Source: an optimization exercise on an open RTL-to-GDS flow (aim: small area and a short achievable clock period). Production flows keep margins and buffers that such runs may drop.
In this exercise RTL edits were held to simulation tests only and were not proved equivalent to the original.
Some runs may be left out. An edit can pass the tests and still lose a function that they never use.
Power figures rest on the tool's default switching activity, not on a simulated workload.

`flow/config.mk`:
```
export PLATFORM = sky130hd
export DESIGN_NAME = MAC
export DESIGN_NICKNAME = MAC
export VERILOG_FILES = /design/flow/design.v
export SDC_FILE = /design/flow/constraint.sdc
export NUM_CORES = 4
export LEC_CHECK = 0
export CAP_MARGIN = 20
export CORE_MARGIN = 2
export CORE_UTILIZATION = 40
export SLEW_MARGIN = 20
```
`flow/constraint.sdc`:
```
create_clock -name core_clock -period 11.0 [get_ports {clk}]
set_input_delay 2.2000 -clock core_clock [delete_from_list [all_inputs] [get_ports {clk}]]
set_output_delay 2.2000 -clock core_clock [all_outputs]
set_load 0.01 [all_outputs]
```
`flow/design.v`:
```
module dr_rx #(
    parameter N = 16
) (
    input               clk,
    input               rst,
    input [2*N-1:0]     in,              
    output reg [N-1:0]  out,             
    output reg          out_rdy
);
    genvar i;
    integer j;
    wire [N-1:0]    in_rdy;
    wire            in_all_rdy;
    generate
    for (i = 0; i < N; i = i+1) begin
        assign in_rdy[i] = in[i*2] | in[(i*2)+1];    
    end
    endgenerate
    assign in_all_rdy = &in_rdy;     
    always @(posedge clk) begin
        if (rst) begin
            out <= 0;
            out_rdy <= 0;
        end else begin
            for (j = 0; j < N; j = j+1) begin
                out[j] <= in[(j*2)+1];
            end
            out_rdy <= in_all_rdy;
        end
    end
endmodule
module dr_tx #(
    parameter N = 16
) (
    input [N-1:0]           in,              
    input                   in_rdy,
    output wire [2*N-1:0]   out              
);
    genvar i;
    generate
    for (i = 0; i < N; i = i+1) begin
        assign out[i*2] = in_rdy ? (~in[i]) : 0;
        assign out[i*2+1] = in_rdy ? (in[i]) : 0;
    end
    endgenerate
endmodule
module MAC #(
    parameter NOC_WID = 16,
    parameter REGIONAL_ADDR_WID = 11
)(
    input                       clk,
    input                       rst,
    input [NOC_WID-1:0]                 cfg_dat,
    input [REGIONAL_ADDR_WID-1:0]       cfg_adr,
    input [REGIONAL_ADDR_WID-1:0]       slv_addr,
    input                       xr,
    input [1:0]                 xd,              
    output wire                 xa,
    input [2*(NOC_WID+1)-1:0]   ad,              
    output wire                 aa,
    output wire [2*NOC_WID-1:0] fd,              
    input                       fa
);
    reg [NOC_WID-1:0]   bits_peek, xmid, m;
    always @(posedge clk) begin
        if (rst) begin
            bits_peek <= 0;
            xmid <= 0;
            m <= 0;
        end else begin
            if (cfg_adr == slv_addr) begin
                bits_peek <= cfg_dat;
            end else if (cfg_adr == slv_addr+4) begin
                xmid <= cfg_dat;
            end else if (cfg_adr == slv_addr+8) begin
                m <= cfg_dat;
            end
        end
    end
    localparam [1:0]
        RX_IDLE     = 2'b00,
        RX_ACK_HI   = 2'b01,
        RX_ACK_LO   = 2'b10;
    reg [1:0]                   rx_state;
    reg [NOC_WID-1:0]           x;
    reg [$clog2(NOC_WID):0]     bits_recvd;
    wire                        xd_arrived;
    assign xd_arrived = xd[0] || xd[1];
    assign xa = (rx_state == RX_ACK_HI);
    always @(posedge clk) begin
        if (rst) begin
            rx_state <= RX_IDLE;
            x <= 0;
            bits_recvd <= 0;
        end else begin
            case (rx_state)
                RX_IDLE: begin
                    if (xr) begin
                        rx_state <= RX_ACK_HI;
                        x <= 0;
                        bits_recvd <= 0;
                    end
                end
                RX_ACK_HI: begin
                    if (xd_arrived) begin
                        rx_state <= RX_ACK_LO;
                        if (bits_recvd < bits_peek) begin
                            x <= (x << 1) | xd[1];
                            bits_recvd <= bits_recvd + 1;
                        end
                    end else if (~xr) begin
                        rx_state <= RX_IDLE;
                    end
                end
                RX_ACK_LO: begin
                    if (~xd_arrived) rx_state <= RX_ACK_HI;
                end
                default: begin
                    rx_state <= RX_IDLE;
                    x <= 0;
                    bits_recvd <= 0;
                end
            endcase
        end
    end
    wire [NOC_WID:0]    a_sync;
    wire                a_sync_rdy;
    dr_rx #(
        .N(NOC_WID+1)
    ) i_dr_rx (
        .clk(clk),
        .rst(rst),
        .in(ad),
        .out(a_sync),
        .out_rdy(a_sync_rdy)
    );
    wire                a_MSb;
    wire [NOC_WID-1:0]  b;
    assign a_MSb = a_sync[NOC_WID];
    assign b = a_sync[NOC_WID-1:0];
    wire [NOC_WID-1:0]  s_left, s_right;
    assign s_left = m*x;
    assign s_right = m*(xmid-x);
    wire [NOC_WID-1:0]  f_sync;
    reg                 f_sync_rdy;
    assign f_sync = a_MSb ? s_right : s_left;
    dr_tx #(
        .N(NOC_WID)
    ) i_dr_tx (
        .in(f_sync),
        .in_rdy(f_sync_rdy),
        .out(fd)
    );
    always @(posedge clk) begin
        if (rst) begin
            f_sync_rdy <= 0;
        end else begin
            f_sync_rdy <= a_sync_rdy;
        end
    end
    assign aa = fa;      
endmodule
```
`flow/run.sh`:
```
#!/bin/bash
# synth_recipe.tcl (not shown) runs the flow's synth.tcl, then flattens the netlist and writes it again
# the make line also repeats each setting of config.mk as NAME=value (left out here)
make -C /OpenROAD-flow-scripts/flow DESIGN_CONFIG=/design/flow/config.mk WORK_HOME=/design/flow/orfs CLKGATE_MAP_FILE= SYNTH_SCRIPT=/design/flow/synth_recipe.tcl finish
```
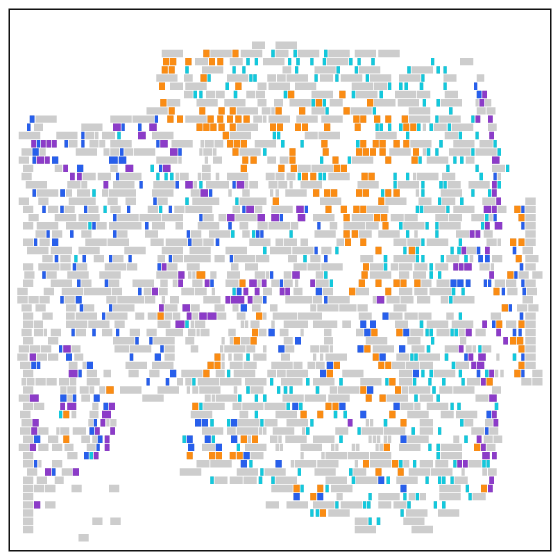
(run_1/logic_types.png)
orange -> and/or cells  # cells 182, most used and2_1
cyan -> inv cells  # cells 253, most used inv_1
purple -> aoi and oai cells  # cells 113, most used a21oi_1
blue -> nor cells  # cells 173, most used nor2_1
multi-input combinational area share: 68.0%
commonest non-fill, non-tap cell in the layout: inv_1

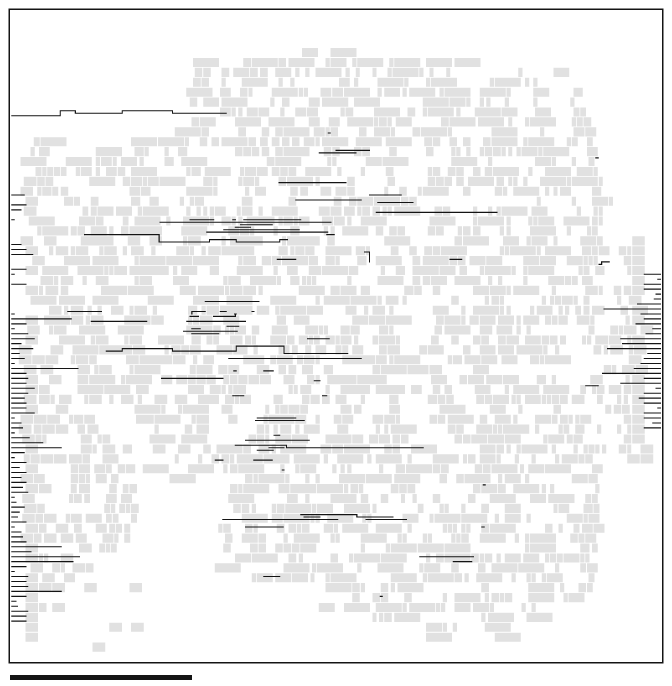
(run_1/layer_met3.png)
Bar = 50 um.
longest straight run = 46.9 um
nets with wire on the layer = 149
share of all routed wire = 4.4%
main direction = horizontal
total number of vias: 9443
met3 global-route usage: 2.71%
drt total wl: 30700 um

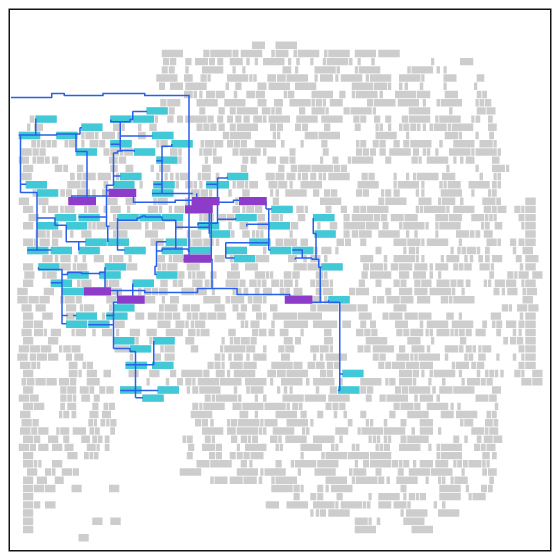
(run_1/clk_routes.png)
cyan -> flip-flops  # count 74
purple -> clock drivers  # count 9
blue -> clock wires  # length 989 um
routed clock nets = 10
clock share of power: 44.9%
clock group total power: 303 uW
insertion delay to the later sink of the worst-skew pair: 0.34 ns

==> impl_results.md, run 1 <==
- DP HPWL: ~25000 um
- Post-Synth XOR/XNOR Area: 7.60%
- Status: finished clean
- CP required: 8.80 ns
- Logic pwr share: between 10 and 15%
- Root Driver: clkbuf_16
- GR Layer Usage met2: 34.4%
- CTS buffer count: 9
- Mux share of post-synthesis cell area: ~4.7%
- Synth top cells by count: 251 x inv_1, 174 x and2_1, 161 x fa_1
- Psw: 172 uW
- Flip-flop and latch power: ~270 uW
- Synth Area in Adders: 38.6%
- Simple-gate share of the synthesized area: 20.5%
- Leak: approximately 6.7 nW
- Non-clock buffers: 135
- Crit-path max FO: 4
- Commonest non-fill, non-tap cells in the layout: 251 x inv_1, 174 x and2_1, 161 x fa_1, 120 x ha_1
- Sequential fraction of the synthesis area: around an eighth
- Slowest cell on the critical path: clkdlybuf4s50_1
- Met2 WL: 14400 um
- Multi-input gates: ~1100
- # Max-Cap Violations: 0
- Hold_buf cts: 0
- Internal: 501 uW
- Fin nets: 1886
- Worst Hold End: bits_peek[3]
- Worst path top cell family by delay: adder cells
- Tap Count: 396
- Rel. slew slack: between 20% and 30%
- Drt wl/cell: 15.9 um
- Ant. Diodes: 0
- Initial antenna violation count: 0
- Ys async rst share: 0%
- Final Cell Area: around 0.014 mm^2
- Port buffer count: ~110
- Hold wc startpoint: bits_peek[3]
- Dominant class by area: multi-input combinational cells
- TritonRoute pass-1 iters: 5
- Netlist Area Pre-Place: 0.0122 mm^2
- R2R cell count: 11
- Share of cells above drive strength 1: 3.33%
- Top-count cell post-synth: inv_1
- Comb pwr: between 90 and 100 uW
- CTS sink cnt: 74
- Max-slew violations: 0
- Critical path destination: fd[30]
- Placed cells: 1912
- Sequential cell count: 74
- Synth Instances: approximately 1400
- Critical Path AT: 8.31 ns
- Via/cell ratio: 4.90
- M1 WL: 14500 um
- Synth unique cells: 50
- Non-Filler Instances: 1928
- Sequential Power Share: about two fifths
- Worst R2R Start: bits_peek[1]
- Grt ovf: 0
- PostCTS Resize Cnt: 0
- Inverters: 253
- Main combinational cell family by area after synthesis: adder cells
- Leading area contributor after synthesis: fa_1
- Bufs on Longest Clock Path: 2
- Post-synth EDFFs: 0
- Setup crit start kind: flop
==> run 1 -> run 2 <==
==> flow/design.v (replaced) <==
module dr_rx (
    input               clk,
    input               rst,
    input [33:0]        in,
    output reg          a_msb,
    output reg          out_rdy
);
    integer i;
    reg all_rdy;
    always @(*) begin
        all_rdy = 1'b1;
        for (i = 0; i < 17; i = i + 1)
            all_rdy = all_rdy & (in[2*i] | in[2*i+1]);
    end
    always @(posedge clk) begin
        if (rst) begin
            a_msb <= 0;
            out_rdy <= 0;
        end else begin
            a_msb <= in[33];
            out_rdy <= all_rdy;
        end
    end
endmodule
module dr_tx #(
    parameter N = 16
) (
    input [N-1:0]           in,
    input                   in_rdy,
    output wire [2*N-1:0]   out
);
    genvar i;
    generate
    for (i = 0; i < N; i = i+1) begin : g
        assign out[i*2]   = in_rdy & ~in[i];
        assign out[i*2+1] = in_rdy &  in[i];
    end
    endgenerate
endmodule
module MAC #(
    parameter NOC_WID = 16,
    parameter REGIONAL_ADDR_WID = 11
)(
    input                       clk,
    input                       rst,
    input [NOC_WID-1:0]                 cfg_dat,
    input [REGIONAL_ADDR_WID-1:0]       cfg_adr,
    input [REGIONAL_ADDR_WID-1:0]       slv_addr,
    input                       xr,
    input [1:0]                 xd,
    output wire                 xa,
    input [2*(NOC_WID+1)-1:0]   ad,
    output wire                 aa,
    output wire [2*NOC_WID-1:0] fd,
    input                       fa
);
    reg [4:0]           bp_lo;
    reg                 bp_hi;
    reg [NOC_WID-1:0]   xmid, m;
    wire [REGIONAL_ADDR_WID:0] adr = {1'b0, cfg_adr};
    wire [REGIONAL_ADDR_WID:0] sa  = {1'b0, slv_addr};
    wire sel0 = (adr == sa);
    wire sel4 = (adr == sa + 12'd4);
    wire sel8 = (adr == sa + 12'd8);
    always @(posedge clk) begin
        if (rst) begin
            bp_lo <= 0;
            bp_hi <= 0;
            xmid <= 0;
            m <= 0;
        end else begin
            if (sel0) begin
                bp_lo <= cfg_dat[4:0];
                bp_hi <= |cfg_dat[NOC_WID-1:5];
            end else if (sel4) begin
                xmid <= cfg_dat;
            end else if (sel8) begin
                m <= cfg_dat;
            end
        end
    end
    reg                 s_hi, s_lo;
    reg [NOC_WID-1:0]   x;
    reg [4:0]           bits_recvd;
    wire                xd_arrived = xd[0] | xd[1];
    wire                take = bp_hi | (bits_recvd < bp_lo);
    assign xa = s_hi;
    always @(posedge clk) begin
        if (rst) begin
            s_hi <= 0;
            s_lo <= 0;
            x <= 0;
            bits_recvd <= 0;
        end else if (s_hi) begin
            if (xd_arrived) begin
                s_hi <= 0;
                s_lo <= 1;
                if (take) begin
                    x <= {x[NOC_WID-2:0], xd[1]};
                    bits_recvd <= bits_recvd + 1'b1;
                end
            end else if (~xr) begin
                s_hi <= 0;
            end
        end else if (s_lo) begin
            if (~xd_arrived) begin
                s_hi <= 1;
                s_lo <= 0;
            end
        end else begin
            if (xr) begin
                s_hi <= 1;
                x <= 0;
                bits_recvd <= 0;
            end
        end
    end
    wire a_msb, a_rdy;
    dr_rx i_dr_rx (.clk(clk), .rst(rst), .in(ad), .a_msb(a_msb), .out_rdy(a_rdy));
    reg f_sync_rdy;
    always @(posedge clk) begin
        if (rst) f_sync_rdy <= 0;
        else     f_sync_rdy <= a_rdy;
    end
    wire [NOC_WID-1:0] y = a_msb ? (xmid - x) : x;
    wire [NOC_WID-1:0] f = m * y;
    dr_tx #(.N(NOC_WID)) i_dr_tx (.in(f), .in_rdy(f_sync_rdy), .out(fd));
    assign aa = fa;
endmodule
==> run 2 against run 1 <==
Against the previous run: global-route usage hardly changed; maximum frequency decreased by 1.0%; via count shrank 27%; power decreased by 13%; flip-flop and latch count down 10; worst setup slack got worse by 0.11 ns; design area decreased by 29%; critical path depth grew 2; critical path type unchanged.
==> impl_results.md, run 2 <==
- Period utilization: 96.5% (was 95.5%)
- Commonest non-fill, non-tap cell in the layout: inv_1 (unchanged)
- Slowest cell on the critical path: fa_1 (was clkdlybuf4s50_1)
- Sequential Power Share: 40.4% (was 40.5%)
- Placed cells: 1341 (was 1912)
- Multi-input combinational area share: 62.9% (was 68.0%)
- Worst path top cell family by delay: adder cells (unchanged)
- Met2 WL: 10400 um (was 14400 um)
- Main combinational cell family by area after synthesis: adder cells (unchanged)
- Crit-path max FO: 5 (was 4)
- Leading area contributor after synthesis: fa_1 (unchanged)
- Max-slew violations: 0 (unchanged)
- Fin nets: 1319 (was 1886)
- TritonRoute pass-1 iters: 4 (was 5)
- PostCTS Resize Cnt: 7 (was 0)
- Drt wl/cell: 15.4 um (was 15.9 um)
- Internal: 437 uW (was 501 uW)
- Rel. slew slack: 29.1% (was 29.3%)
- # Post-CTS Setup Buffers: 6 (was 0)
- Critical path destination: fd[30] (unchanged)
- Sequential cell count: 64 (was 74)
- Dominant class by area: multi-input combinational cells (unchanged)
- Worst Hold End: bp_hi (was bits_peek[3])
- Worst R2R Start: bits_recvd[1] (was bits_peek[1])
- Grt ovf: 0 (unchanged)
- GR Layer Usage met2: 36.1% (was 34.4%)
- Bufs on Longest Clock Path: 2 (unchanged)
- Post-Synth XOR/XNOR Area: 7.51% (was 7.60%)
- Simple-gate share of the synthesized area: 22.5% (was 20.5%)
- Inverters: 133 (was 253)
- Ys async rst share: 0% (unchanged)
- Drt total wl: 21000 um (was 30700 um)
- Worst slew pin tran: 1.06 ns (about the same)
- Final Cell Area: 0.0100 mm^2 (was 0.0141 mm^2)
- Hold wc startpoint: bp_hi (was bits_peek[3])
- Leak: 4.49 nW (was 6.65 nW)
- Min Tclk post-route: 10.62 ns (was 10.51 ns)
- # Max-Cap Violations: 0 (unchanged)
- Via/cell ratio: 5.06 (was 4.90)
- Non-clock buffers: 138 (was 135)
- Synth unique cells: 58 (was 50)
- Fillcell total: 1997 (was 2998)
- Met3 global-route usage: 2.24% (was 2.71%)
- Synth Area in Adders: 30.7% (was 38.6%)
- Sequential fraction of the synthesis area: 15.7% (was 12.1%)
- Psw: 148 uW (was 172 uW)
- Netlist Area Pre-Place: 0.00818 mm^2 (was 0.0122 mm^2)
- Tap Count: 270 (was 396)
- CP required: 8.80 ns (about the same)
- Synth top cells by count: 133 x inv_1, 86 x nor2_1, 81 x fa_1 (was 251 x inv_1, 174 x and2_1, 161 x fa_1)
- Critical Path AT: 8.42 ns (was 8.31 ns)
- Post-synth EDFFs: 0 (unchanged)
- Flip-flop and latch power: 236 uW (was 273 uW)
- Status: finished clean (unchanged)
- Port buffer count: 109 (unchanged)
- Commonest non-fill, non-tap cells in the layout: 132 x inv_1, 106 x clkdlybuf4s50_1, 86 x nor2_1, 79 x fa_1, 72 x nand2_1 (was 251 x inv_1, 174 x and2_1, 161 x fa_1, 120 x ha_1)
- Worst Slack Setup Final: 0.384 ns (was 0.492 ns)
- Row count: 52 (was 64)
- Ant. Diodes: 0 (unchanged)
- Setup crit start kind: flop (unchanged)
- Multi-input gates: 743 (was 1054)
- Synth top area cells: fa_1 20%, dfxtp_1 16%, ha_1 11% (was fa_1 26%, ha_1 12%, dfxtp_1 12%)
- Logic pwr share: 13.4% (was 14.6%)
- Synth Instances: 981 (was 1442)
- Hold_buf cts: 0 (unchanged)
- Non-Filler Instances: 1364 (was 1928)
- CTS sink cnt: 64 (was 74)
- Mux share of post-synthesis cell area: 5.65% (was 4.66%)
- Initial antenna violation count: 0 (unchanged)
- Root Driver: clkbuf_16 (unchanged)
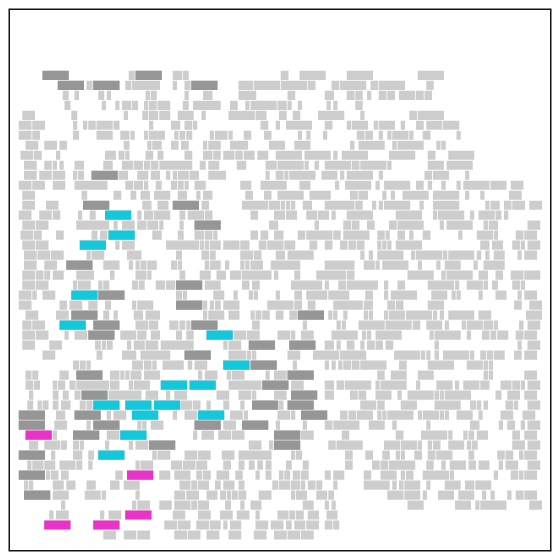
(run_2/flops_by_reg.png)
Other sequential cells in the stronger grey, the rest of the logic in the fainter grey.
magenta -> bp_lo  # flops 5, where lower left
cyan -> xmid  # flops 16
Layout Utilization: 49.7%
Reg area: 0.00128 mm^2

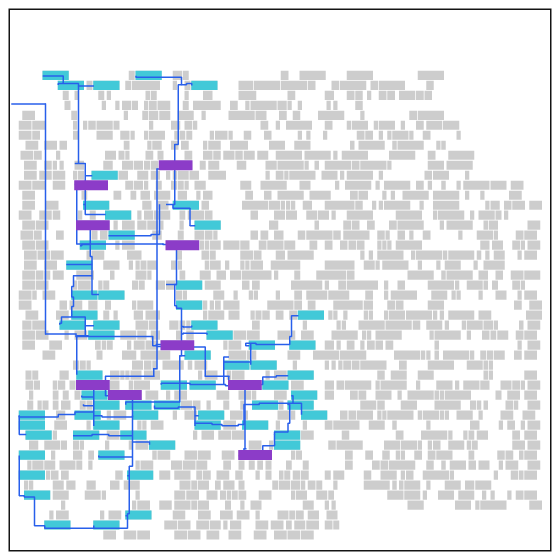
(run_2/clk_routes.png)
clock share of power: 46.2%
skew final: 0.00753 ns
insertion delay to the later sink of the worst-skew pair: 0.33 ns
clock group total power: 270 uW

==> run 3: a larger rewrite; changed files in full <==
==> flow/design.v <==
module dr_rx (
    input               clk,
    input               rst,
    input [33:0]        in,
    output wire         a_msb_nx,
    output reg          out_rdy
);
    integer i;
    reg all_rdy;
    always @(*) begin
        all_rdy = 1'b1;
        for (i = 0; i < 17; i = i + 1)
            all_rdy = all_rdy & (in[2*i] | in[2*i+1]);
    end
    assign a_msb_nx = in[33];
    always @(posedge clk) begin
        if (rst) out_rdy <= 0;
        else     out_rdy <= all_rdy;
    end
endmodule
module dr_tx #(
    parameter N = 16
) (
    input [N-1:0]           in,
    input                   in_rdy,
    output wire [2*N-1:0]   out
);
    genvar i;
    generate
    for (i = 0; i < N; i = i+1) begin : g
        assign out[i*2]   = in_rdy & ~in[i];
        assign out[i*2+1] = in_rdy &  in[i];
    end
    endgenerate
endmodule
module MAC #(
    parameter NOC_WID = 16,
    parameter REGIONAL_ADDR_WID = 11
)(
    input                       clk,
    input                       rst,
    input [NOC_WID-1:0]                 cfg_dat,
    input [REGIONAL_ADDR_WID-1:0]       cfg_adr,
    input [REGIONAL_ADDR_WID-1:0]       slv_addr,
    input                       xr,
    input [1:0]                 xd,
    output wire                 xa,
    input [2*(NOC_WID+1)-1:0]   ad,
    output wire                 aa,
    output wire [2*NOC_WID-1:0] fd,
    input                       fa
);
    reg [4:0]   bp_lo;
    reg         bp_hi;
    reg [15:0]  xmid, m;
    wire [11:0] adr = {1'b0, cfg_adr};
    wire [11:0] sa  = {1'b0, slv_addr};
    wire sel0 = (adr == sa);
    wire sel4 = (adr == sa + 12'd4);
    wire sel8 = (adr == sa + 12'd8);
    wire        we_bp   = ~rst & sel0;
    wire        we_xmid = ~rst & ~sel0 & sel4;
    wire        we_m    = ~rst & ~sel0 & ~sel4 & sel8;
    wire [15:0] xmid_nx = rst ? 16'd0 : (we_xmid ? cfg_dat : xmid);
    always @(posedge clk) begin
        if (rst) begin
            bp_lo <= 0;
            bp_hi <= 0;
            m <= 0;
        end else begin
            if (we_bp) begin
                bp_lo <= cfg_dat[4:0];
                bp_hi <= |cfg_dat[15:5];
            end
            if (we_m) m <= cfg_dat;
        end
        xmid <= xmid_nx;
    end
    reg         s_hi, s_lo;
    reg [15:0]  x;
    reg [4:0]   bits_recvd;
    wire        xd_arrived = xd[0] | xd[1];
    wire        take = bp_hi | (bits_recvd < bp_lo);
    assign xa = s_hi;
    wire        x_clr   = ~s_hi & ~s_lo & xr;
    wire        x_shift = s_hi & xd_arrived & take;
    wire [15:0] x_nx = (rst | x_clr) ? 16'd0 :
                       x_shift ? {x[14:0], xd[1]} : x;
    always @(posedge clk) begin
        if (rst) begin
            s_hi <= 0;
            s_lo <= 0;
            bits_recvd <= 0;
        end else if (s_hi) begin
            if (xd_arrived) begin
                s_hi <= 0;
                s_lo <= 1;
                if (take) bits_recvd <= bits_recvd + 1'b1;
            end else if (~xr) begin
                s_hi <= 0;
            end
        end else if (s_lo) begin
            if (~xd_arrived) begin
                s_hi <= 1;
                s_lo <= 0;
            end
        end else if (xr) begin
            s_hi <= 1;
            bits_recvd <= 0;
        end
        x <= x_nx;
    end
    wire a_nx, a_rdy;
    dr_rx i_dr_rx (.clk(clk), .rst(rst), .in(ad), .a_msb_nx(a_nx), .out_rdy(a_rdy));
    reg f_sync_rdy;
    always @(posedge clk) begin
        if (rst) f_sync_rdy <= 0;
        else     f_sync_rdy <= a_rdy;
    end
    wire [15:0] y_nx = a_nx ? (xmid_nx - x_nx) : x_nx;
    wire [16:0] ye = {y_nx, 1'b0};
    reg  [7:0]  bneg, bone, btwo;
    integer k;
    always @(posedge clk) begin
        for (k = 0; k < 8; k = k + 1) begin
            bneg[k] <= ye[2*k+2];
            bone[k] <= ye[2*k+1] ^ ye[2*k];
            btwo[k] <= (ye[2*k+2] & ~ye[2*k+1] & ~ye[2*k]) | (~ye[2*k+2] & ye[2*k+1] & ye[2*k]);
        end
    end
    wire [15:0] f;
    mul16 i_mul (.m(m), .bneg(bneg), .bone(bone), .btwo(btwo), .p(f));
    dr_tx #(.N(16)) i_dr_tx (.in(f), .in_rdy(f_sync_rdy), .out(fd));
    assign aa = fa;
endmodule
module mul16 (input [15:0] m, input [7:0] bneg, input [7:0] bone, input [7:0] btwo, output [15:0] p);
    wire pp1;
    wire pp2;
    wire pp3;
    wire pp4;
    wire pp5;
    wire pp6;
    wire pp7;
    wire pp8;
    wire pp9;
    wire pp10;
    wire pp11;
    wire pp12;
    wire pp13;
    wire pp14;
    wire pp15;
    wire pp16;
    wire pp17;
    wire pp18;
    wire pp19;
    wire pp20;
    wire pp21;
    wire pp22;
    wire pp23;
    wire pp24;
    wire pp25;
    wire pp26;
    wire pp27;
    wire pp28;
    wire pp29;
    wire pp30;
    wire pp31;
    wire pp32;
    wire pp33;
    wire pp34;
    wire pp35;
    wire pp36;
    wire pp37;
    wire pp38;
    wire pp39;
    wire pp40;
    wire pp41;
    wire pp42;
    wire pp43;
    wire pp44;
    wire pp45;
    wire pp46;
    wire pp47;
    wire pp48;
    wire pp49;
    wire pp50;
    wire pp51;
    wire pp52;
    wire pp53;
    wire pp54;
    wire pp55;
    wire pp56;
    wire pp57;
    wire pp58;
    wire pp59;
    wire pp60;
    wire pp61;
    wire pp62;
    wire pp63;
    wire pp64;
    wire pp65;
    wire pp66;
    wire pp67;
    wire pp68;
    wire pp69;
    wire pp70;
    wire pp71;
    wire pp72;
    wire s73;
    wire c74;
    wire s75;
    wire c76;
    wire s77;
    wire c78;
    wire s79;
    wire c80;
    wire s81;
    wire c82;
    wire s83;
    wire c84;
    wire s85;
    wire c86;
    wire s87;
    wire c88;
    wire s89;
    wire c90;
    wire s91;
    wire s92;
    wire s93;
    wire s94;
    wire c95;
    wire s96;
    wire c97;
    wire s98;
    wire c99;
    wire s100;
    wire c101;
    wire s102;
    wire c103;
    wire s104;
    wire c105;
    wire s106;
    wire c107;
    wire s108;
    wire c109;
    wire s110;
    wire c111;
    wire s112;
    wire c113;
    wire s114;
    wire c115;
    wire s116;
    wire c117;
    wire s118;
    wire c119;
    wire s120;
    wire c121;
    wire s122;
    wire c123;
    wire s124;
    wire c125;
    wire s126;
    wire s127;
    wire s128;
    wire c129;
    wire s130;
    wire c131;
    wire s132;
    wire c133;
    wire s134;
    wire c135;
    wire s136;
    wire c137;
    wire s138;
    wire c139;
    wire s140;
    wire c141;
    wire s142;
    wire c143;
    wire s144;
    wire c145;
    wire s146;
    wire c147;
    wire s148;
    wire c149;
    wire s150;
    wire s151;
    wire c152;
    wire s153;
    wire c154;
    wire s155;
    wire c156;
    wire s157;
    wire c158;
    wire s159;
    wire c160;
    wire s161;
    wire c162;
    wire s163;
    wire c164;
    wire s165;
    wire c166;
    wire s167;
    wire c168;
    wire s169;
    wire c170;
    wire s171;
    wire c172;
    wire s173;
    wire c174;
    wire s175;
    wire c176;
    wire s177;
    assign pp1 = (bone[0] & m[0]) ^ bneg[0];
    assign pp2 = ((bone[0] & m[1]) | (btwo[0] & m[0])) ^ bneg[0];
    assign pp3 = ((bone[0] & m[2]) | (btwo[0] & m[1])) ^ bneg[0];
    assign pp4 = ((bone[0] & m[3]) | (btwo[0] & m[2])) ^ bneg[0];
    assign pp5 = ((bone[0] & m[4]) | (btwo[0] & m[3])) ^ bneg[0];
    assign pp6 = ((bone[0] & m[5]) | (btwo[0] & m[4])) ^ bneg[0];
    assign pp7 = ((bone[0] & m[6]) | (btwo[0] & m[5])) ^ bneg[0];
    assign pp8 = ((bone[0] & m[7]) | (btwo[0] & m[6])) ^ bneg[0];
    assign pp9 = ((bone[0] & m[8]) | (btwo[0] & m[7])) ^ bneg[0];
    assign pp10 = ((bone[0] & m[9]) | (btwo[0] & m[8])) ^ bneg[0];
    assign pp11 = ((bone[0] & m[10]) | (btwo[0] & m[9])) ^ bneg[0];
    assign pp12 = ((bone[0] & m[11]) | (btwo[0] & m[10])) ^ bneg[0];
    assign pp13 = ((bone[0] & m[12]) | (btwo[0] & m[11])) ^ bneg[0];
    assign pp14 = ((bone[0] & m[13]) | (btwo[0] & m[12])) ^ bneg[0];
    assign pp15 = ((bone[0] & m[14]) | (btwo[0] & m[13])) ^ bneg[0];
    assign pp16 = ((bone[0] & m[15]) | (btwo[0] & m[14])) ^ bneg[0];
    assign pp17 = (bone[1] & m[0]) ^ bneg[1];
    assign pp18 = ((bone[1] & m[1]) | (btwo[1] & m[0])) ^ bneg[1];
    assign pp19 = ((bone[1] & m[2]) | (btwo[1] & m[1])) ^ bneg[1];
    assign pp20 = ((bone[1] & m[3]) | (btwo[1] & m[2])) ^ bneg[1];
    assign pp21 = ((bone[1] & m[4]) | (btwo[1] & m[3])) ^ bneg[1];
    assign pp22 = ((bone[1] & m[5]) | (btwo[1] & m[4])) ^ bneg[1];
    assign pp23 = ((bone[1] & m[6]) | (btwo[1] & m[5])) ^ bneg[1];
    assign pp24 = ((bone[1] & m[7]) | (btwo[1] & m[6])) ^ bneg[1];
    assign pp25 = ((bone[1] & m[8]) | (btwo[1] & m[7])) ^ bneg[1];
    assign pp26 = ((bone[1] & m[9]) | (btwo[1] & m[8])) ^ bneg[1];
    assign pp27 = ((bone[1] & m[10]) | (btwo[1] & m[9])) ^ bneg[1];
    assign pp28 = ((bone[1] & m[11]) | (btwo[1] & m[10])) ^ bneg[1];
    assign pp29 = ((bone[1] & m[12]) | (btwo[1] & m[11])) ^ bneg[1];
    assign pp30 = ((bone[1] & m[13]) | (btwo[1] & m[12])) ^ bneg[1];
    assign pp31 = (bone[2] & m[0]) ^ bneg[2];
    assign pp32 = ((bone[2] & m[1]) | (btwo[2] & m[0])) ^ bneg[2];
    assign pp33 = ((bone[2] & m[2]) | (btwo[2] & m[1])) ^ bneg[2];
    assign pp34 = ((bone[2] & m[3]) | (btwo[2] & m[2])) ^ bneg[2];
    assign pp35 = ((bone[2] & m[4]) | (btwo[2] & m[3])) ^ bneg[2];
    assign pp36 = ((bone[2] & m[5]) | (btwo[2] & m[4])) ^ bneg[2];
    assign pp37 = ((bone[2] & m[6]) | (btwo[2] & m[5])) ^ bneg[2];
    assign pp38 = ((bone[2] & m[7]) | (btwo[2] & m[6])) ^ bneg[2];
    assign pp39 = ((bone[2] & m[8]) | (btwo[2] & m[7])) ^ bneg[2];
    assign pp40 = ((bone[2] & m[9]) | (btwo[2] & m[8])) ^ bneg[2];
    assign pp41 = ((bone[2] & m[10]) | (btwo[2] & m[9])) ^ bneg[2];
    assign pp42 = ((bone[2] & m[11]) | (btwo[2] & m[10])) ^ bneg[2];
    assign pp43 = (bone[3] & m[0]) ^ bneg[3];
    assign pp44 = ((bone[3] & m[1]) | (btwo[3] & m[0])) ^ bneg[3];
    assign pp45 = ((bone[3] & m[2]) | (btwo[3] & m[1])) ^ bneg[3];
    assign pp46 = ((bone[3] & m[3]) | (btwo[3] & m[2])) ^ bneg[3];
    assign pp47 = ((bone[3] & m[4]) | (btwo[3] & m[3])) ^ bneg[3];
    assign pp48 = ((bone[3] & m[5]) | (btwo[3] & m[4])) ^ bneg[3];
    assign pp49 = ((bone[3] & m[6]) | (btwo[3] & m[5])) ^ bneg[3];
    assign pp50 = ((bone[3] & m[7]) | (btwo[3] & m[6])) ^ bneg[3];
    assign pp51 = ((bone[3] & m[8]) | (btwo[3] & m[7])) ^ bneg[3];
    assign pp52 = ((bone[3] & m[9]) | (btwo[3] & m[8])) ^ bneg[3];
    assign pp53 = (bone[4] & m[0]) ^ bneg[4];
    assign pp54 = ((bone[4] & m[1]) | (btwo[4] & m[0])) ^ bneg[4];
    assign pp55 = ((bone[4] & m[2]) | (btwo[4] & m[1])) ^ bneg[4];
    assign pp56 = ((bone[4] & m[3]) | (btwo[4] & m[2])) ^ bneg[4];
    assign pp57 = ((bone[4] & m[4]) | (btwo[4] & m[3])) ^ bneg[4];
    assign pp58 = ((bone[4] & m[5]) | (btwo[4] & m[4])) ^ bneg[4];
    assign pp59 = ((bone[4] & m[6]) | (btwo[4] & m[5])) ^ bneg[4];
    assign pp60 = ((bone[4] & m[7]) | (btwo[4] & m[6])) ^ bneg[4];
    assign pp61 = (bone[5] & m[0]) ^ bneg[5];
    assign pp62 = ((bone[5] & m[1]) | (btwo[5] & m[0])) ^ bneg[5];
    assign pp63 = ((bone[5] & m[2]) | (btwo[5] & m[1])) ^ bneg[5];
    assign pp64 = ((bone[5] & m[3]) | (btwo[5] & m[2])) ^ bneg[5];
    assign pp65 = ((bone[5] & m[4]) | (btwo[5] & m[3])) ^ bneg[5];
    assign pp66 = ((bone[5] & m[5]) | (btwo[5] & m[4])) ^ bneg[5];
    assign pp67 = (bone[6] & m[0]) ^ bneg[6];
    assign pp68 = ((bone[6] & m[1]) | (btwo[6] & m[0])) ^ bneg[6];
    assign pp69 = ((bone[6] & m[2]) | (btwo[6] & m[1])) ^ bneg[6];
    assign pp70 = ((bone[6] & m[3]) | (btwo[6] & m[2])) ^ bneg[6];
    assign pp71 = (bone[7] & m[0]) ^ bneg[7];
    assign pp72 = ((bone[7] & m[1]) | (btwo[7] & m[0])) ^ bneg[7];
    assign s73 = pp11 ^ pp25;
    assign c74 = pp11 & pp25;
    assign s75 = pp12 ^ pp26;
    assign c76 = pp12 & pp26;
    assign s77 = pp13 ^ pp27 ^ pp39;
    assign c78 = (pp13 & pp27) | (pp13 & pp39) | (pp27 & pp39);
    assign s79 = pp49 ^ pp57;
    assign c80 = pp49 & pp57;
    assign s81 = pp14 ^ pp28 ^ pp40;
    assign c82 = (pp14 & pp28) | (pp14 & pp40) | (pp28 & pp40);
    assign s83 = pp50 ^ pp58;
    assign c84 = pp50 & pp58;
    assign s85 = pp15 ^ pp29 ^ pp41;
    assign c86 = (pp15 & pp29) | (pp15 & pp41) | (pp29 & pp41);
    assign s87 = pp51 ^ pp59 ^ pp65;
    assign c88 = (pp51 & pp59) | (pp51 & pp65) | (pp59 & pp65);
    assign s89 = pp69 ^ pp71;
    assign c90 = pp69 & pp71;
    assign s91 = pp16 ^ pp30 ^ pp42;
    assign s92 = pp52 ^ pp60 ^ pp66;
    assign s93 = pp70 ^ pp72;
    assign s94 = pp7 ^ pp21;
    assign c95 = pp7 & pp21;
    assign s96 = pp8 ^ pp22;
    assign c97 = pp8 & pp22;
    assign s98 = pp9 ^ pp23 ^ pp35;
    assign c99 = (pp9 & pp23) | (pp9 & pp35) | (pp23 & pp35);
    assign s100 = pp45 ^ pp53;
    assign c101 = pp45 & pp53;
    assign s102 = pp10 ^ pp24 ^ pp36;
    assign c103 = (pp10 & pp24) | (pp10 & pp36) | (pp24 & pp36);
    assign s104 = pp46 ^ pp54;
    assign c105 = pp46 & pp54;
    assign s106 = s73 ^ pp37 ^ pp47;
    assign c107 = (s73 & pp37) | (s73 & pp47) | (pp37 & pp47);
    assign s108 = pp55 ^ pp61 ^ bneg[5];
    assign c109 = (pp55 & pp61) | (pp55 & bneg[5]) | (pp61 & bneg[5]);
    assign s110 = c74 ^ s75 ^ pp38;
    assign c111 = (c74 & s75) | (c74 & pp38) | (s75 & pp38);
    assign s112 = pp48 ^ pp56 ^ pp62;
    assign c113 = (pp48 & pp56) | (pp48 & pp62) | (pp56 & pp62);
    assign s114 = c76 ^ s77 ^ s79;
    assign c115 = (c76 & s77) | (c76 & s79) | (s77 & s79);
    assign s116 = pp63 ^ pp67 ^ bneg[6];
    assign c117 = (pp63 & pp67) | (pp63 & bneg[6]) | (pp67 & bneg[6]);
    assign s118 = c78 ^ c80 ^ s81;
    assign c119 = (c78 & c80) | (c78 & s81) | (c80 & s81);
    assign s120 = s83 ^ pp64 ^ pp68;
    assign c121 = (s83 & pp64) | (s83 & pp68) | (pp64 & pp68);
    assign s122 = c82 ^ c84 ^ s85;
    assign c123 = (c82 & c84) | (c82 & s85) | (c84 & s85);
    assign s124 = s87 ^ s89 ^ bneg[7];
    assign c125 = (s87 & s89) | (s87 & bneg[7]) | (s89 & bneg[7]);
    assign s126 = c86 ^ c88 ^ c90;
    assign s127 = s91 ^ s92 ^ s93;
    assign s128 = pp5 ^ pp19;
    assign c129 = pp5 & pp19;
    assign s130 = pp6 ^ pp20;
    assign c131 = pp6 & pp20;
    assign s132 = s94 ^ pp33 ^ pp43;
    assign c133 = (s94 & pp33) | (s94 & pp43) | (pp33 & pp43);
    assign s134 = c95 ^ s96 ^ pp34;
    assign c135 = (c95 & s96) | (c95 & pp34) | (s96 & pp34);
    assign s136 = c97 ^ s98 ^ s100;
    assign c137 = (c97 & s98) | (c97 & s100) | (s98 & s100);
    assign s138 = c99 ^ c101 ^ s102;
    assign c139 = (c99 & c101) | (c99 & s102) | (c101 & s102);
    assign s140 = c103 ^ c105 ^ s106;
    assign c141 = (c103 & c105) | (c103 & s106) | (c105 & s106);
    assign s142 = c107 ^ c109 ^ s110;
    assign c143 = (c107 & c109) | (c107 & s110) | (c109 & s110);
    assign s144 = c111 ^ c113 ^ s114;
    assign c145 = (c111 & c113) | (c111 & s114) | (c113 & s114);
    assign s146 = c115 ^ c117 ^ s118;
    assign c147 = (c115 & c117) | (c115 & s118) | (c117 & s118);
    assign s148 = c119 ^ c121 ^ s122;
    assign c149 = (c119 & c121) | (c119 & s122) | (c121 & s122);
    assign s150 = c123 ^ c125 ^ s126;
    assign s151 = pp3 ^ pp17;
    assign c152 = pp3 & pp17;
    assign s153 = pp4 ^ pp18;
    assign c154 = pp4 & pp18;
    assign s155 = s128 ^ pp31 ^ bneg[2];
    assign c156 = (s128 & pp31) | (s128 & bneg[2]) | (pp31 & bneg[2]);
    assign s157 = c129 ^ s130 ^ pp32;
    assign c158 = (c129 & s130) | (c129 & pp32) | (s130 & pp32);
    assign s159 = c131 ^ s132 ^ bneg[3];
    assign c160 = (c131 & s132) | (c131 & bneg[3]) | (s132 & bneg[3]);
    assign s161 = c133 ^ s134 ^ pp44;
    assign c162 = (c133 & s134) | (c133 & pp44) | (s134 & pp44);
    assign s163 = c135 ^ s136 ^ bneg[4];
    assign c164 = (c135 & s136) | (c135 & bneg[4]) | (s136 & bneg[4]);
    assign s165 = c137 ^ s138 ^ s104;
    assign c166 = (c137 & s138) | (c137 & s104) | (s138 & s104);
    assign s167 = c139 ^ s140 ^ s108;
    assign c168 = (c139 & s140) | (c139 & s108) | (s140 & s108);
    assign s169 = c141 ^ s142 ^ s112;
    assign c170 = (c141 & s142) | (c141 & s112) | (s142 & s112);
    assign s171 = c143 ^ s144 ^ s116;
    assign c172 = (c143 & s144) | (c143 & s116) | (s144 & s116);
    assign s173 = c145 ^ s146 ^ s120;
    assign c174 = (c145 & s146) | (c145 & s120) | (s146 & s120);
    assign s175 = c147 ^ s148 ^ s124;
    assign c176 = (c147 & s148) | (c147 & s124) | (s148 & s124);
    assign s177 = c149 ^ s150 ^ s127;
    wire [15:0] ra = {c176, c174, c172, c170, c168, c166, c164, c162, c160, c158, c156, c154, c152, s151, pp2, pp1};
    wire [15:0] rb = {s177, s175, s173, s171, s169, s167, s165, s163, s161, s159, s157, s155, s153, bneg[1], 1'b0, bneg[0]};
    assign p = ra + rb;
endmodule
==> run 3 against run 2 <==
Against the previous run: die area fell by 4.5%; register-to-register slack got worse by 2.1 ns; final cell count fell by 6.4%; via count fell by 4.7%; critical path type unchanged; power rose by 29%; largest cell class unchanged; still clean on timing, DRC and antenna.
==> impl_results.md, run 3 <==
- Drt wl/cell: 14.5 um (was 15.4 um)
- DP HPWL: 14800 um (was 16800 um)
- Met2 WL: 8500 um (was 10400 um)
- Ys async rst share: 0% (unchanged)
- Final Cell Area: 0.00938 mm^2 (was 0.0100 mm^2)
- Hold wc startpoint: bp_lo[3] (was bp_hi)
- Worst R2R Start: bp_lo[1] (was bits_recvd[1])
- Synth Area in Adders: 16.7% (was 30.7%)
- Tap Count: 265 (was 270)
- CTS buffer count: 9 (unchanged)
- Drt total wl: 18500 um (was 21000 um)
- Pwr dens: 80.2 mW/mm^2 (was 58.3 mW/mm^2)
- CP required: 8.80 ns (about the same)
- Post-synth EDFFs: 0 (unchanged)
- Sequential Power Share: 42.6% (was 40.4%)
- Fin nets: 1168 (was 1319)
- Status: finished clean (unchanged)
- Setup crit end kind: output pin (unchanged)
- Worst slew pin tran: 0.877 ns (was 1.06 ns)
- Root Driver: clkbuf_16 (unchanged)
- Non-clock buffers: 112 (was 138)
- Sequential cell count: 87 (was 64)
- Share of cells above drive strength 1: 4.55% (was 6.22%)
- Synth Instances: 936 (was 981)
- Port buffer count: 109 (unchanged)
- Setup crit start kind: flop (unchanged)
- Mux share of post-synthesis cell area: 5.34% (was 5.65%)
- Synth unique cells: 68 (was 58)
- Simple-gate share of the synthesized area: 15.8% (was 22.5%)
- Commonest non-fill, non-tap cells in the layout: 109 x clkdlybuf4s50_1, 103 x xnor2_1, 87 x dfxtp_1, 85 x inv_1, 79 x nor2_1 (was 132 x inv_1, 106 x clkdlybuf4s50_1, 86 x nor2_1, 79 x fa_1, 72 x nand2_1)
- PostCTS Resize Cnt: 0 (was 7)
- # Post-CTS Setup Buffers: 0 (was 6)
- R2R cell count: 18 (was 11)
- Worst Hold End: bp_lo[3] (was bp_hi)
- Worst Slack Setup Final: 3.43 ns (was 0.384 ns)
- Ant. Diodes: 0 (unchanged)
- Via/cell ratio: 5.15 (was 5.06)
- Sequential fraction of the synthesis area: 22.3% (was 15.7%)
- Leak: 3.60 nW (was 4.49 nW)
- Multi-input combinational area share: 59.1% (was 62.9%)
- Dominant class by area: multi-input combinational cells (unchanged)
- Synth top area cells: dfxtp_1 22%, xnor2_1 12%, fa_1 8.7% (was fa_1 20%, dfxtp_1 16%, ha_1 11%)
- Met3 global-route usage: 2.90% (was 2.24%)
- Logic pwr share: 12.9% (was 13.4%)
- Insertion delay to the later sink of the worst-skew pair: 0.34 ns (was 0.33 ns)
- Fillcell total: 1917 (was 1997)
- Leading area contributor after synthesis: dfxtp_1 (was fa_1)
- Min Tclk post-route: 7.57 ns (was 10.62 ns)
- Internal: 573 uW (was 437 uW)
- Crit-path max FO: 17 (was 5)
- Rel. slew slack: 41.5% (was 29.1%)
- Non-Filler Instances: 1277 (was 1364)
- Grt ovf: 0 (unchanged)
- DRT antenna net count: 0 (unchanged)
- Worst path top cell family by delay: adder cells (unchanged)
- Placed cells: 1261 (was 1341)
- Top-count cell post-synth: xnor2_1 (was inv_1)
- Max-slew violations: 0 (unchanged)
- Period utilization: 68.8% (was 96.5%)
- Row count: 51 (was 52)
- Clock group total power: 335 uW (was 270 uW)
- TritonRoute pass-1 iters: 5 (was 4)
- Inverters: 85 (was 133)
- Commonest non-fill, non-tap cell in the layout: clkdlybuf4s50_1 (was inv_1)
- # Max-Cap Violations: 0 (unchanged)
- Initial antenna violation count: 0 (unchanged)
- Comb pwr: 97.3 uW (was 78.4 uW)
- Clock share of power: 44.5% (was 46.2%)
- Bufs on Longest Clock Path: 2 (unchanged)
- Placeable Area: 0.0193 mm^2 (was 0.0202 mm^2)
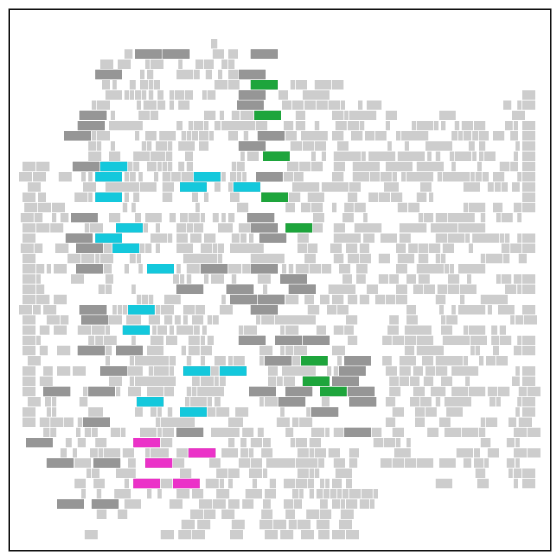
(run_3/flops_by_reg.png)
Other sequential cells in the stronger grey, the rest of the logic in the fainter grey.
cyan -> xmid  # flops 16
green -> bone  # flops 8
magenta -> bp_lo  # flops 5, where lower left
Layout Utilization: 48.7%
Reg area: 0.00174 mm^2
flip-flop and latch power: 321 uW

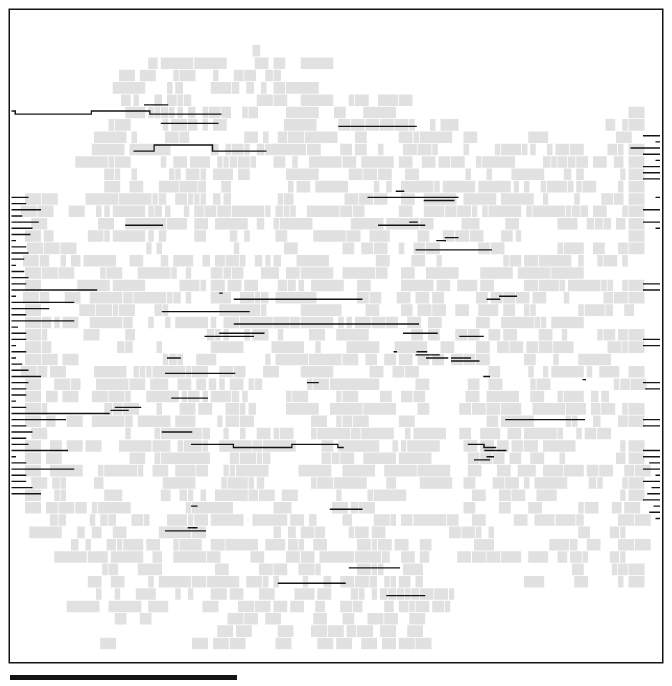
(run_3/layer_met3.png)
Bar = 50 um.
nets with wire on the layer = 120
longest straight run = 40.5 um
share of all routed wire = 4.4%

==> run 3 -> run 4 <==
==> flow/flow/run.sh (new file) <==
#!/bin/bash
set -euo pipefail
bash standard.sh "BUFFER_PORTS_ARGS=-buffer_cell sky130_fd_sc_hd__buf_1" finish > standard_flow.log 2>&1
==> flow/standard.sh (new file) <==
#!/bin/bash
# synth_recipe.tcl (not shown) runs the flow's synth.tcl, then flattens the netlist and writes it again
# the make line also repeats each setting of config.mk as NAME=value (left out here)
make -C /OpenROAD-flow-scripts/flow DESIGN_CONFIG=/design/flow/config.mk WORK_HOME=/design/flow/orfs CLKGATE_MAP_FILE= SYNTH_SCRIPT=/design/flow/synth_recipe.tcl "${@:-finish}"
--- a/flow/config.mk
+++ b/flow/config.mk
@@ -8,4 +8,5 @@
 export CAP_MARGIN = 20
 export CORE_MARGIN = 2
 export CORE_UTILIZATION = 40
+export SETUP_SLACK_MARGIN = 4
 export SLEW_MARGIN = 20
removed: flow/run.sh
==> run 4 against run 3 <==
Against the previous run: hold slack better by 0.0021 ns; die area unchanged; largest cell class unchanged; non-clock buffer count unchanged; synthesized area unchanged; still clean.
==> impl_results.md, run 4 <==
- Total track usage: 18.2% (was 18.7%)
- Hold Violations, Final: 0 (unchanged)
- P&R area growth vs syn: 11.7% (was 20.2%)
- Synth top area cells: dfxtp_1 22%, xnor2_1 12%, fa_1 8.7% (unchanged)
- Post-synth EDFFs: 0 (unchanged)
- Comb pwr: 79.0 uW (was 97.3 uW)
- Compound-Gate Fraction of Synth Area: 17.3% (unchanged)
- Bufs on Longest Clock Path: 2 (unchanged)
- Commonest non-fill, non-tap cells in the layout: 109 x buf_1, 103 x xnor2_1, 85 x inv_1, 79 x nor2_1, 75 x nand2_1 (was 109 x clkdlybuf4s50_1, 103 x xnor2_1, 87 x dfxtp_1, 85 x inv_1, 79 x nor2_1)
- Sequential fraction of the synthesis area: 22.3% (unchanged)
- Period utilization: 61.3% (was 68.8%)
- Top Usage Layer GRT: met2 (unchanged)
- Grt ovf: 0 (unchanged)
- DRT antenna net count: 0 (unchanged)
- RSZ-0062 raised after global routing: false (unchanged)
- Slowest stage delay, CP: 0.49 ns (was 0.89 ns)
- Multi-input gates: 712 (unchanged)
- R2r setup slk: 6.27 ns (was 6.31 ns)
- Hold_buf cts: 0 (unchanged)
- Met2 WL: 8010 um (was 8500 um)
- Post-synth top area share: 22.3% (unchanged)
- Syn_nets: 1097 (unchanged)
- Instance count on the critical path: 15 (unchanged)
- Initial DRC Count: 378 (was 368)
- Dominant class by area: multi-input combinational cells (unchanged)
- Peak VDD IR: 0.0670 mV (was 0.0792 mV)
- Worst Hold End: bp_lo[2] (was bp_lo[3])
- Share of cells above drive strength 1: 6.72% (was 4.55%)
- Worst path top cell family by delay: adder cells (unchanged)
- Internal: 509 uW (was 573 uW)
- Crit path launch: bone[1] (was bneg[0])
- Top power group: registers (was the clock network)
- Pin count of the biggest net entering global routing: 32 (unchanged)
- Placeable Area: 0.0193 mm^2 (unchanged)
- Pwr dens: 79.0 mW/mm^2 (was 80.2 mW/mm^2)
- Leak: 3.31 nW (was 3.60 nW)
- Slowest cell on the critical path: fa_1 (was dfxtp_1)
- First-pass GRT wire length: 30400 um (was 31100 um)
- Simple-gate share of the synthesized area: 15.8% (unchanged)
- M1 WL: 9180 um (was 9000 um)
- Synth Instances: 936 (unchanged)
- Final Cell Area: 0.00871 mm^2 (was 0.00938 mm^2)
- R2R cell count: 18 (unchanged)
- Skew final: 0.0115 ns (was 0.00725 ns)
- Synth Area per Inst: 8.33 um^2 (unchanged)
- Critical Path AT: 4.54 ns (was 5.37 ns)
- ClkCell Share: 3.33% (was 3.54%)
- Post-Synth XOR/XNOR Area: 15.8% (unchanged)
- Mux share of post-synthesis cell area: 5.34% (unchanged)
- R2r endpoint: btwo[6] (was btwo[7])
- F_max: 0.148 GHz (was 0.132 GHz)
- Row count: 51 (unchanged)
- Fraction of area in registers: 20.5% (was 18.6%)
- Setup TNS: 0 ns (unchanged)
- Psw: 180 uW (about the same)
- Drt wl/cell: 14.2 um (was 14.5 um)
- CTS buffer count: 9 (unchanged)
- DP HPWL: 14500 um (was 14800 um)
- Via/cell ratio: 5.08 (was 5.15)
- Hold Slack: 0.488 ns (was 0.486 ns)
- Placer Congestion: 0.895 (was 0.871)
- I/O Pins: 112 (unchanged)
- Flops & latches, synth: 87 (unchanged)
- Rel. slew slack: 53.1% (was 41.5%)
- Placed cells: 1261 (unchanged)
- Reg area: 0.00179 mm^2 (was 0.00174 mm^2)
- Main combinational cell family by area after synthesis: compound AO/OA/AOI/OAI gates (unchanged)
- Setup crit start kind: flop (unchanged)
- Final setup viols: 0 (unchanged)
- Crit-path most repeated cell: fa_1 (unchanged)
- Clock share of power: 42.2% (was 44.5%)
- Drt total wl: 18100 um (was 18500 um)
- Port buffer count: 109 (unchanged)
- Yosys warnings: 2 (unchanged)
- Top flop regs: m: 16 flops, x: 16 flops, xmid: 16 flops (unchanged)
- Non-Filler Instances: 1277 (unchanged)
- TritonRoute pass-1 iters: 5 (unchanged)
- WHS Path Cells: 1 (unchanged)
- H-tree depth: 3 (unchanged)
- Non-clock buffers: 112 (unchanged)
- Max layer used: met4 (unchanged)
- Leading area contributor after synthesis: dfxtp_1 (unchanged)
- Layout Utilization: 45.2% (was 48.7%)
- Logic pwr share: 11.5% (was 12.9%)
- Clkbuf count: 10 (unchanged)
- HP Class: flop to flop (unchanged)
- Initial core utilization: 40.5% (unchanged)
- GR Layer Usage met2: 30.1% (was 31.3%)
- Setup crit end kind: output pin (unchanged)
- CTS sink cnt: 87 (unchanged)
- Tap Count: 265 (unchanged)
- Fillcell total: 1989 (was 1917)
- Total number of vias: 6488 (was 6578)
- Crit-path max FO: 14 (was 17)
- Worst R2R Start: bp_lo[1] (unchanged)
- Insertion delay to the later sink of the worst-skew pair: 0.34 ns (about the same)
- Ys async rst share: 0% (unchanged)
- Top FF cell, synth: dfxtp_1 (unchanged)
- Switching share of power: 26.1% (was 23.9%)
- Netlist Area Pre-Place: 0.00780 mm^2 (unchanged)
- Critical path destination: fd[31] (unchanged)
- Non-clock buffer share: 4.95% (was 11.9%)
- CP Buf/Inv Count: 4 (unchanged)
- Sequential cell count: 87 (unchanged)
- Clock group total power: 291 uW (was 335 uW)
- Top-count cell post-synth: xnor2_1 (unchanged)
- Synth Area in Adders: 16.7% (unchanged)
- Synth unique cells: 68 (unchanged)
- Worst Slack Setup Final: 4.26 ns (was 3.43 ns)
- Initial antenna violation count: 0 (unchanged)
- Met1 Track Usage GR: 25.6% (was 25.8%)
- Ant. Diodes: 0 (unchanged)
- DRC: 0 (unchanged)
- Vias in the first global route: 6152 (was 6249)
- Power Total: 688 uW (was 752 uW)
- # Max-Cap Violations: 0 (unchanged)
- Met3 WL post-DR: 700 um (was 821 um)
- Die W: 144 um (unchanged)
- Worst slew pin tran: 0.701 ns (was 0.877 ns)
- Max-slew violations: 0 (unchanged)
- CP required: 8.80 ns (about the same)
- # Post-CTS Setup Buffers: 0 (unchanged)
- CTS tree: done (unchanged)
- Die ar.: 0.0206 mm^2 (unchanged)
- Met3 global-route usage: 2.13% (was 2.90%)
- Min Tclk post-route: 6.74 ns (was 7.57 ns)
- PostCTS Resize Cnt: 6 (was 0)
- Hold wc startpoint: bp_lo[2] (was bp_lo[3])
- Root Driver: clkbuf_16 (unchanged)
- Sequential Power Share: 46.3% (was 42.6%)
- CTS clk-pin slew, worst paths: 0.07 ns (about the same)
- Status: finished clean (unchanged)
- Post-place setup slack: 4.22 ns (was 3.79 ns)
- Inverters: 85 (unchanged)
- Crit path cell chain: a22oi_1, xor2_1, fa_1, inv_1, fa_1, fa_1, inv_1, fa_1, inv_1, ha_1, or3_1, o31ai_1, xnor2_1, and2_1, buf_1 (was xor2_1, fa_1, inv_1, fa_1, fa_1, inv_1, fa_1, inv_1, ha_1, nand3_1, a211oi_1, o31ai_1, xnor2_1, and2_1, clkdlybuf4s50_1)
- Flip-flop and latch power: 319 uW (was 321 uW)
- Fin nets: 1168 (unchanged)
- Critical path class: flop to output pin (unchanged)
- Multi-input logic area: 0.00555 mm^2 (was 0.00554 mm^2)
- DP Area: 0.00836 mm^2 (was 0.00904 mm^2)
- Synth top cells by count: 103 x xnor2_1, 87 x dfxtp_1, 85 x inv_1 (unchanged)
- Height of the die: 144 um (unchanged)
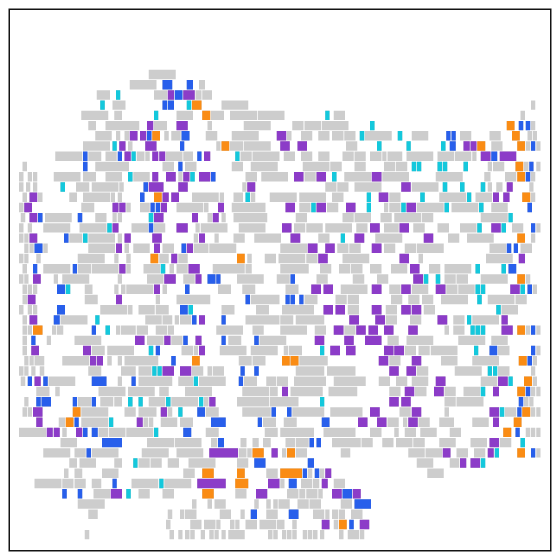
(run_4/logic_types.png)
multi-input combinational area share: 63.7%
commonest non-fill, non-tap cell in the layout: buf_1

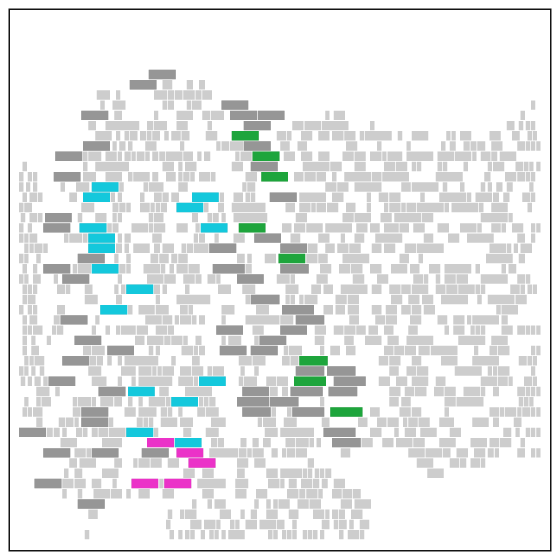
(run_4/flops_by_reg.png)
Other sequential cells in the stronger grey, the rest of the logic in the fainter grey.
magenta -> bp_lo  # flops 5
cyan -> xmid  # flops 16
green -> bone  # flops 8

--- run 5 (changed files replaced; the others as in run 4) ---
==> flow/design.v <==
module dr_rx (
    input               clk,
    input               rst,
    input [33:0]        in,
    output wire         a_msb_nx,
    output reg          out_rdy
);
    integer i;
    reg all_rdy;
    always @(*) begin
        all_rdy = 1'b1;
        for (i = 0; i < 17; i = i + 1)
            all_rdy = all_rdy & (in[2*i] | in[2*i+1]);
    end
    assign a_msb_nx = in[33];
    always @(posedge clk) begin
        if (rst) out_rdy <= 0;
        else     out_rdy <= all_rdy;
    end
endmodule
module dr_tx #(
    parameter N = 16
) (
    input [N-1:0]           in,
    input                   in_rdy,
    output wire [2*N-1:0]   out
);
    genvar i;
    generate
    for (i = 0; i < N; i = i+1) begin : g
        assign out[i*2]   = in_rdy & ~in[i];
        assign out[i*2+1] = in_rdy &  in[i];
    end
    endgenerate
endmodule
module MAC #(
    parameter NOC_WID = 16,
    parameter REGIONAL_ADDR_WID = 11
)(
    input                       clk,
    input                       rst,
    input [NOC_WID-1:0]                 cfg_dat,
    input [REGIONAL_ADDR_WID-1:0]       cfg_adr,
    input [REGIONAL_ADDR_WID-1:0]       slv_addr,
    input                       xr,
    input [1:0]                 xd,
    output wire                 xa,
    input [2*(NOC_WID+1)-1:0]   ad,
    output wire                 aa,
    output wire [2*NOC_WID-1:0] fd,
    input                       fa
);
    reg [4:0]   bp_lo;
    reg         bp_hi;
    reg [15:0]  xmid, m;
    wire [11:0] adr = {1'b0, cfg_adr};
    wire [11:0] sa  = {1'b0, slv_addr};
    wire sel0 = (adr == sa);
    wire sel4 = (adr == sa + 12'd4);
    wire sel8 = (adr == sa + 12'd8);
    wire        we_bp   = ~rst & sel0;
    wire        we_xmid = ~rst & ~sel0 & sel4;
    wire        we_m    = ~rst & ~sel0 & ~sel4 & sel8;
    wire [15:0] xmid_nx = rst ? 16'd0 : (we_xmid ? cfg_dat : xmid);
    always @(posedge clk) begin
        if (rst) begin
            bp_lo <= 0;
            bp_hi <= 0;
            m <= 0;
        end else begin
            if (we_bp) begin
                bp_lo <= cfg_dat[4:0];
                bp_hi <= |cfg_dat[15:5];
            end
            if (we_m) m <= cfg_dat;
        end
        xmid <= xmid_nx;
    end
    reg         s_hi, s_lo;
    reg [15:0]  x;
    reg [4:0]   bits_recvd;
    wire        xd_arrived = xd[0] | xd[1];
    wire        take = bp_hi | (bits_recvd < bp_lo);
    assign xa = s_hi;
    wire        x_clr   = ~s_hi & ~s_lo & xr;
    wire        x_shift = s_hi & xd_arrived & take;
    wire [15:0] x_nx = (rst | x_clr) ? 16'd0 :
                       x_shift ? {x[14:0], xd[1]} : x;
    always @(posedge clk) begin
        if (rst) begin
            s_hi <= 0;
            s_lo <= 0;
            bits_recvd <= 0;
        end else if (s_hi) begin
            if (xd_arrived) begin
                s_hi <= 0;
                s_lo <= 1;
                if (take) bits_recvd <= bits_recvd + 1'b1;
            end else if (~xr) begin
                s_hi <= 0;
            end
        end else if (s_lo) begin
            if (~xd_arrived) begin
                s_hi <= 1;
                s_lo <= 0;
            end
        end else if (xr) begin
            s_hi <= 1;
            bits_recvd <= 0;
        end
        x <= x_nx;
    end
    wire a_nx, a_rdy;
    dr_rx i_dr_rx (.clk(clk), .rst(rst), .in(ad), .a_msb_nx(a_nx), .out_rdy(a_rdy));
    reg f_sync_rdy;
    always @(posedge clk) begin
        if (rst) f_sync_rdy <= 0;
        else     f_sync_rdy <= a_rdy;
    end
    wire [15:0] y_nx = a_nx ? (xmid_nx - x_nx) : x_nx;
    wire [16:0] ye = {y_nx, 1'b0};
    reg  [7:0]  bneg, bone, btwo;
    integer k;
    always @(posedge clk) begin
        for (k = 0; k < 8; k = k + 1) begin
            bneg[k] <= ye[2*k+2];
            bone[k] <= ye[2*k+1] ^ ye[2*k];
            btwo[k] <= (ye[2*k+2] & ~ye[2*k+1] & ~ye[2*k]) | (~ye[2*k+2] & ye[2*k+1] & ye[2*k]);
        end
    end
    wire [15:0] f;
    mul16 i_mul (.m(m), .bneg(bneg), .bone(bone), .btwo(btwo), .p(f));
    dr_tx #(.N(16)) i_dr_tx (.in(f), .in_rdy(f_sync_rdy), .out(fd));
    assign aa = fa;
endmodule
module mul16 (input [15:0] m, input [7:0] bneg, input [7:0] bone, input [7:0] btwo, output [15:0] p);
    wire pp1;
    wire pp2;
    wire pp3;
    wire pp4;
    wire pp5;
    wire pp6;
    wire pp7;
    wire pp8;
    wire pp9;
    wire pp10;
    wire pp11;
    wire pp12;
    wire pp13;
    wire pp14;
    wire pp15;
    wire pp16;
    wire pp17;
    wire pp18;
    wire pp19;
    wire pp20;
    wire pp21;
    wire pp22;
    wire pp23;
    wire pp24;
    wire pp25;
    wire pp26;
    wire pp27;
    wire pp28;
    wire pp29;
    wire pp30;
    wire pp31;
    wire pp32;
    wire pp33;
    wire pp34;
    wire pp35;
    wire pp36;
    wire pp37;
    wire pp38;
    wire pp39;
    wire pp40;
    wire pp41;
    wire pp42;
    wire pp43;
    wire pp44;
    wire pp45;
    wire pp46;
    wire pp47;
    wire pp48;
    wire pp49;
    wire pp50;
    wire pp51;
    wire pp52;
    wire pp53;
    wire pp54;
    wire pp55;
    wire pp56;
    wire pp57;
    wire pp58;
    wire pp59;
    wire pp60;
    wire pp61;
    wire pp62;
    wire pp63;
    wire pp64;
    wire pp65;
    wire pp66;
    wire pp67;
    wire pp68;
    wire pp69;
    wire pp70;
    wire pp71;
    wire pp72;
    wire s73;
    wire c74;
    wire s75;
    wire c76;
    wire s77;
    wire c78;
    wire s79;
    wire c80;
    wire s81;
    wire c82;
    wire s83;
    wire c84;
    wire s85;
    wire c86;
    wire s87;
    wire c88;
    wire s89;
    wire c90;
    wire s91;
    wire c92;
    wire s93;
    wire c94;
    wire s95;
    wire c96;
    wire s97;
    wire c98;
    wire s99;
    wire c100;
    wire s101;
    wire c102;
    wire s103;
    wire c104;
    wire s105;
    wire c106;
    wire s107;
    wire c108;
    wire s109;
    wire c110;
    wire s111;
    wire c112;
    wire s113;
    wire c114;
    wire s115;
    wire c116;
    wire s117;
    wire c118;
    wire s119;
    wire c120;
    wire s121;
    wire c122;
    wire s123;
    wire c124;
    wire s125;
    wire c126;
    wire s127;
    wire c128;
    wire s129;
    wire c130;
    wire s131;
    wire c132;
    wire s133;
    wire c134;
    wire s135;
    wire c136;
    wire s137;
    wire c138;
    wire s139;
    wire c140;
    wire s141;
    wire c142;
    wire s143;
    wire c144;
    wire s145;
    wire c146;
    wire s147;
    wire c148;
    wire s149;
    wire c150;
    wire s151;
    wire c152;
    wire s153;
    wire c154;
    wire s155;
    wire c156;
    wire s157;
    wire c158;
    wire s159;
    wire c160;
    wire s161;
    wire c162;
    wire s163;
    wire c164;
    wire s165;
    wire c166;
    wire s167;
    wire c168;
    wire s169;
    wire c170;
    wire s171;
    wire s172;
    wire s173;
    wire s174;
    wire s175;
    wire s176;
    wire s177;
    assign pp1 = (bone[0] & m[0]) ^ bneg[0];
    assign pp2 = ((bone[0] & m[1]) | (btwo[0] & m[0])) ^ bneg[0];
    assign pp3 = ((bone[0] & m[2]) | (btwo[0] & m[1])) ^ bneg[0];
    assign pp4 = ((bone[0] & m[3]) | (btwo[0] & m[2])) ^ bneg[0];
    assign pp5 = ((bone[0] & m[4]) | (btwo[0] & m[3])) ^ bneg[0];
    assign pp6 = ((bone[0] & m[5]) | (btwo[0] & m[4])) ^ bneg[0];
    assign pp7 = ((bone[0] & m[6]) | (btwo[0] & m[5])) ^ bneg[0];
    assign pp8 = ((bone[0] & m[7]) | (btwo[0] & m[6])) ^ bneg[0];
    assign pp9 = ((bone[0] & m[8]) | (btwo[0] & m[7])) ^ bneg[0];
    assign pp10 = ((bone[0] & m[9]) | (btwo[0] & m[8])) ^ bneg[0];
    assign pp11 = ((bone[0] & m[10]) | (btwo[0] & m[9])) ^ bneg[0];
    assign pp12 = ((bone[0] & m[11]) | (btwo[0] & m[10])) ^ bneg[0];
    assign pp13 = ((bone[0] & m[12]) | (btwo[0] & m[11])) ^ bneg[0];
    assign pp14 = ((bone[0] & m[13]) | (btwo[0] & m[12])) ^ bneg[0];
    assign pp15 = ((bone[0] & m[14]) | (btwo[0] & m[13])) ^ bneg[0];
    assign pp16 = ((bone[0] & m[15]) | (btwo[0] & m[14])) ^ bneg[0];
    assign pp17 = (bone[1] & m[0]) ^ bneg[1];
    assign pp18 = ((bone[1] & m[1]) | (btwo[1] & m[0])) ^ bneg[1];
    assign pp19 = ((bone[1] & m[2]) | (btwo[1] & m[1])) ^ bneg[1];
    assign pp20 = ((bone[1] & m[3]) | (btwo[1] & m[2])) ^ bneg[1];
    assign pp21 = ((bone[1] & m[4]) | (btwo[1] & m[3])) ^ bneg[1];
    assign pp22 = ((bone[1] & m[5]) | (btwo[1] & m[4])) ^ bneg[1];
    assign pp23 = ((bone[1] & m[6]) | (btwo[1] & m[5])) ^ bneg[1];
    assign pp24 = ((bone[1] & m[7]) | (btwo[1] & m[6])) ^ bneg[1];
    assign pp25 = ((bone[1] & m[8]) | (btwo[1] & m[7])) ^ bneg[1];
    assign pp26 = ((bone[1] & m[9]) | (btwo[1] & m[8])) ^ bneg[1];
    assign pp27 = ((bone[1] & m[10]) | (btwo[1] & m[9])) ^ bneg[1];
    assign pp28 = ((bone[1] & m[11]) | (btwo[1] & m[10])) ^ bneg[1];
    assign pp29 = ((bone[1] & m[12]) | (btwo[1] & m[11])) ^ bneg[1];
    assign pp30 = ((bone[1] & m[13]) | (btwo[1] & m[12])) ^ bneg[1];
    assign pp31 = (bone[2] & m[0]) ^ bneg[2];
    assign pp32 = ((bone[2] & m[1]) | (btwo[2] & m[0])) ^ bneg[2];
    assign pp33 = ((bone[2] & m[2]) | (btwo[2] & m[1])) ^ bneg[2];
    assign pp34 = ((bone[2] & m[3]) | (btwo[2] & m[2])) ^ bneg[2];
    assign pp35 = ((bone[2] & m[4]) | (btwo[2] & m[3])) ^ bneg[2];
    assign pp36 = ((bone[2] & m[5]) | (btwo[2] & m[4])) ^ bneg[2];
    assign pp37 = ((bone[2] & m[6]) | (btwo[2] & m[5])) ^ bneg[2];
    assign pp38 = ((bone[2] & m[7]) | (btwo[2] & m[6])) ^ bneg[2];
    assign pp39 = ((bone[2] & m[8]) | (btwo[2] & m[7])) ^ bneg[2];
    assign pp40 = ((bone[2] & m[9]) | (btwo[2] & m[8])) ^ bneg[2];
    assign pp41 = ((bone[2] & m[10]) | (btwo[2] & m[9])) ^ bneg[2];
    assign pp42 = ((bone[2] & m[11]) | (btwo[2] & m[10])) ^ bneg[2];
    assign pp43 = (bone[3] & m[0]) ^ bneg[3];
    assign pp44 = ((bone[3] & m[1]) | (btwo[3] & m[0])) ^ bneg[3];
    assign pp45 = ((bone[3] & m[2]) | (btwo[3] & m[1])) ^ bneg[3];
    assign pp46 = ((bone[3] & m[3]) | (btwo[3] & m[2])) ^ bneg[3];
    assign pp47 = ((bone[3] & m[4]) | (btwo[3] & m[3])) ^ bneg[3];
    assign pp48 = ((bone[3] & m[5]) | (btwo[3] & m[4])) ^ bneg[3];
    assign pp49 = ((bone[3] & m[6]) | (btwo[3] & m[5])) ^ bneg[3];
    assign pp50 = ((bone[3] & m[7]) | (btwo[3] & m[6])) ^ bneg[3];
    assign pp51 = ((bone[3] & m[8]) | (btwo[3] & m[7])) ^ bneg[3];
    assign pp52 = ((bone[3] & m[9]) | (btwo[3] & m[8])) ^ bneg[3];
    assign pp53 = (bone[4] & m[0]) ^ bneg[4];
    assign pp54 = ((bone[4] & m[1]) | (btwo[4] & m[0])) ^ bneg[4];
    assign pp55 = ((bone[4] & m[2]) | (btwo[4] & m[1])) ^ bneg[4];
    assign pp56 = ((bone[4] & m[3]) | (btwo[4] & m[2])) ^ bneg[4];
    assign pp57 = ((bone[4] & m[4]) | (btwo[4] & m[3])) ^ bneg[4];
    assign pp58 = ((bone[4] & m[5]) | (btwo[4] & m[4])) ^ bneg[4];
    assign pp59 = ((bone[4] & m[6]) | (btwo[4] & m[5])) ^ bneg[4];
    assign pp60 = ((bone[4] & m[7]) | (btwo[4] & m[6])) ^ bneg[4];
    assign pp61 = (bone[5] & m[0]) ^ bneg[5];
    assign pp62 = ((bone[5] & m[1]) | (btwo[5] & m[0])) ^ bneg[5];
    assign pp63 = ((bone[5] & m[2]) | (btwo[5] & m[1])) ^ bneg[5];
    assign pp64 = ((bone[5] & m[3]) | (btwo[5] & m[2])) ^ bneg[5];
    assign pp65 = ((bone[5] & m[4]) | (btwo[5] & m[3])) ^ bneg[5];
    assign pp66 = ((bone[5] & m[5]) | (btwo[5] & m[4])) ^ bneg[5];
    assign pp67 = (bone[6] & m[0]) ^ bneg[6];
    assign pp68 = ((bone[6] & m[1]) | (btwo[6] & m[0])) ^ bneg[6];
    assign pp69 = ((bone[6] & m[2]) | (btwo[6] & m[1])) ^ bneg[6];
    assign pp70 = ((bone[6] & m[3]) | (btwo[6] & m[2])) ^ bneg[6];
    assign pp71 = (bone[7] & m[0]) ^ bneg[7];
    assign pp72 = ((bone[7] & m[1]) | (btwo[7] & m[0])) ^ bneg[7];
    assign s73 = bneg[1] ^ pp17;
    assign c74 = bneg[1] & pp17;
    assign s75 = pp18 ^ pp4;
    assign c76 = pp18 & pp4;
    assign s77 = bneg[2] ^ pp19 ^ pp31;
    assign c78 = (bneg[2] & pp19) | (bneg[2] & pp31) | (pp19 & pp31);
    assign s79 = pp5 ^ c76;
    assign c80 = pp5 & c76;
    assign s81 = pp20 ^ pp32 ^ pp6;
    assign c82 = (pp20 & pp32) | (pp20 & pp6) | (pp32 & pp6);
    assign s83 = c78 ^ s81;
    assign c84 = c78 & s81;
    assign s85 = bneg[3] ^ pp21 ^ pp33;
    assign c86 = (bneg[3] & pp21) | (bneg[3] & pp33) | (pp21 & pp33);
    assign s87 = pp43 ^ pp7 ^ c82;
    assign c88 = (pp43 & pp7) | (pp43 & c82) | (pp7 & c82);
    assign s89 = s85 ^ c84;
    assign c90 = s85 & c84;
    assign s91 = pp22 ^ pp34 ^ pp44;
    assign c92 = (pp22 & pp34) | (pp22 & pp44) | (pp34 & pp44);
    assign s93 = pp8 ^ c86 ^ s91;
    assign c94 = (pp8 & c86) | (pp8 & s91) | (c86 & s91);
    assign s95 = c88 ^ s93;
    assign c96 = c88 & s93;
    assign s97 = bneg[4] ^ pp23 ^ pp35;
    assign c98 = (bneg[4] & pp23) | (bneg[4] & pp35) | (pp23 & pp35);
    assign s99 = pp45 ^ pp53 ^ pp9;
    assign c100 = (pp45 & pp53) | (pp45 & pp9) | (pp53 & pp9);
    assign s101 = c92 ^ s97 ^ s99;
    assign c102 = (c92 & s97) | (c92 & s99) | (s97 & s99);
    assign s103 = c94 ^ s101;
    assign c104 = c94 & s101;
    assign s105 = pp10 ^ pp24 ^ pp36;
    assign c106 = (pp10 & pp24) | (pp10 & pp36) | (pp24 & pp36);
    assign s107 = pp46 ^ pp54 ^ c100;
    assign c108 = (pp46 & pp54) | (pp46 & c100) | (pp54 & c100);
    assign s109 = c98 ^ s105 ^ c102;
    assign c110 = (c98 & s105) | (c98 & c102) | (s105 & c102);
    assign s111 = s107 ^ c104;
    assign c112 = s107 & c104;
    assign s113 = bneg[5] ^ pp11 ^ pp25;
    assign c114 = (bneg[5] & pp11) | (bneg[5] & pp25) | (pp11 & pp25);
    assign s115 = pp37 ^ pp47 ^ pp55;
    assign c116 = (pp37 & pp47) | (pp37 & pp55) | (pp47 & pp55);
    assign s117 = pp61 ^ c106 ^ s113;
    assign c118 = (pp61 & c106) | (pp61 & s113) | (c106 & s113);
    assign s119 = s115 ^ c108 ^ s117;
    assign c120 = (s115 & c108) | (s115 & s117) | (c108 & s117);
    assign s121 = c110 ^ s119;
    assign c122 = c110 & s119;
    assign s123 = pp12 ^ pp26 ^ pp38;
    assign c124 = (pp12 & pp26) | (pp12 & pp38) | (pp26 & pp38);
    assign s125 = pp48 ^ pp56 ^ pp62;
    assign c126 = (pp48 & pp56) | (pp48 & pp62) | (pp56 & pp62);
    assign s127 = c114 ^ c116 ^ s123;
    assign c128 = (c114 & c116) | (c114 & s123) | (c116 & s123);
    assign s129 = s125 ^ c118 ^ s127;
    assign c130 = (s125 & c118) | (s125 & s127) | (c118 & s127);
    assign s131 = c120 ^ s129;
    assign c132 = c120 & s129;
    assign s133 = bneg[6] ^ pp13 ^ pp27;
    assign c134 = (bneg[6] & pp13) | (bneg[6] & pp27) | (pp13 & pp27);
    assign s135 = pp39 ^ pp49 ^ pp57;
    assign c136 = (pp39 & pp49) | (pp39 & pp57) | (pp49 & pp57);
    assign s137 = pp63 ^ pp67 ^ c124;
    assign c138 = (pp63 & pp67) | (pp63 & c124) | (pp67 & c124);
    assign s139 = c126 ^ s133 ^ s135;
    assign c140 = (c126 & s133) | (c126 & s135) | (s133 & s135);
    assign s141 = c128 ^ s137 ^ s139;
    assign c142 = (c128 & s137) | (c128 & s139) | (s137 & s139);
    assign s143 = c130 ^ s141;
    assign c144 = c130 & s141;
    assign s145 = pp14 ^ pp28 ^ pp40;
    assign c146 = (pp14 & pp28) | (pp14 & pp40) | (pp28 & pp40);
    assign s147 = pp50 ^ pp58 ^ pp64;
    assign c148 = (pp50 & pp58) | (pp50 & pp64) | (pp58 & pp64);
    assign s149 = pp68 ^ c134 ^ c136;
    assign c150 = (pp68 & c134) | (pp68 & c136) | (c134 & c136);
    assign s151 = s145 ^ s147 ^ c138;
    assign c152 = (s145 & s147) | (s145 & c138) | (s147 & c138);
    assign s153 = c140 ^ s149 ^ s151;
    assign c154 = (c140 & s149) | (c140 & s151) | (s149 & s151);
    assign s155 = c142 ^ c144;
    assign c156 = c142 & c144;
    assign s157 = bneg[7] ^ pp15 ^ pp29;
    assign c158 = (bneg[7] & pp15) | (bneg[7] & pp29) | (pp15 & pp29);
    assign s159 = pp41 ^ pp51 ^ pp59;
    assign c160 = (pp41 & pp51) | (pp41 & pp59) | (pp51 & pp59);
    assign s161 = pp65 ^ pp69 ^ pp71;
    assign c162 = (pp65 & pp69) | (pp65 & pp71) | (pp69 & pp71);
    assign s163 = c146 ^ c148 ^ s157;
    assign c164 = (c146 & c148) | (c146 & s157) | (c148 & s157);
    assign s165 = s159 ^ s161 ^ c150;
    assign c166 = (s159 & s161) | (s159 & c150) | (s161 & c150);
    assign s167 = s163 ^ c152 ^ s165;
    assign c168 = (s163 & c152) | (s163 & s165) | (c152 & s165);
    assign s169 = c154 ^ s167;
    assign c170 = c154 & s167;
    assign s171 = pp16 ^ pp30 ^ pp42;
    assign s172 = pp52 ^ pp60 ^ pp66;
    assign s173 = pp70 ^ pp72 ^ c158;
    assign s174 = c160 ^ c162 ^ s171;
    assign s175 = s172 ^ c164 ^ s173;
    assign s176 = s174 ^ c166 ^ s175;
    assign s177 = c168 ^ s176;
    wire [15:0] ra = {c170, c156, s153, c132, c122, c112, s109, c96, c90, s87, c80, s77, c74, pp3, pp2, bneg[0]};
    wire [15:0] rb = {s177, s169, s155, s143, s131, s121, s111, s103, s95, s89, s83, s79, s75, s73, 1'b0, pp1};
    assign p = ra + rb;
endmodule
==> flow/config.mk <==
export PLATFORM = sky130hd
export DESIGN_NAME = MAC
export DESIGN_NICKNAME = MAC
export VERILOG_FILES = /design/flow/design.v
export SDC_FILE = /design/flow/constraint.sdc
export NUM_CORES = 4
export LEC_CHECK = 0
export CAP_MARGIN = 20
export CORE_MARGIN = 2
export CORE_UTILIZATION = 40
export CTS_BUF_LIST = sky130_fd_sc_hd__clkbuf_8
export SETUP_SLACK_MARGIN = 4
export SLEW_MARGIN = 20
==> run 5 against run 4 <==
Against the previous run: still clean; maximum frequency grew 0.42%; final cell count shrank 5.1%; synthesized area shrank 1.8%; register-to-register slack lost 0.07 ns; clock-buffer cell count shrank 1; hold slack lost 0.022 ns; sequential power shrank 1%; worst setup slack gained 0.028 ns; global-route usage grew 0.052 points; first-iteration DRC count grew 22%; largest power group unchanged.
==> impl_results.md, run 5 <==
- Initial DRC Count: 463 (was 378)
- Syn_nets: 1063 (was 1097)
- Met1 Track Usage GR: 26.4% (was 25.6%)
- Initial antenna violation count: 0 (unchanged)
- Critical path class: flop to output pin (unchanged)
- Die ar.: 0.0203 mm^2 (was 0.0206 mm^2)
- P&R area growth vs syn: 10.3% (was 11.7%)
- Netlist Area Pre-Place: 0.00765 mm^2 (was 0.00780 mm^2)
- Met2 WL: 8060 um (was 8010 um)
- Peak VDD IR: 0.0609 mV (was 0.0670 mV)
- Worst path top cell family by delay: adder cells (unchanged)
- Fin nets: 1136 (was 1168)
- Ys async rst share: 0% (unchanged)
- Bufs on Longest Clock Path: 2 (unchanged)
- Switching share of power: 28.0% (was 26.1%)
- Pwr dens: 69.8 mW/mm^2 (was 79.0 mW/mm^2)
- Power Total: 589 uW (was 688 uW)
- # Max-Cap Violations: 0 (unchanged)
- Leading area contributor after synthesis: dfxtp_1 (unchanged)
- Comb pwr: 52.7 uW (was 79.0 uW)
- Drt wl/cell: 14.9 um (was 14.2 um)
- Layout Utilization: 45.0% (was 45.2%)
- Logic pwr share: 8.9% (was 11.5%)
- Vias in the first global route: 6120 (was 6152)
- Setup crit start kind: flop (unchanged)
- First-pass GRT wire length: 30200 um (was 30400 um)
- Period utilization: 61.0% (was 61.3%)
- HP Class: flop to flop (unchanged)
- Simple-gate share of the synthesized area: 16.2% (was 15.8%)
- DRT antenna net count: 0 (unchanged)
- Setup TNS: 0 ns (unchanged)
- Total number of vias: 6320 (was 6488)
- Worst Slack Setup Final: 4.28 ns (was 4.26 ns)
- Placed cells: 1196 (was 1261)
- Row count: 50 (was 51)
- Yosys warnings: 2 (unchanged)
- Via/cell ratio: 5.21 (was 5.08)
- PostCTS Resize Cnt: 7 (was 6)
- Non-clock buffers: 111 (was 112)
- Ant. Diodes: 0 (unchanged)
- Main combinational cell family by area after synthesis: adder cells (was compound AO/OA/AOI/OAI gates)
- Post-synth top area share: 22.8% (was 22.3%)
- Final setup viols: 0 (unchanged)
- Grt ovf: 0 (unchanged)
- GR Layer Usage met2: 29.8% (was 30.1%)
- Status: finished clean (unchanged)
- Crit path launch: bone[2] (was bone[1])
- Reg area: 0.00178 mm^2 (was 0.00179 mm^2)
- Drt total wl: 18000 um (was 18100 um)
- Instance count on the critical path: 16 (was 15)
- Pin count of the biggest net entering global routing: 48 (was 32)
- Critical path destination: fd[31] (unchanged)
- Multi-input combinational area share: 65.2% (was 63.7%)
- H-tree depth: 3 (unchanged)
- Sequential fraction of the synthesis area: 22.8% (was 22.3%)
- Clock share of power: 37.6% (was 42.2%)
- Mux share of post-synthesis cell area: 6.34% (was 5.34%)
- Top Usage Layer GRT: met2 (unchanged)
- Worst R2R Start: bp_lo[2] (was bp_lo[1])
- Slowest stage delay, CP: 0.49 ns (about the same)
- Root Driver: clkbuf_8 (was clkbuf_16)
- Slowest cell on the critical path: dfxtp_2 (was fa_1)
- Fillcell total: 1877 (was 1989)
- Height of the die: 142 um (was 144 um)
- Skew final: 0.0121 ns (was 0.0115 ns)
- Top power group: registers (unchanged)
- Met3 WL post-DR: 646 um (was 700 um)
- DP Area: 0.00819 mm^2 (was 0.00836 mm^2)
- Clock group total power: 221 uW (was 291 uW)
- R2r endpoint: btwo[7] (was btwo[6])
- Min Tclk post-route: 6.72 ns (was 6.74 ns)
- Synth top area cells: dfxtp_1 23%, fa_1 9.4%, xnor2_1 9.4% (was dfxtp_1 22%, xnor2_1 12%, fa_1 8.7%)
- Hold Violations, Final: 0 (unchanged)
- Synth Area in Adders: 17.6% (was 16.7%)
- Share of cells above drive strength 1: 6.13% (was 6.72%)
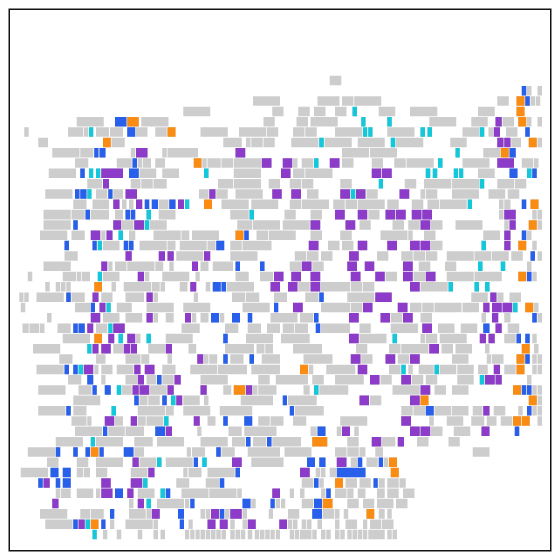
(run_5/logic_types.png)
orange -> and/or cells  # cells 36, most used and2_1, where spread over the die
purple -> aoi and oai cells  # cells 161, most used a22oi_1
blue -> nor cells  # cells 114, most used nor2_1
cyan -> inv cells  # cells 64, most used inv_1

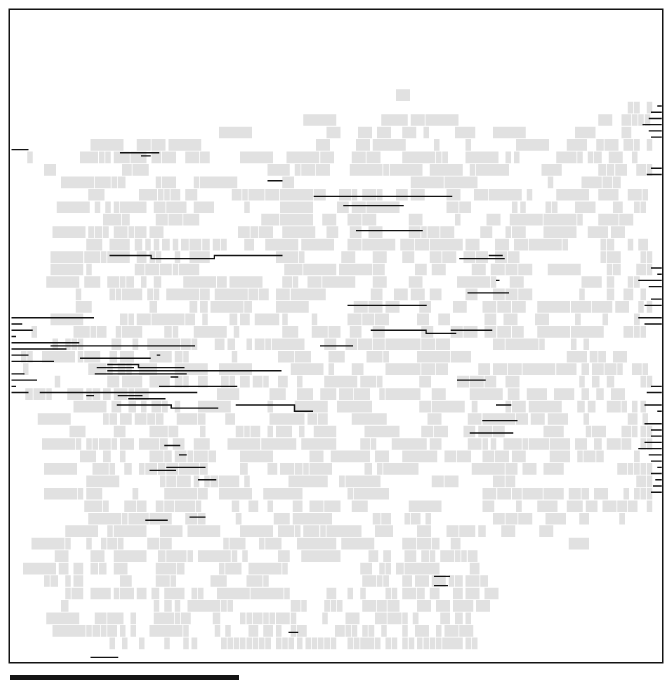
(run_5/layer_met3.png)
Bar = 50 um.
main direction = horizontal
longest straight run = 37.7 um

==> run 5 -> run 6 <==
--- a/flow/design.v
+++ b/flow/design.v
@@ -52,7 +52,7 @@
 );
     reg [4:0]   bp_lo;
     reg         bp_hi;
-    reg [15:0]  xmid, m;
+    reg [15:0]  xmid;
     wire [11:0] adr = {1'b0, cfg_adr};
     wire [11:0] sa  = {1'b0, slv_addr};
     wire sel0 = (adr == sa);
@@ -66,13 +66,9 @@
         if (rst) begin
             bp_lo <= 0;
             bp_hi <= 0;
-            m <= 0;
-        end else begin
-            if (we_bp) begin
-                bp_lo <= cfg_dat[4:0];
-                bp_hi <= |cfg_dat[15:5];
-            end
-            if (we_m) m <= cfg_dat;
+        end else if (we_bp) begin
+            bp_lo <= cfg_dat[4:0];
+            bp_hi <= |cfg_dat[15:5];
         end
         xmid <= xmid_nx;
     end
@@ -117,19 +113,27 @@
         if (rst) f_sync_rdy <= 0;
         else     f_sync_rdy <= a_rdy;
     end
-    wire [15:0] y_nx = a_nx ? (xmid_nx - x_nx) : x_nx;
-    wire [16:0] ye = {y_nx, 1'b0};
-    reg  [7:0]  bneg, bone, btwo;
+    wire [16:0] me = {cfg_dat, 1'b0};
+    reg  [7:0]  mneg, mone, mtwo;
     integer k;
     always @(posedge clk) begin
-        for (k = 0; k < 8; k = k + 1) begin
-            bneg[k] <= ye[2*k+2];
-            bone[k] <= ye[2*k+1] ^ ye[2*k];
-            btwo[k] <= (ye[2*k+2] & ~ye[2*k+1] & ~ye[2*k]) | (~ye[2*k+2] & ye[2*k+1] & ye[2*k]);
+        if (rst) begin
+            mneg <= 0;
+            mone <= 0;
+            mtwo <= 0;
+        end else if (we_m) begin
+            for (k = 0; k < 8; k = k + 1) begin
+                mneg[k] <= me[2*k+2];
+                mone[k] <= me[2*k+1] ^ me[2*k];
+                mtwo[k] <= (me[2*k+2] & ~me[2*k+1] & ~me[2*k]) | (~me[2*k+2] & me[2*k+1] & me[2*k]);
+            end
         end
     end
+    reg  [15:0] y;
+    always @(posedge clk)
+        y <= a_nx ? (xmid_nx - x_nx) : x_nx;
     wire [15:0] f;
-    mul16 i_mul (.m(m), .bneg(bneg), .bone(bone), .btwo(btwo), .p(f));
+    mul16 i_mul (.m(y), .bneg(mneg), .bone(mone), .btwo(mtwo), .p(f));
     dr_tx #(.N(16)) i_dr_tx (.in(f), .in_rdy(f_sync_rdy), .out(fd));
     assign aa = fa;
 endmodule
==> flow/flow/run.sh (replaced) <==
#!/bin/bash
# The standard layout with two changes to how it is made:
#  - the port buffers are plain buf_1 cells instead of the delay buffers
#    buffer_ports picks by itself (every port still gets one);
#  - ABC's mapping script leaves out its final "upsize -c", so gate sizing
#    is left to OpenROAD's timing repair on the placed design.
# The ORFS scripts are used from a copy in this folder that differs from
# FLOW_HOME/scripts only in abc_speed.script.
set -euo pipefail
here=$(pwd)
rm -rf "$here/orfs_scripts"
cp -r "$FLOW_HOME/scripts" "$here/orfs_scripts"
cp "$here/flow/abc_speed.script" "$here/orfs_scripts/abc_speed.script"
bash standard.sh "SCRIPTS_DIR=$here/orfs_scripts" \
    "BUFFER_PORTS_ARGS=-buffer_cell sky130_fd_sc_hd__buf_1" finish > standard_flow.log 2>&1
==> flow/flow/abc_speed.script (new file) <==
&get -n
&st
&dch
&nf
&st
&syn2
&if -g -K 6
&synch2
&nf
&st
&syn2
&if -g -K 6
&synch2
&nf
&st
&syn2
&if -g -K 6
&synch2
&nf
&st
&syn2
&if -g -K 6
&synch2
&nf
&st
&syn2
&if -g -K 6
&synch2
&nf
&put
buffer -c
topo
stime -c
dnsize -c
--- a/flow/config.mk
+++ b/flow/config.mk
@@ -9,5 +9,5 @@
 export CORE_MARGIN = 2
 export CORE_UTILIZATION = 40
 export CTS_BUF_LIST = sky130_fd_sc_hd__clkbuf_8
-export SETUP_SLACK_MARGIN = 4
+export SETUP_SLACK_MARGIN = 4.3
 export SLEW_MARGIN = 20
==> run 6 against run 5 <==
Against the previous run: still clean on timing, DRC and antenna; flip-flop and latch count did not move; combinational power rose by 2%; clock-buffer cell count rose by 2; clock power barely moved; register-to-register slack improved by 0.63 ns; sequential share of layout area rose by 0.13 points; sequential power barely moved; critical path depth did not move; critical path type unchanged.
==> impl_results.md, run 6 <==
- Final setup viols: 0 (unchanged)
- Status: finished clean (unchanged)
- Syn_nets: 1075 (was 1063)
- Post-place setup slack: 4.37 ns (was 4.03 ns)
- Peak VDD IR: 0.0573 mV (was 0.0609 mV)
- Comb pwr: 53.5 uW (was 52.7 uW)
- Initial antenna violation count: 0 (unchanged)
- Placeable Area: 0.0187 mm^2 (was 0.0188 mm^2)
- Placer Congestion: 0.854 (was 0.856)
- Compound-Gate Fraction of Synth Area: 16.1% (about the same)
- DP HPWL: 13900 um (was 14000 um)
- Root Driver: clkbuf_8 (unchanged)
- Skew final: 0.0111 ns (was 0.0121 ns)
- Clkbuf count: 11 (was 9)
- Crit path launch: mone[0] (was bone[2])
- Die ar.: 0.0202 mm^2 (was 0.0203 mm^2)
- PostCTS Resize Cnt: 24 (was 7)
- Worst path top cell family by delay: adder cells (unchanged)
- Grt ovf: 0 (unchanged)
- Bufs on Longest Clock Path: 2 (unchanged)
- Critical path destination: fd[31] (unchanged)
- Period utilization: 59.4% (was 61.0%)
- First-pass GRT wire length: 28800 um (was 30200 um)
- P&R area growth vs syn: 11.4% (was 10.3%)
- Layout Utilization: 45.5% (was 45.0%)
- Ant. Diodes: 0 (unchanged)
- M1 WL: 8690 um (was 9150 um)
- Max layer used: met4 (unchanged)
- Crit path cell chain: a22oi_2, xor2_1, fa_1, fa_1, fa_1, inv_1, fa_1, ha_1, xor2_1, xnor2_1, xnor2_1, xnor2_1, xnor2_1, xnor2_1, and2_1, buf_1 (was a22oi_1, xor2_1, fa_1, fa_1, fa_1, inv_1, fa_1, ha_1, xor2_1, xnor2_1, xnor2_1, xnor2_1, xnor2_2, xnor2_1, and2_1, buf_1)
- WHS Path Cells: 1 (unchanged)
- Dominant class by area: multi-input combinational cells (unchanged)
- Synth top area cells: dfxtp_1 23%, fa_1 9.4%, ha_1 8.8% (was dfxtp_1 23%, fa_1 9.4%, xnor2_1 9.4%)
- Commonest non-fill, non-tap cell in the layout: buf_1 (unchanged)
- R2r setup slk: 6.83 ns (was 6.20 ns)
- Multi-input combinational area share: 64.4% (was 65.2%)
- Simple-gate share of the synthesized area: 14.8% (was 16.2%)
- Synth unique cells: 48 (was 61)
- I/O Pins: 112 (unchanged)
- Flip-flop and latch power: 313 uW (was 315 uW)
- Drt wl/cell: 14.5 um (was 14.9 um)
- Critical Path AT: 4.33 ns (was 4.52 ns)
- Logic pwr share: 9.1% (was 8.9%)
- CTS buffer count: 9 (unchanged)
- DP Area: 0.00820 mm^2 (was 0.00819 mm^2)
- Worst Hold End: f_sync_rdy (unchanged)
- Worst R2R Start: bp_lo[1] (was bp_lo[2])
- Pin count of the biggest net entering global routing: 55 (was 48)
- Top Usage Layer GRT: met2 (unchanged)
- Tap Count: 234 (unchanged)
- Fraction of area in registers: 21.3% (was 21.1%)
- Setup crit end kind: output pin (unchanged)
- Sequential cell count: 87 (unchanged)
- Initial core utilization: 40.9% (was 40.8%)
- Sequential fraction of the synthesis area: 22.8% (about the same)
- Worst Slack Setup Final: 4.47 ns (was 4.28 ns)
- Hold_buf cts: 0 (unchanged)
- Switching share of power: 24.3% (was 28.0%)
- DRT antenna net count: 0 (unchanged)
- Power Total: 589 uW (about the same)
- # Post-CTS Setup Buffers: 0 (unchanged)
- CTS tree: done (unchanged)
- Post-Synth XOR/XNOR Area: 14.8% (was 15.4%)
- Via/cell ratio: 5.15 (was 5.21)
- F_max: 0.153 GHz (was 0.149 GHz)
- Post-synth EDFFs: 0 (unchanged)
- Reg area: 0.00181 mm^2 (was 0.00178 mm^2)
- Sequential Power Share: 53.2% (was 53.5%)
- CTS sink cnt: 87 (unchanged)
- Yosys warnings: 2 (unchanged)
- GR Layer Usage met2: 28.3% (was 29.8%)
- Height of the die: 142 um (about the same)
- Non-clock buffer share: 5.52% (was 5.04%)
- Initial DRC Count: 327 (was 463)
- Slowest stage delay, CP: 0.50 ns (was 0.49 ns)
- Rel. slew slack: 30.8% (was 33.2%)
- Psw: 143 uW (was 165 uW)
- Post-synth top area share: 22.8% (about the same)
- Crit-path most repeated cell: xnor2_1
- Met3 WL post-DR: 645 um (was 646 um)
- Flops & latches, synth: 87 (unchanged)
- Multi-input gates: 693 (was 700)
- R2r endpoint: y[15] (was btwo[7])
- CP required: 8.80 ns (about the same)
- Clock share of power: 37.7% (was 37.6%)
- Inverters: 73 (was 64)
- Slowest cell on the critical path: fa_1 (was dfxtp_2)
- Hold Violations, Final: 0 (unchanged)
- Total track usage: 17.6% (was 18.3%)
- RSZ-0062 raised after global routing: true (was false)
- H-tree depth: 3 (unchanged)
- Fin nets: 1149 (was 1136)
- Critical path class: flop to output pin (unchanged)
- Multi-input logic area: 0.00548 mm^2 (was 0.00550 mm^2)
- Ys async rst share: 0% (unchanged)
- CTS clk-pin slew, worst paths: 0.08 ns (was 0.10 ns)
- Share of cells above drive strength 1: 7.93% (was 6.13%)
- ClkCell Share: 2.17% (was 2.30%)
- Hold Slack: 0.491 ns (was 0.466 ns)
- Mux share of post-synthesis cell area: 6.86% (was 6.34%)
- Commonest non-fill, non-tap cells in the layout: 108 x buf_1, 75 x nor2_1, 73 x inv_1, 69 x xnor2_1 (was 108 x buf_1, 81 x nor2_1, 81 x xnor2_1, 65 x a22oi_1, 65 x dfxtp_1)
- R2R cell count: 17 (was 19)
- Setup TNS: 0 ns (unchanged)
- Synth Area in Adders: 18.3% (was 17.6%)
- Final Cell Area: 0.00852 mm^2 (was 0.00844 mm^2)
- Netlist Area Pre-Place: 0.00765 mm^2 (about the same)
- DRC: 0 (unchanged)
- Internal: 446 uW (was 424 uW)
- Placed cells: 1200 (was 1196)
- Setup crit start kind: flop (unchanged)
- Pwr dens: 69.2 mW/mm^2 (was 69.8 mW/mm^2)
- Worst slew pin tran: 1.04 ns (was 1.00 ns)
- Port buffer count: 109 (unchanged)
- Max-slew violations: 0 (unchanged)
- # Max-Cap Violations: 0 (unchanged)
- Top-count cell post-synth: dfxtp_1 (unchanged)
- Row count: 50 (unchanged)
- Leading area contributor after synthesis: dfxtp_1 (unchanged)
- Instance count on the critical path: 16 (unchanged)
- Synth top cells by count: 87 x dfxtp_1, 75 x nor2_1, 72 x inv_1 (was 87 x dfxtp_1, 82 x xnor2_1, 81 x nor2_1)
- Die W: 142 um (about the same)
- Hold wc startpoint: i_dr_rx.out_rdy (unchanged)
- Top flop regs: x: 16 flops, xmid: 16 flops, y: 16 flops (was m: 16 flops, x: 16 flops, xmid: 16 flops)
- Top power group: registers (unchanged)
- Fillcell total: 1860 (was 1877)
- Synth Area per Inst: 8.43 um^2 (was 8.51 um^2)
- Non-Filler Instances: 1217 (was 1212)
- TritonRoute pass-1 iters: 5 (unchanged)
- Synth Instances: 907 (was 900)
- Main combinational cell family by area after synthesis: adder cells (unchanged)
- Clock group total power: 222 uW (was 221 uW)
- Crit-path max FO: 17 (was 12)
- Vias in the first global route: 5732 (was 6120)
- Top FF cell, synth: dfxtp_1 (unchanged)
- Min Tclk post-route: 6.53 ns (was 6.72 ns)
- HP Class: flop to flop (unchanged)
- CP Buf/Inv Count: 2 (unchanged)
- Non-clock buffers: 117 (was 111)
- Met1 Track Usage GR: 25.1% (was 26.4%)
- Met2 WL: 8150 um (was 8060 um)
- Leak: 3.43 nW (was 3.44 nW)
- Insertion delay to the later sink of the worst-skew pair: 0.36 ns (was 0.37 ns)
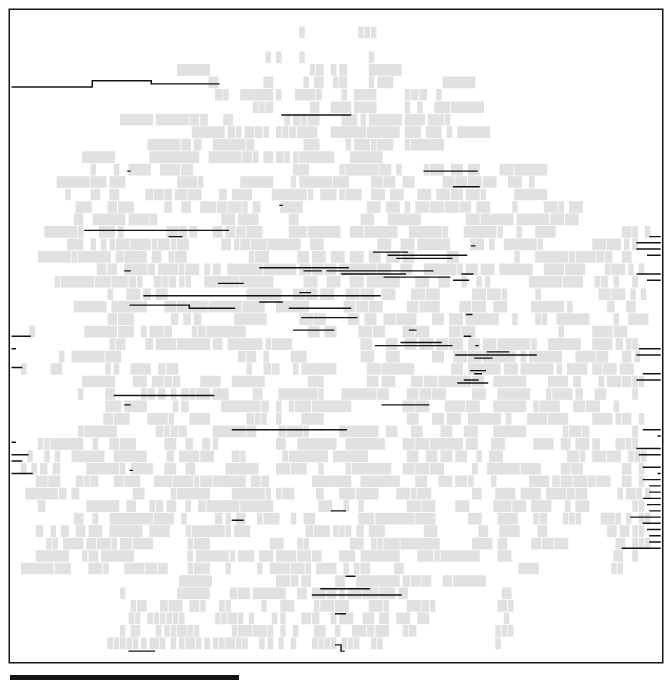
(run_6/layer_met3.png)
Bar = 50 um.
longest straight run = 51.5 um
main direction = horizontal
wire length on this layer = 645 um
met3 global-route usage: 1.72%
total number of vias: 6266
drt total wl: 17700 um

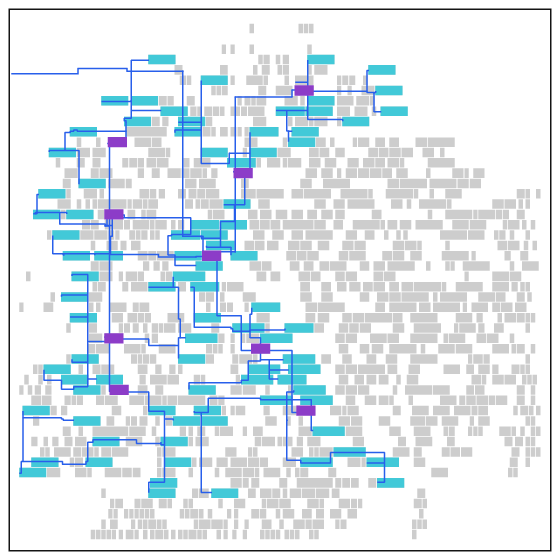
(run_6/clk_routes.png)
blue -> clock wires  # length 1190 um
cyan -> flip-flops  # count 87
purple -> clock drivers  # count 9
routed clock nets = 10


==> screenshots <==
Gate-type map.
image #1
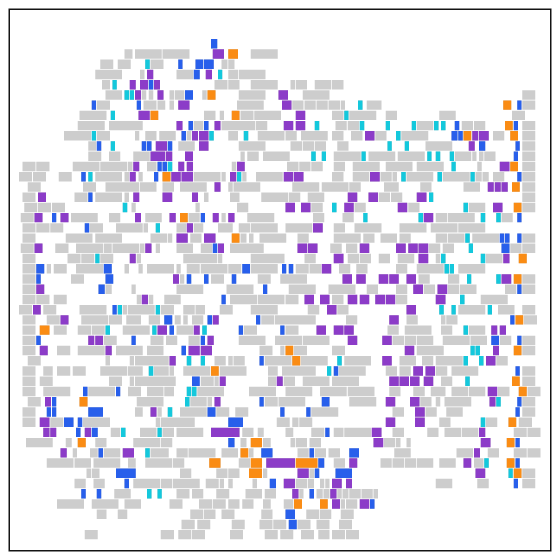
image #2
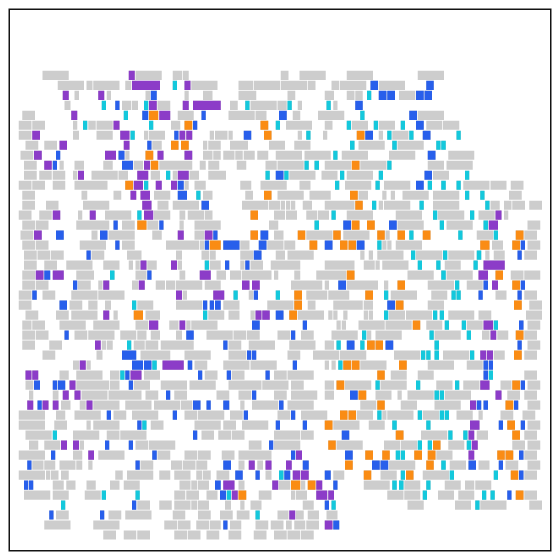
image #3
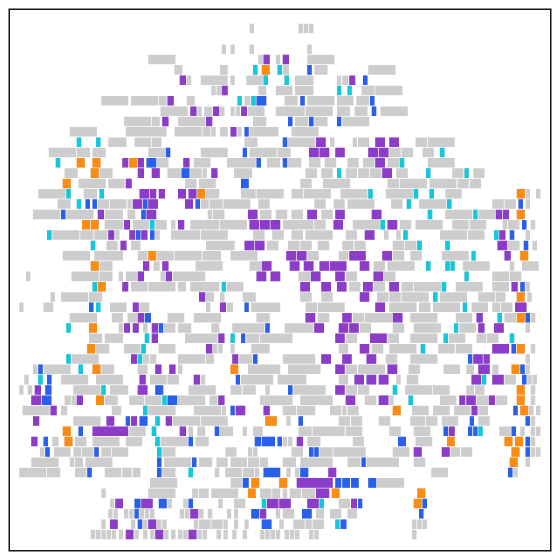
image #1: run 3
image #3: run 6
image #2: run 2

Key to image #1:
purple -> aoi and oai cells  # cells 168, most used a22oi_1
blue -> nor cells  # cells 110, most used nor2_1, where spread over the die
orange -> and/or cells  # cells 38, most used and2_1, where spread over the die
cyan -> inv cells  # cells 85, most used inv_1


==> notes/layouts.md <==
Pictures saved along the way, in no particular order.

Where the registers sit.
Other sequential cells in the stronger grey, the rest of the logic in the fainter grey.
panel A
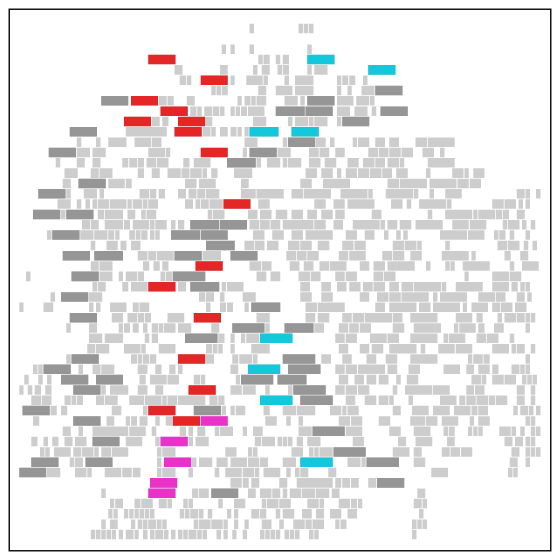
panel B
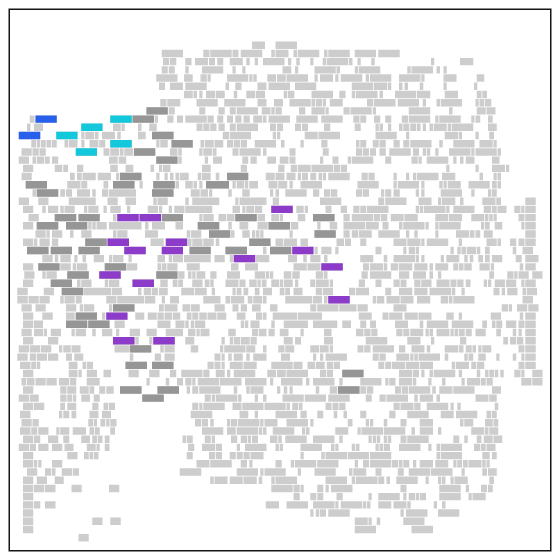
panel C
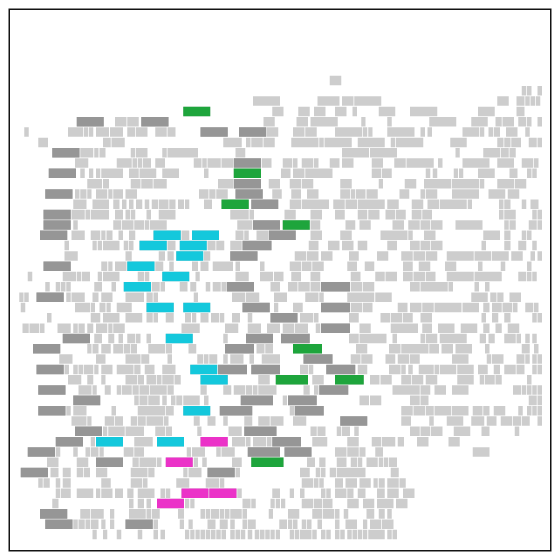
The one with the most cells is panel B.
| from | picture |
|---|---|
| run 1 | panel B |
| run 5 | panel C |
| run 6 | panel A |

==> re-timing with driven ports <==
No port has a modelled driver above. Below, the same layouts with a new extraction and two added sets of constraints.
Step 1: set_driving_cell puts a clkbuf_16 on clk and a buf_2 on each other input, an assumption about the parent block.
Step 2 times the ports against the registers' clock, not the clock port: input delays grow and output delays shrink by t, the midpoint of the rising clock arrivals with the driver on.
Three values: ideal, step 1, step 2; two values: the first two.
| run | t, ns | setup WS [ns] | hold WS [ns] | pins driven straight from the clock port |
|---|---|---|---|---|
| run 1 | 0.373 | 0.492 / 0.451 / 0.825 | 0.497 / 0.497 / 0.497 | 1 |
| run 2 | 0.365 | 0.384 / 0.345 / 0.711 | 0.463 / 0.463 / 0.463 | 1 |
| run 3 | 0.378 | 3.433 / 3.396 / 3.774 | 0.486 / 0.486 / 0.486 | 1 |
| run 4 | 0.375 | 4.256 / 4.216 / 4.296 | 0.488 / 0.488 / 0.488 | 1 |
| run 5 | 0.395 | 4.285 / 4.252 / 3.992 | 0.466 / 0.466 / 0.466 | 1 |
| run 6 | 0.389 | 4.466 / 4.433 / 4.471 | 0.491 / 0.491 / 0.491 | 1 |
After both steps every run listed still meets setup and hold. For run 5, which loses most, drivers alone change the setup slack by -0.033 ns; drivers and shift together by -0.293 ns.
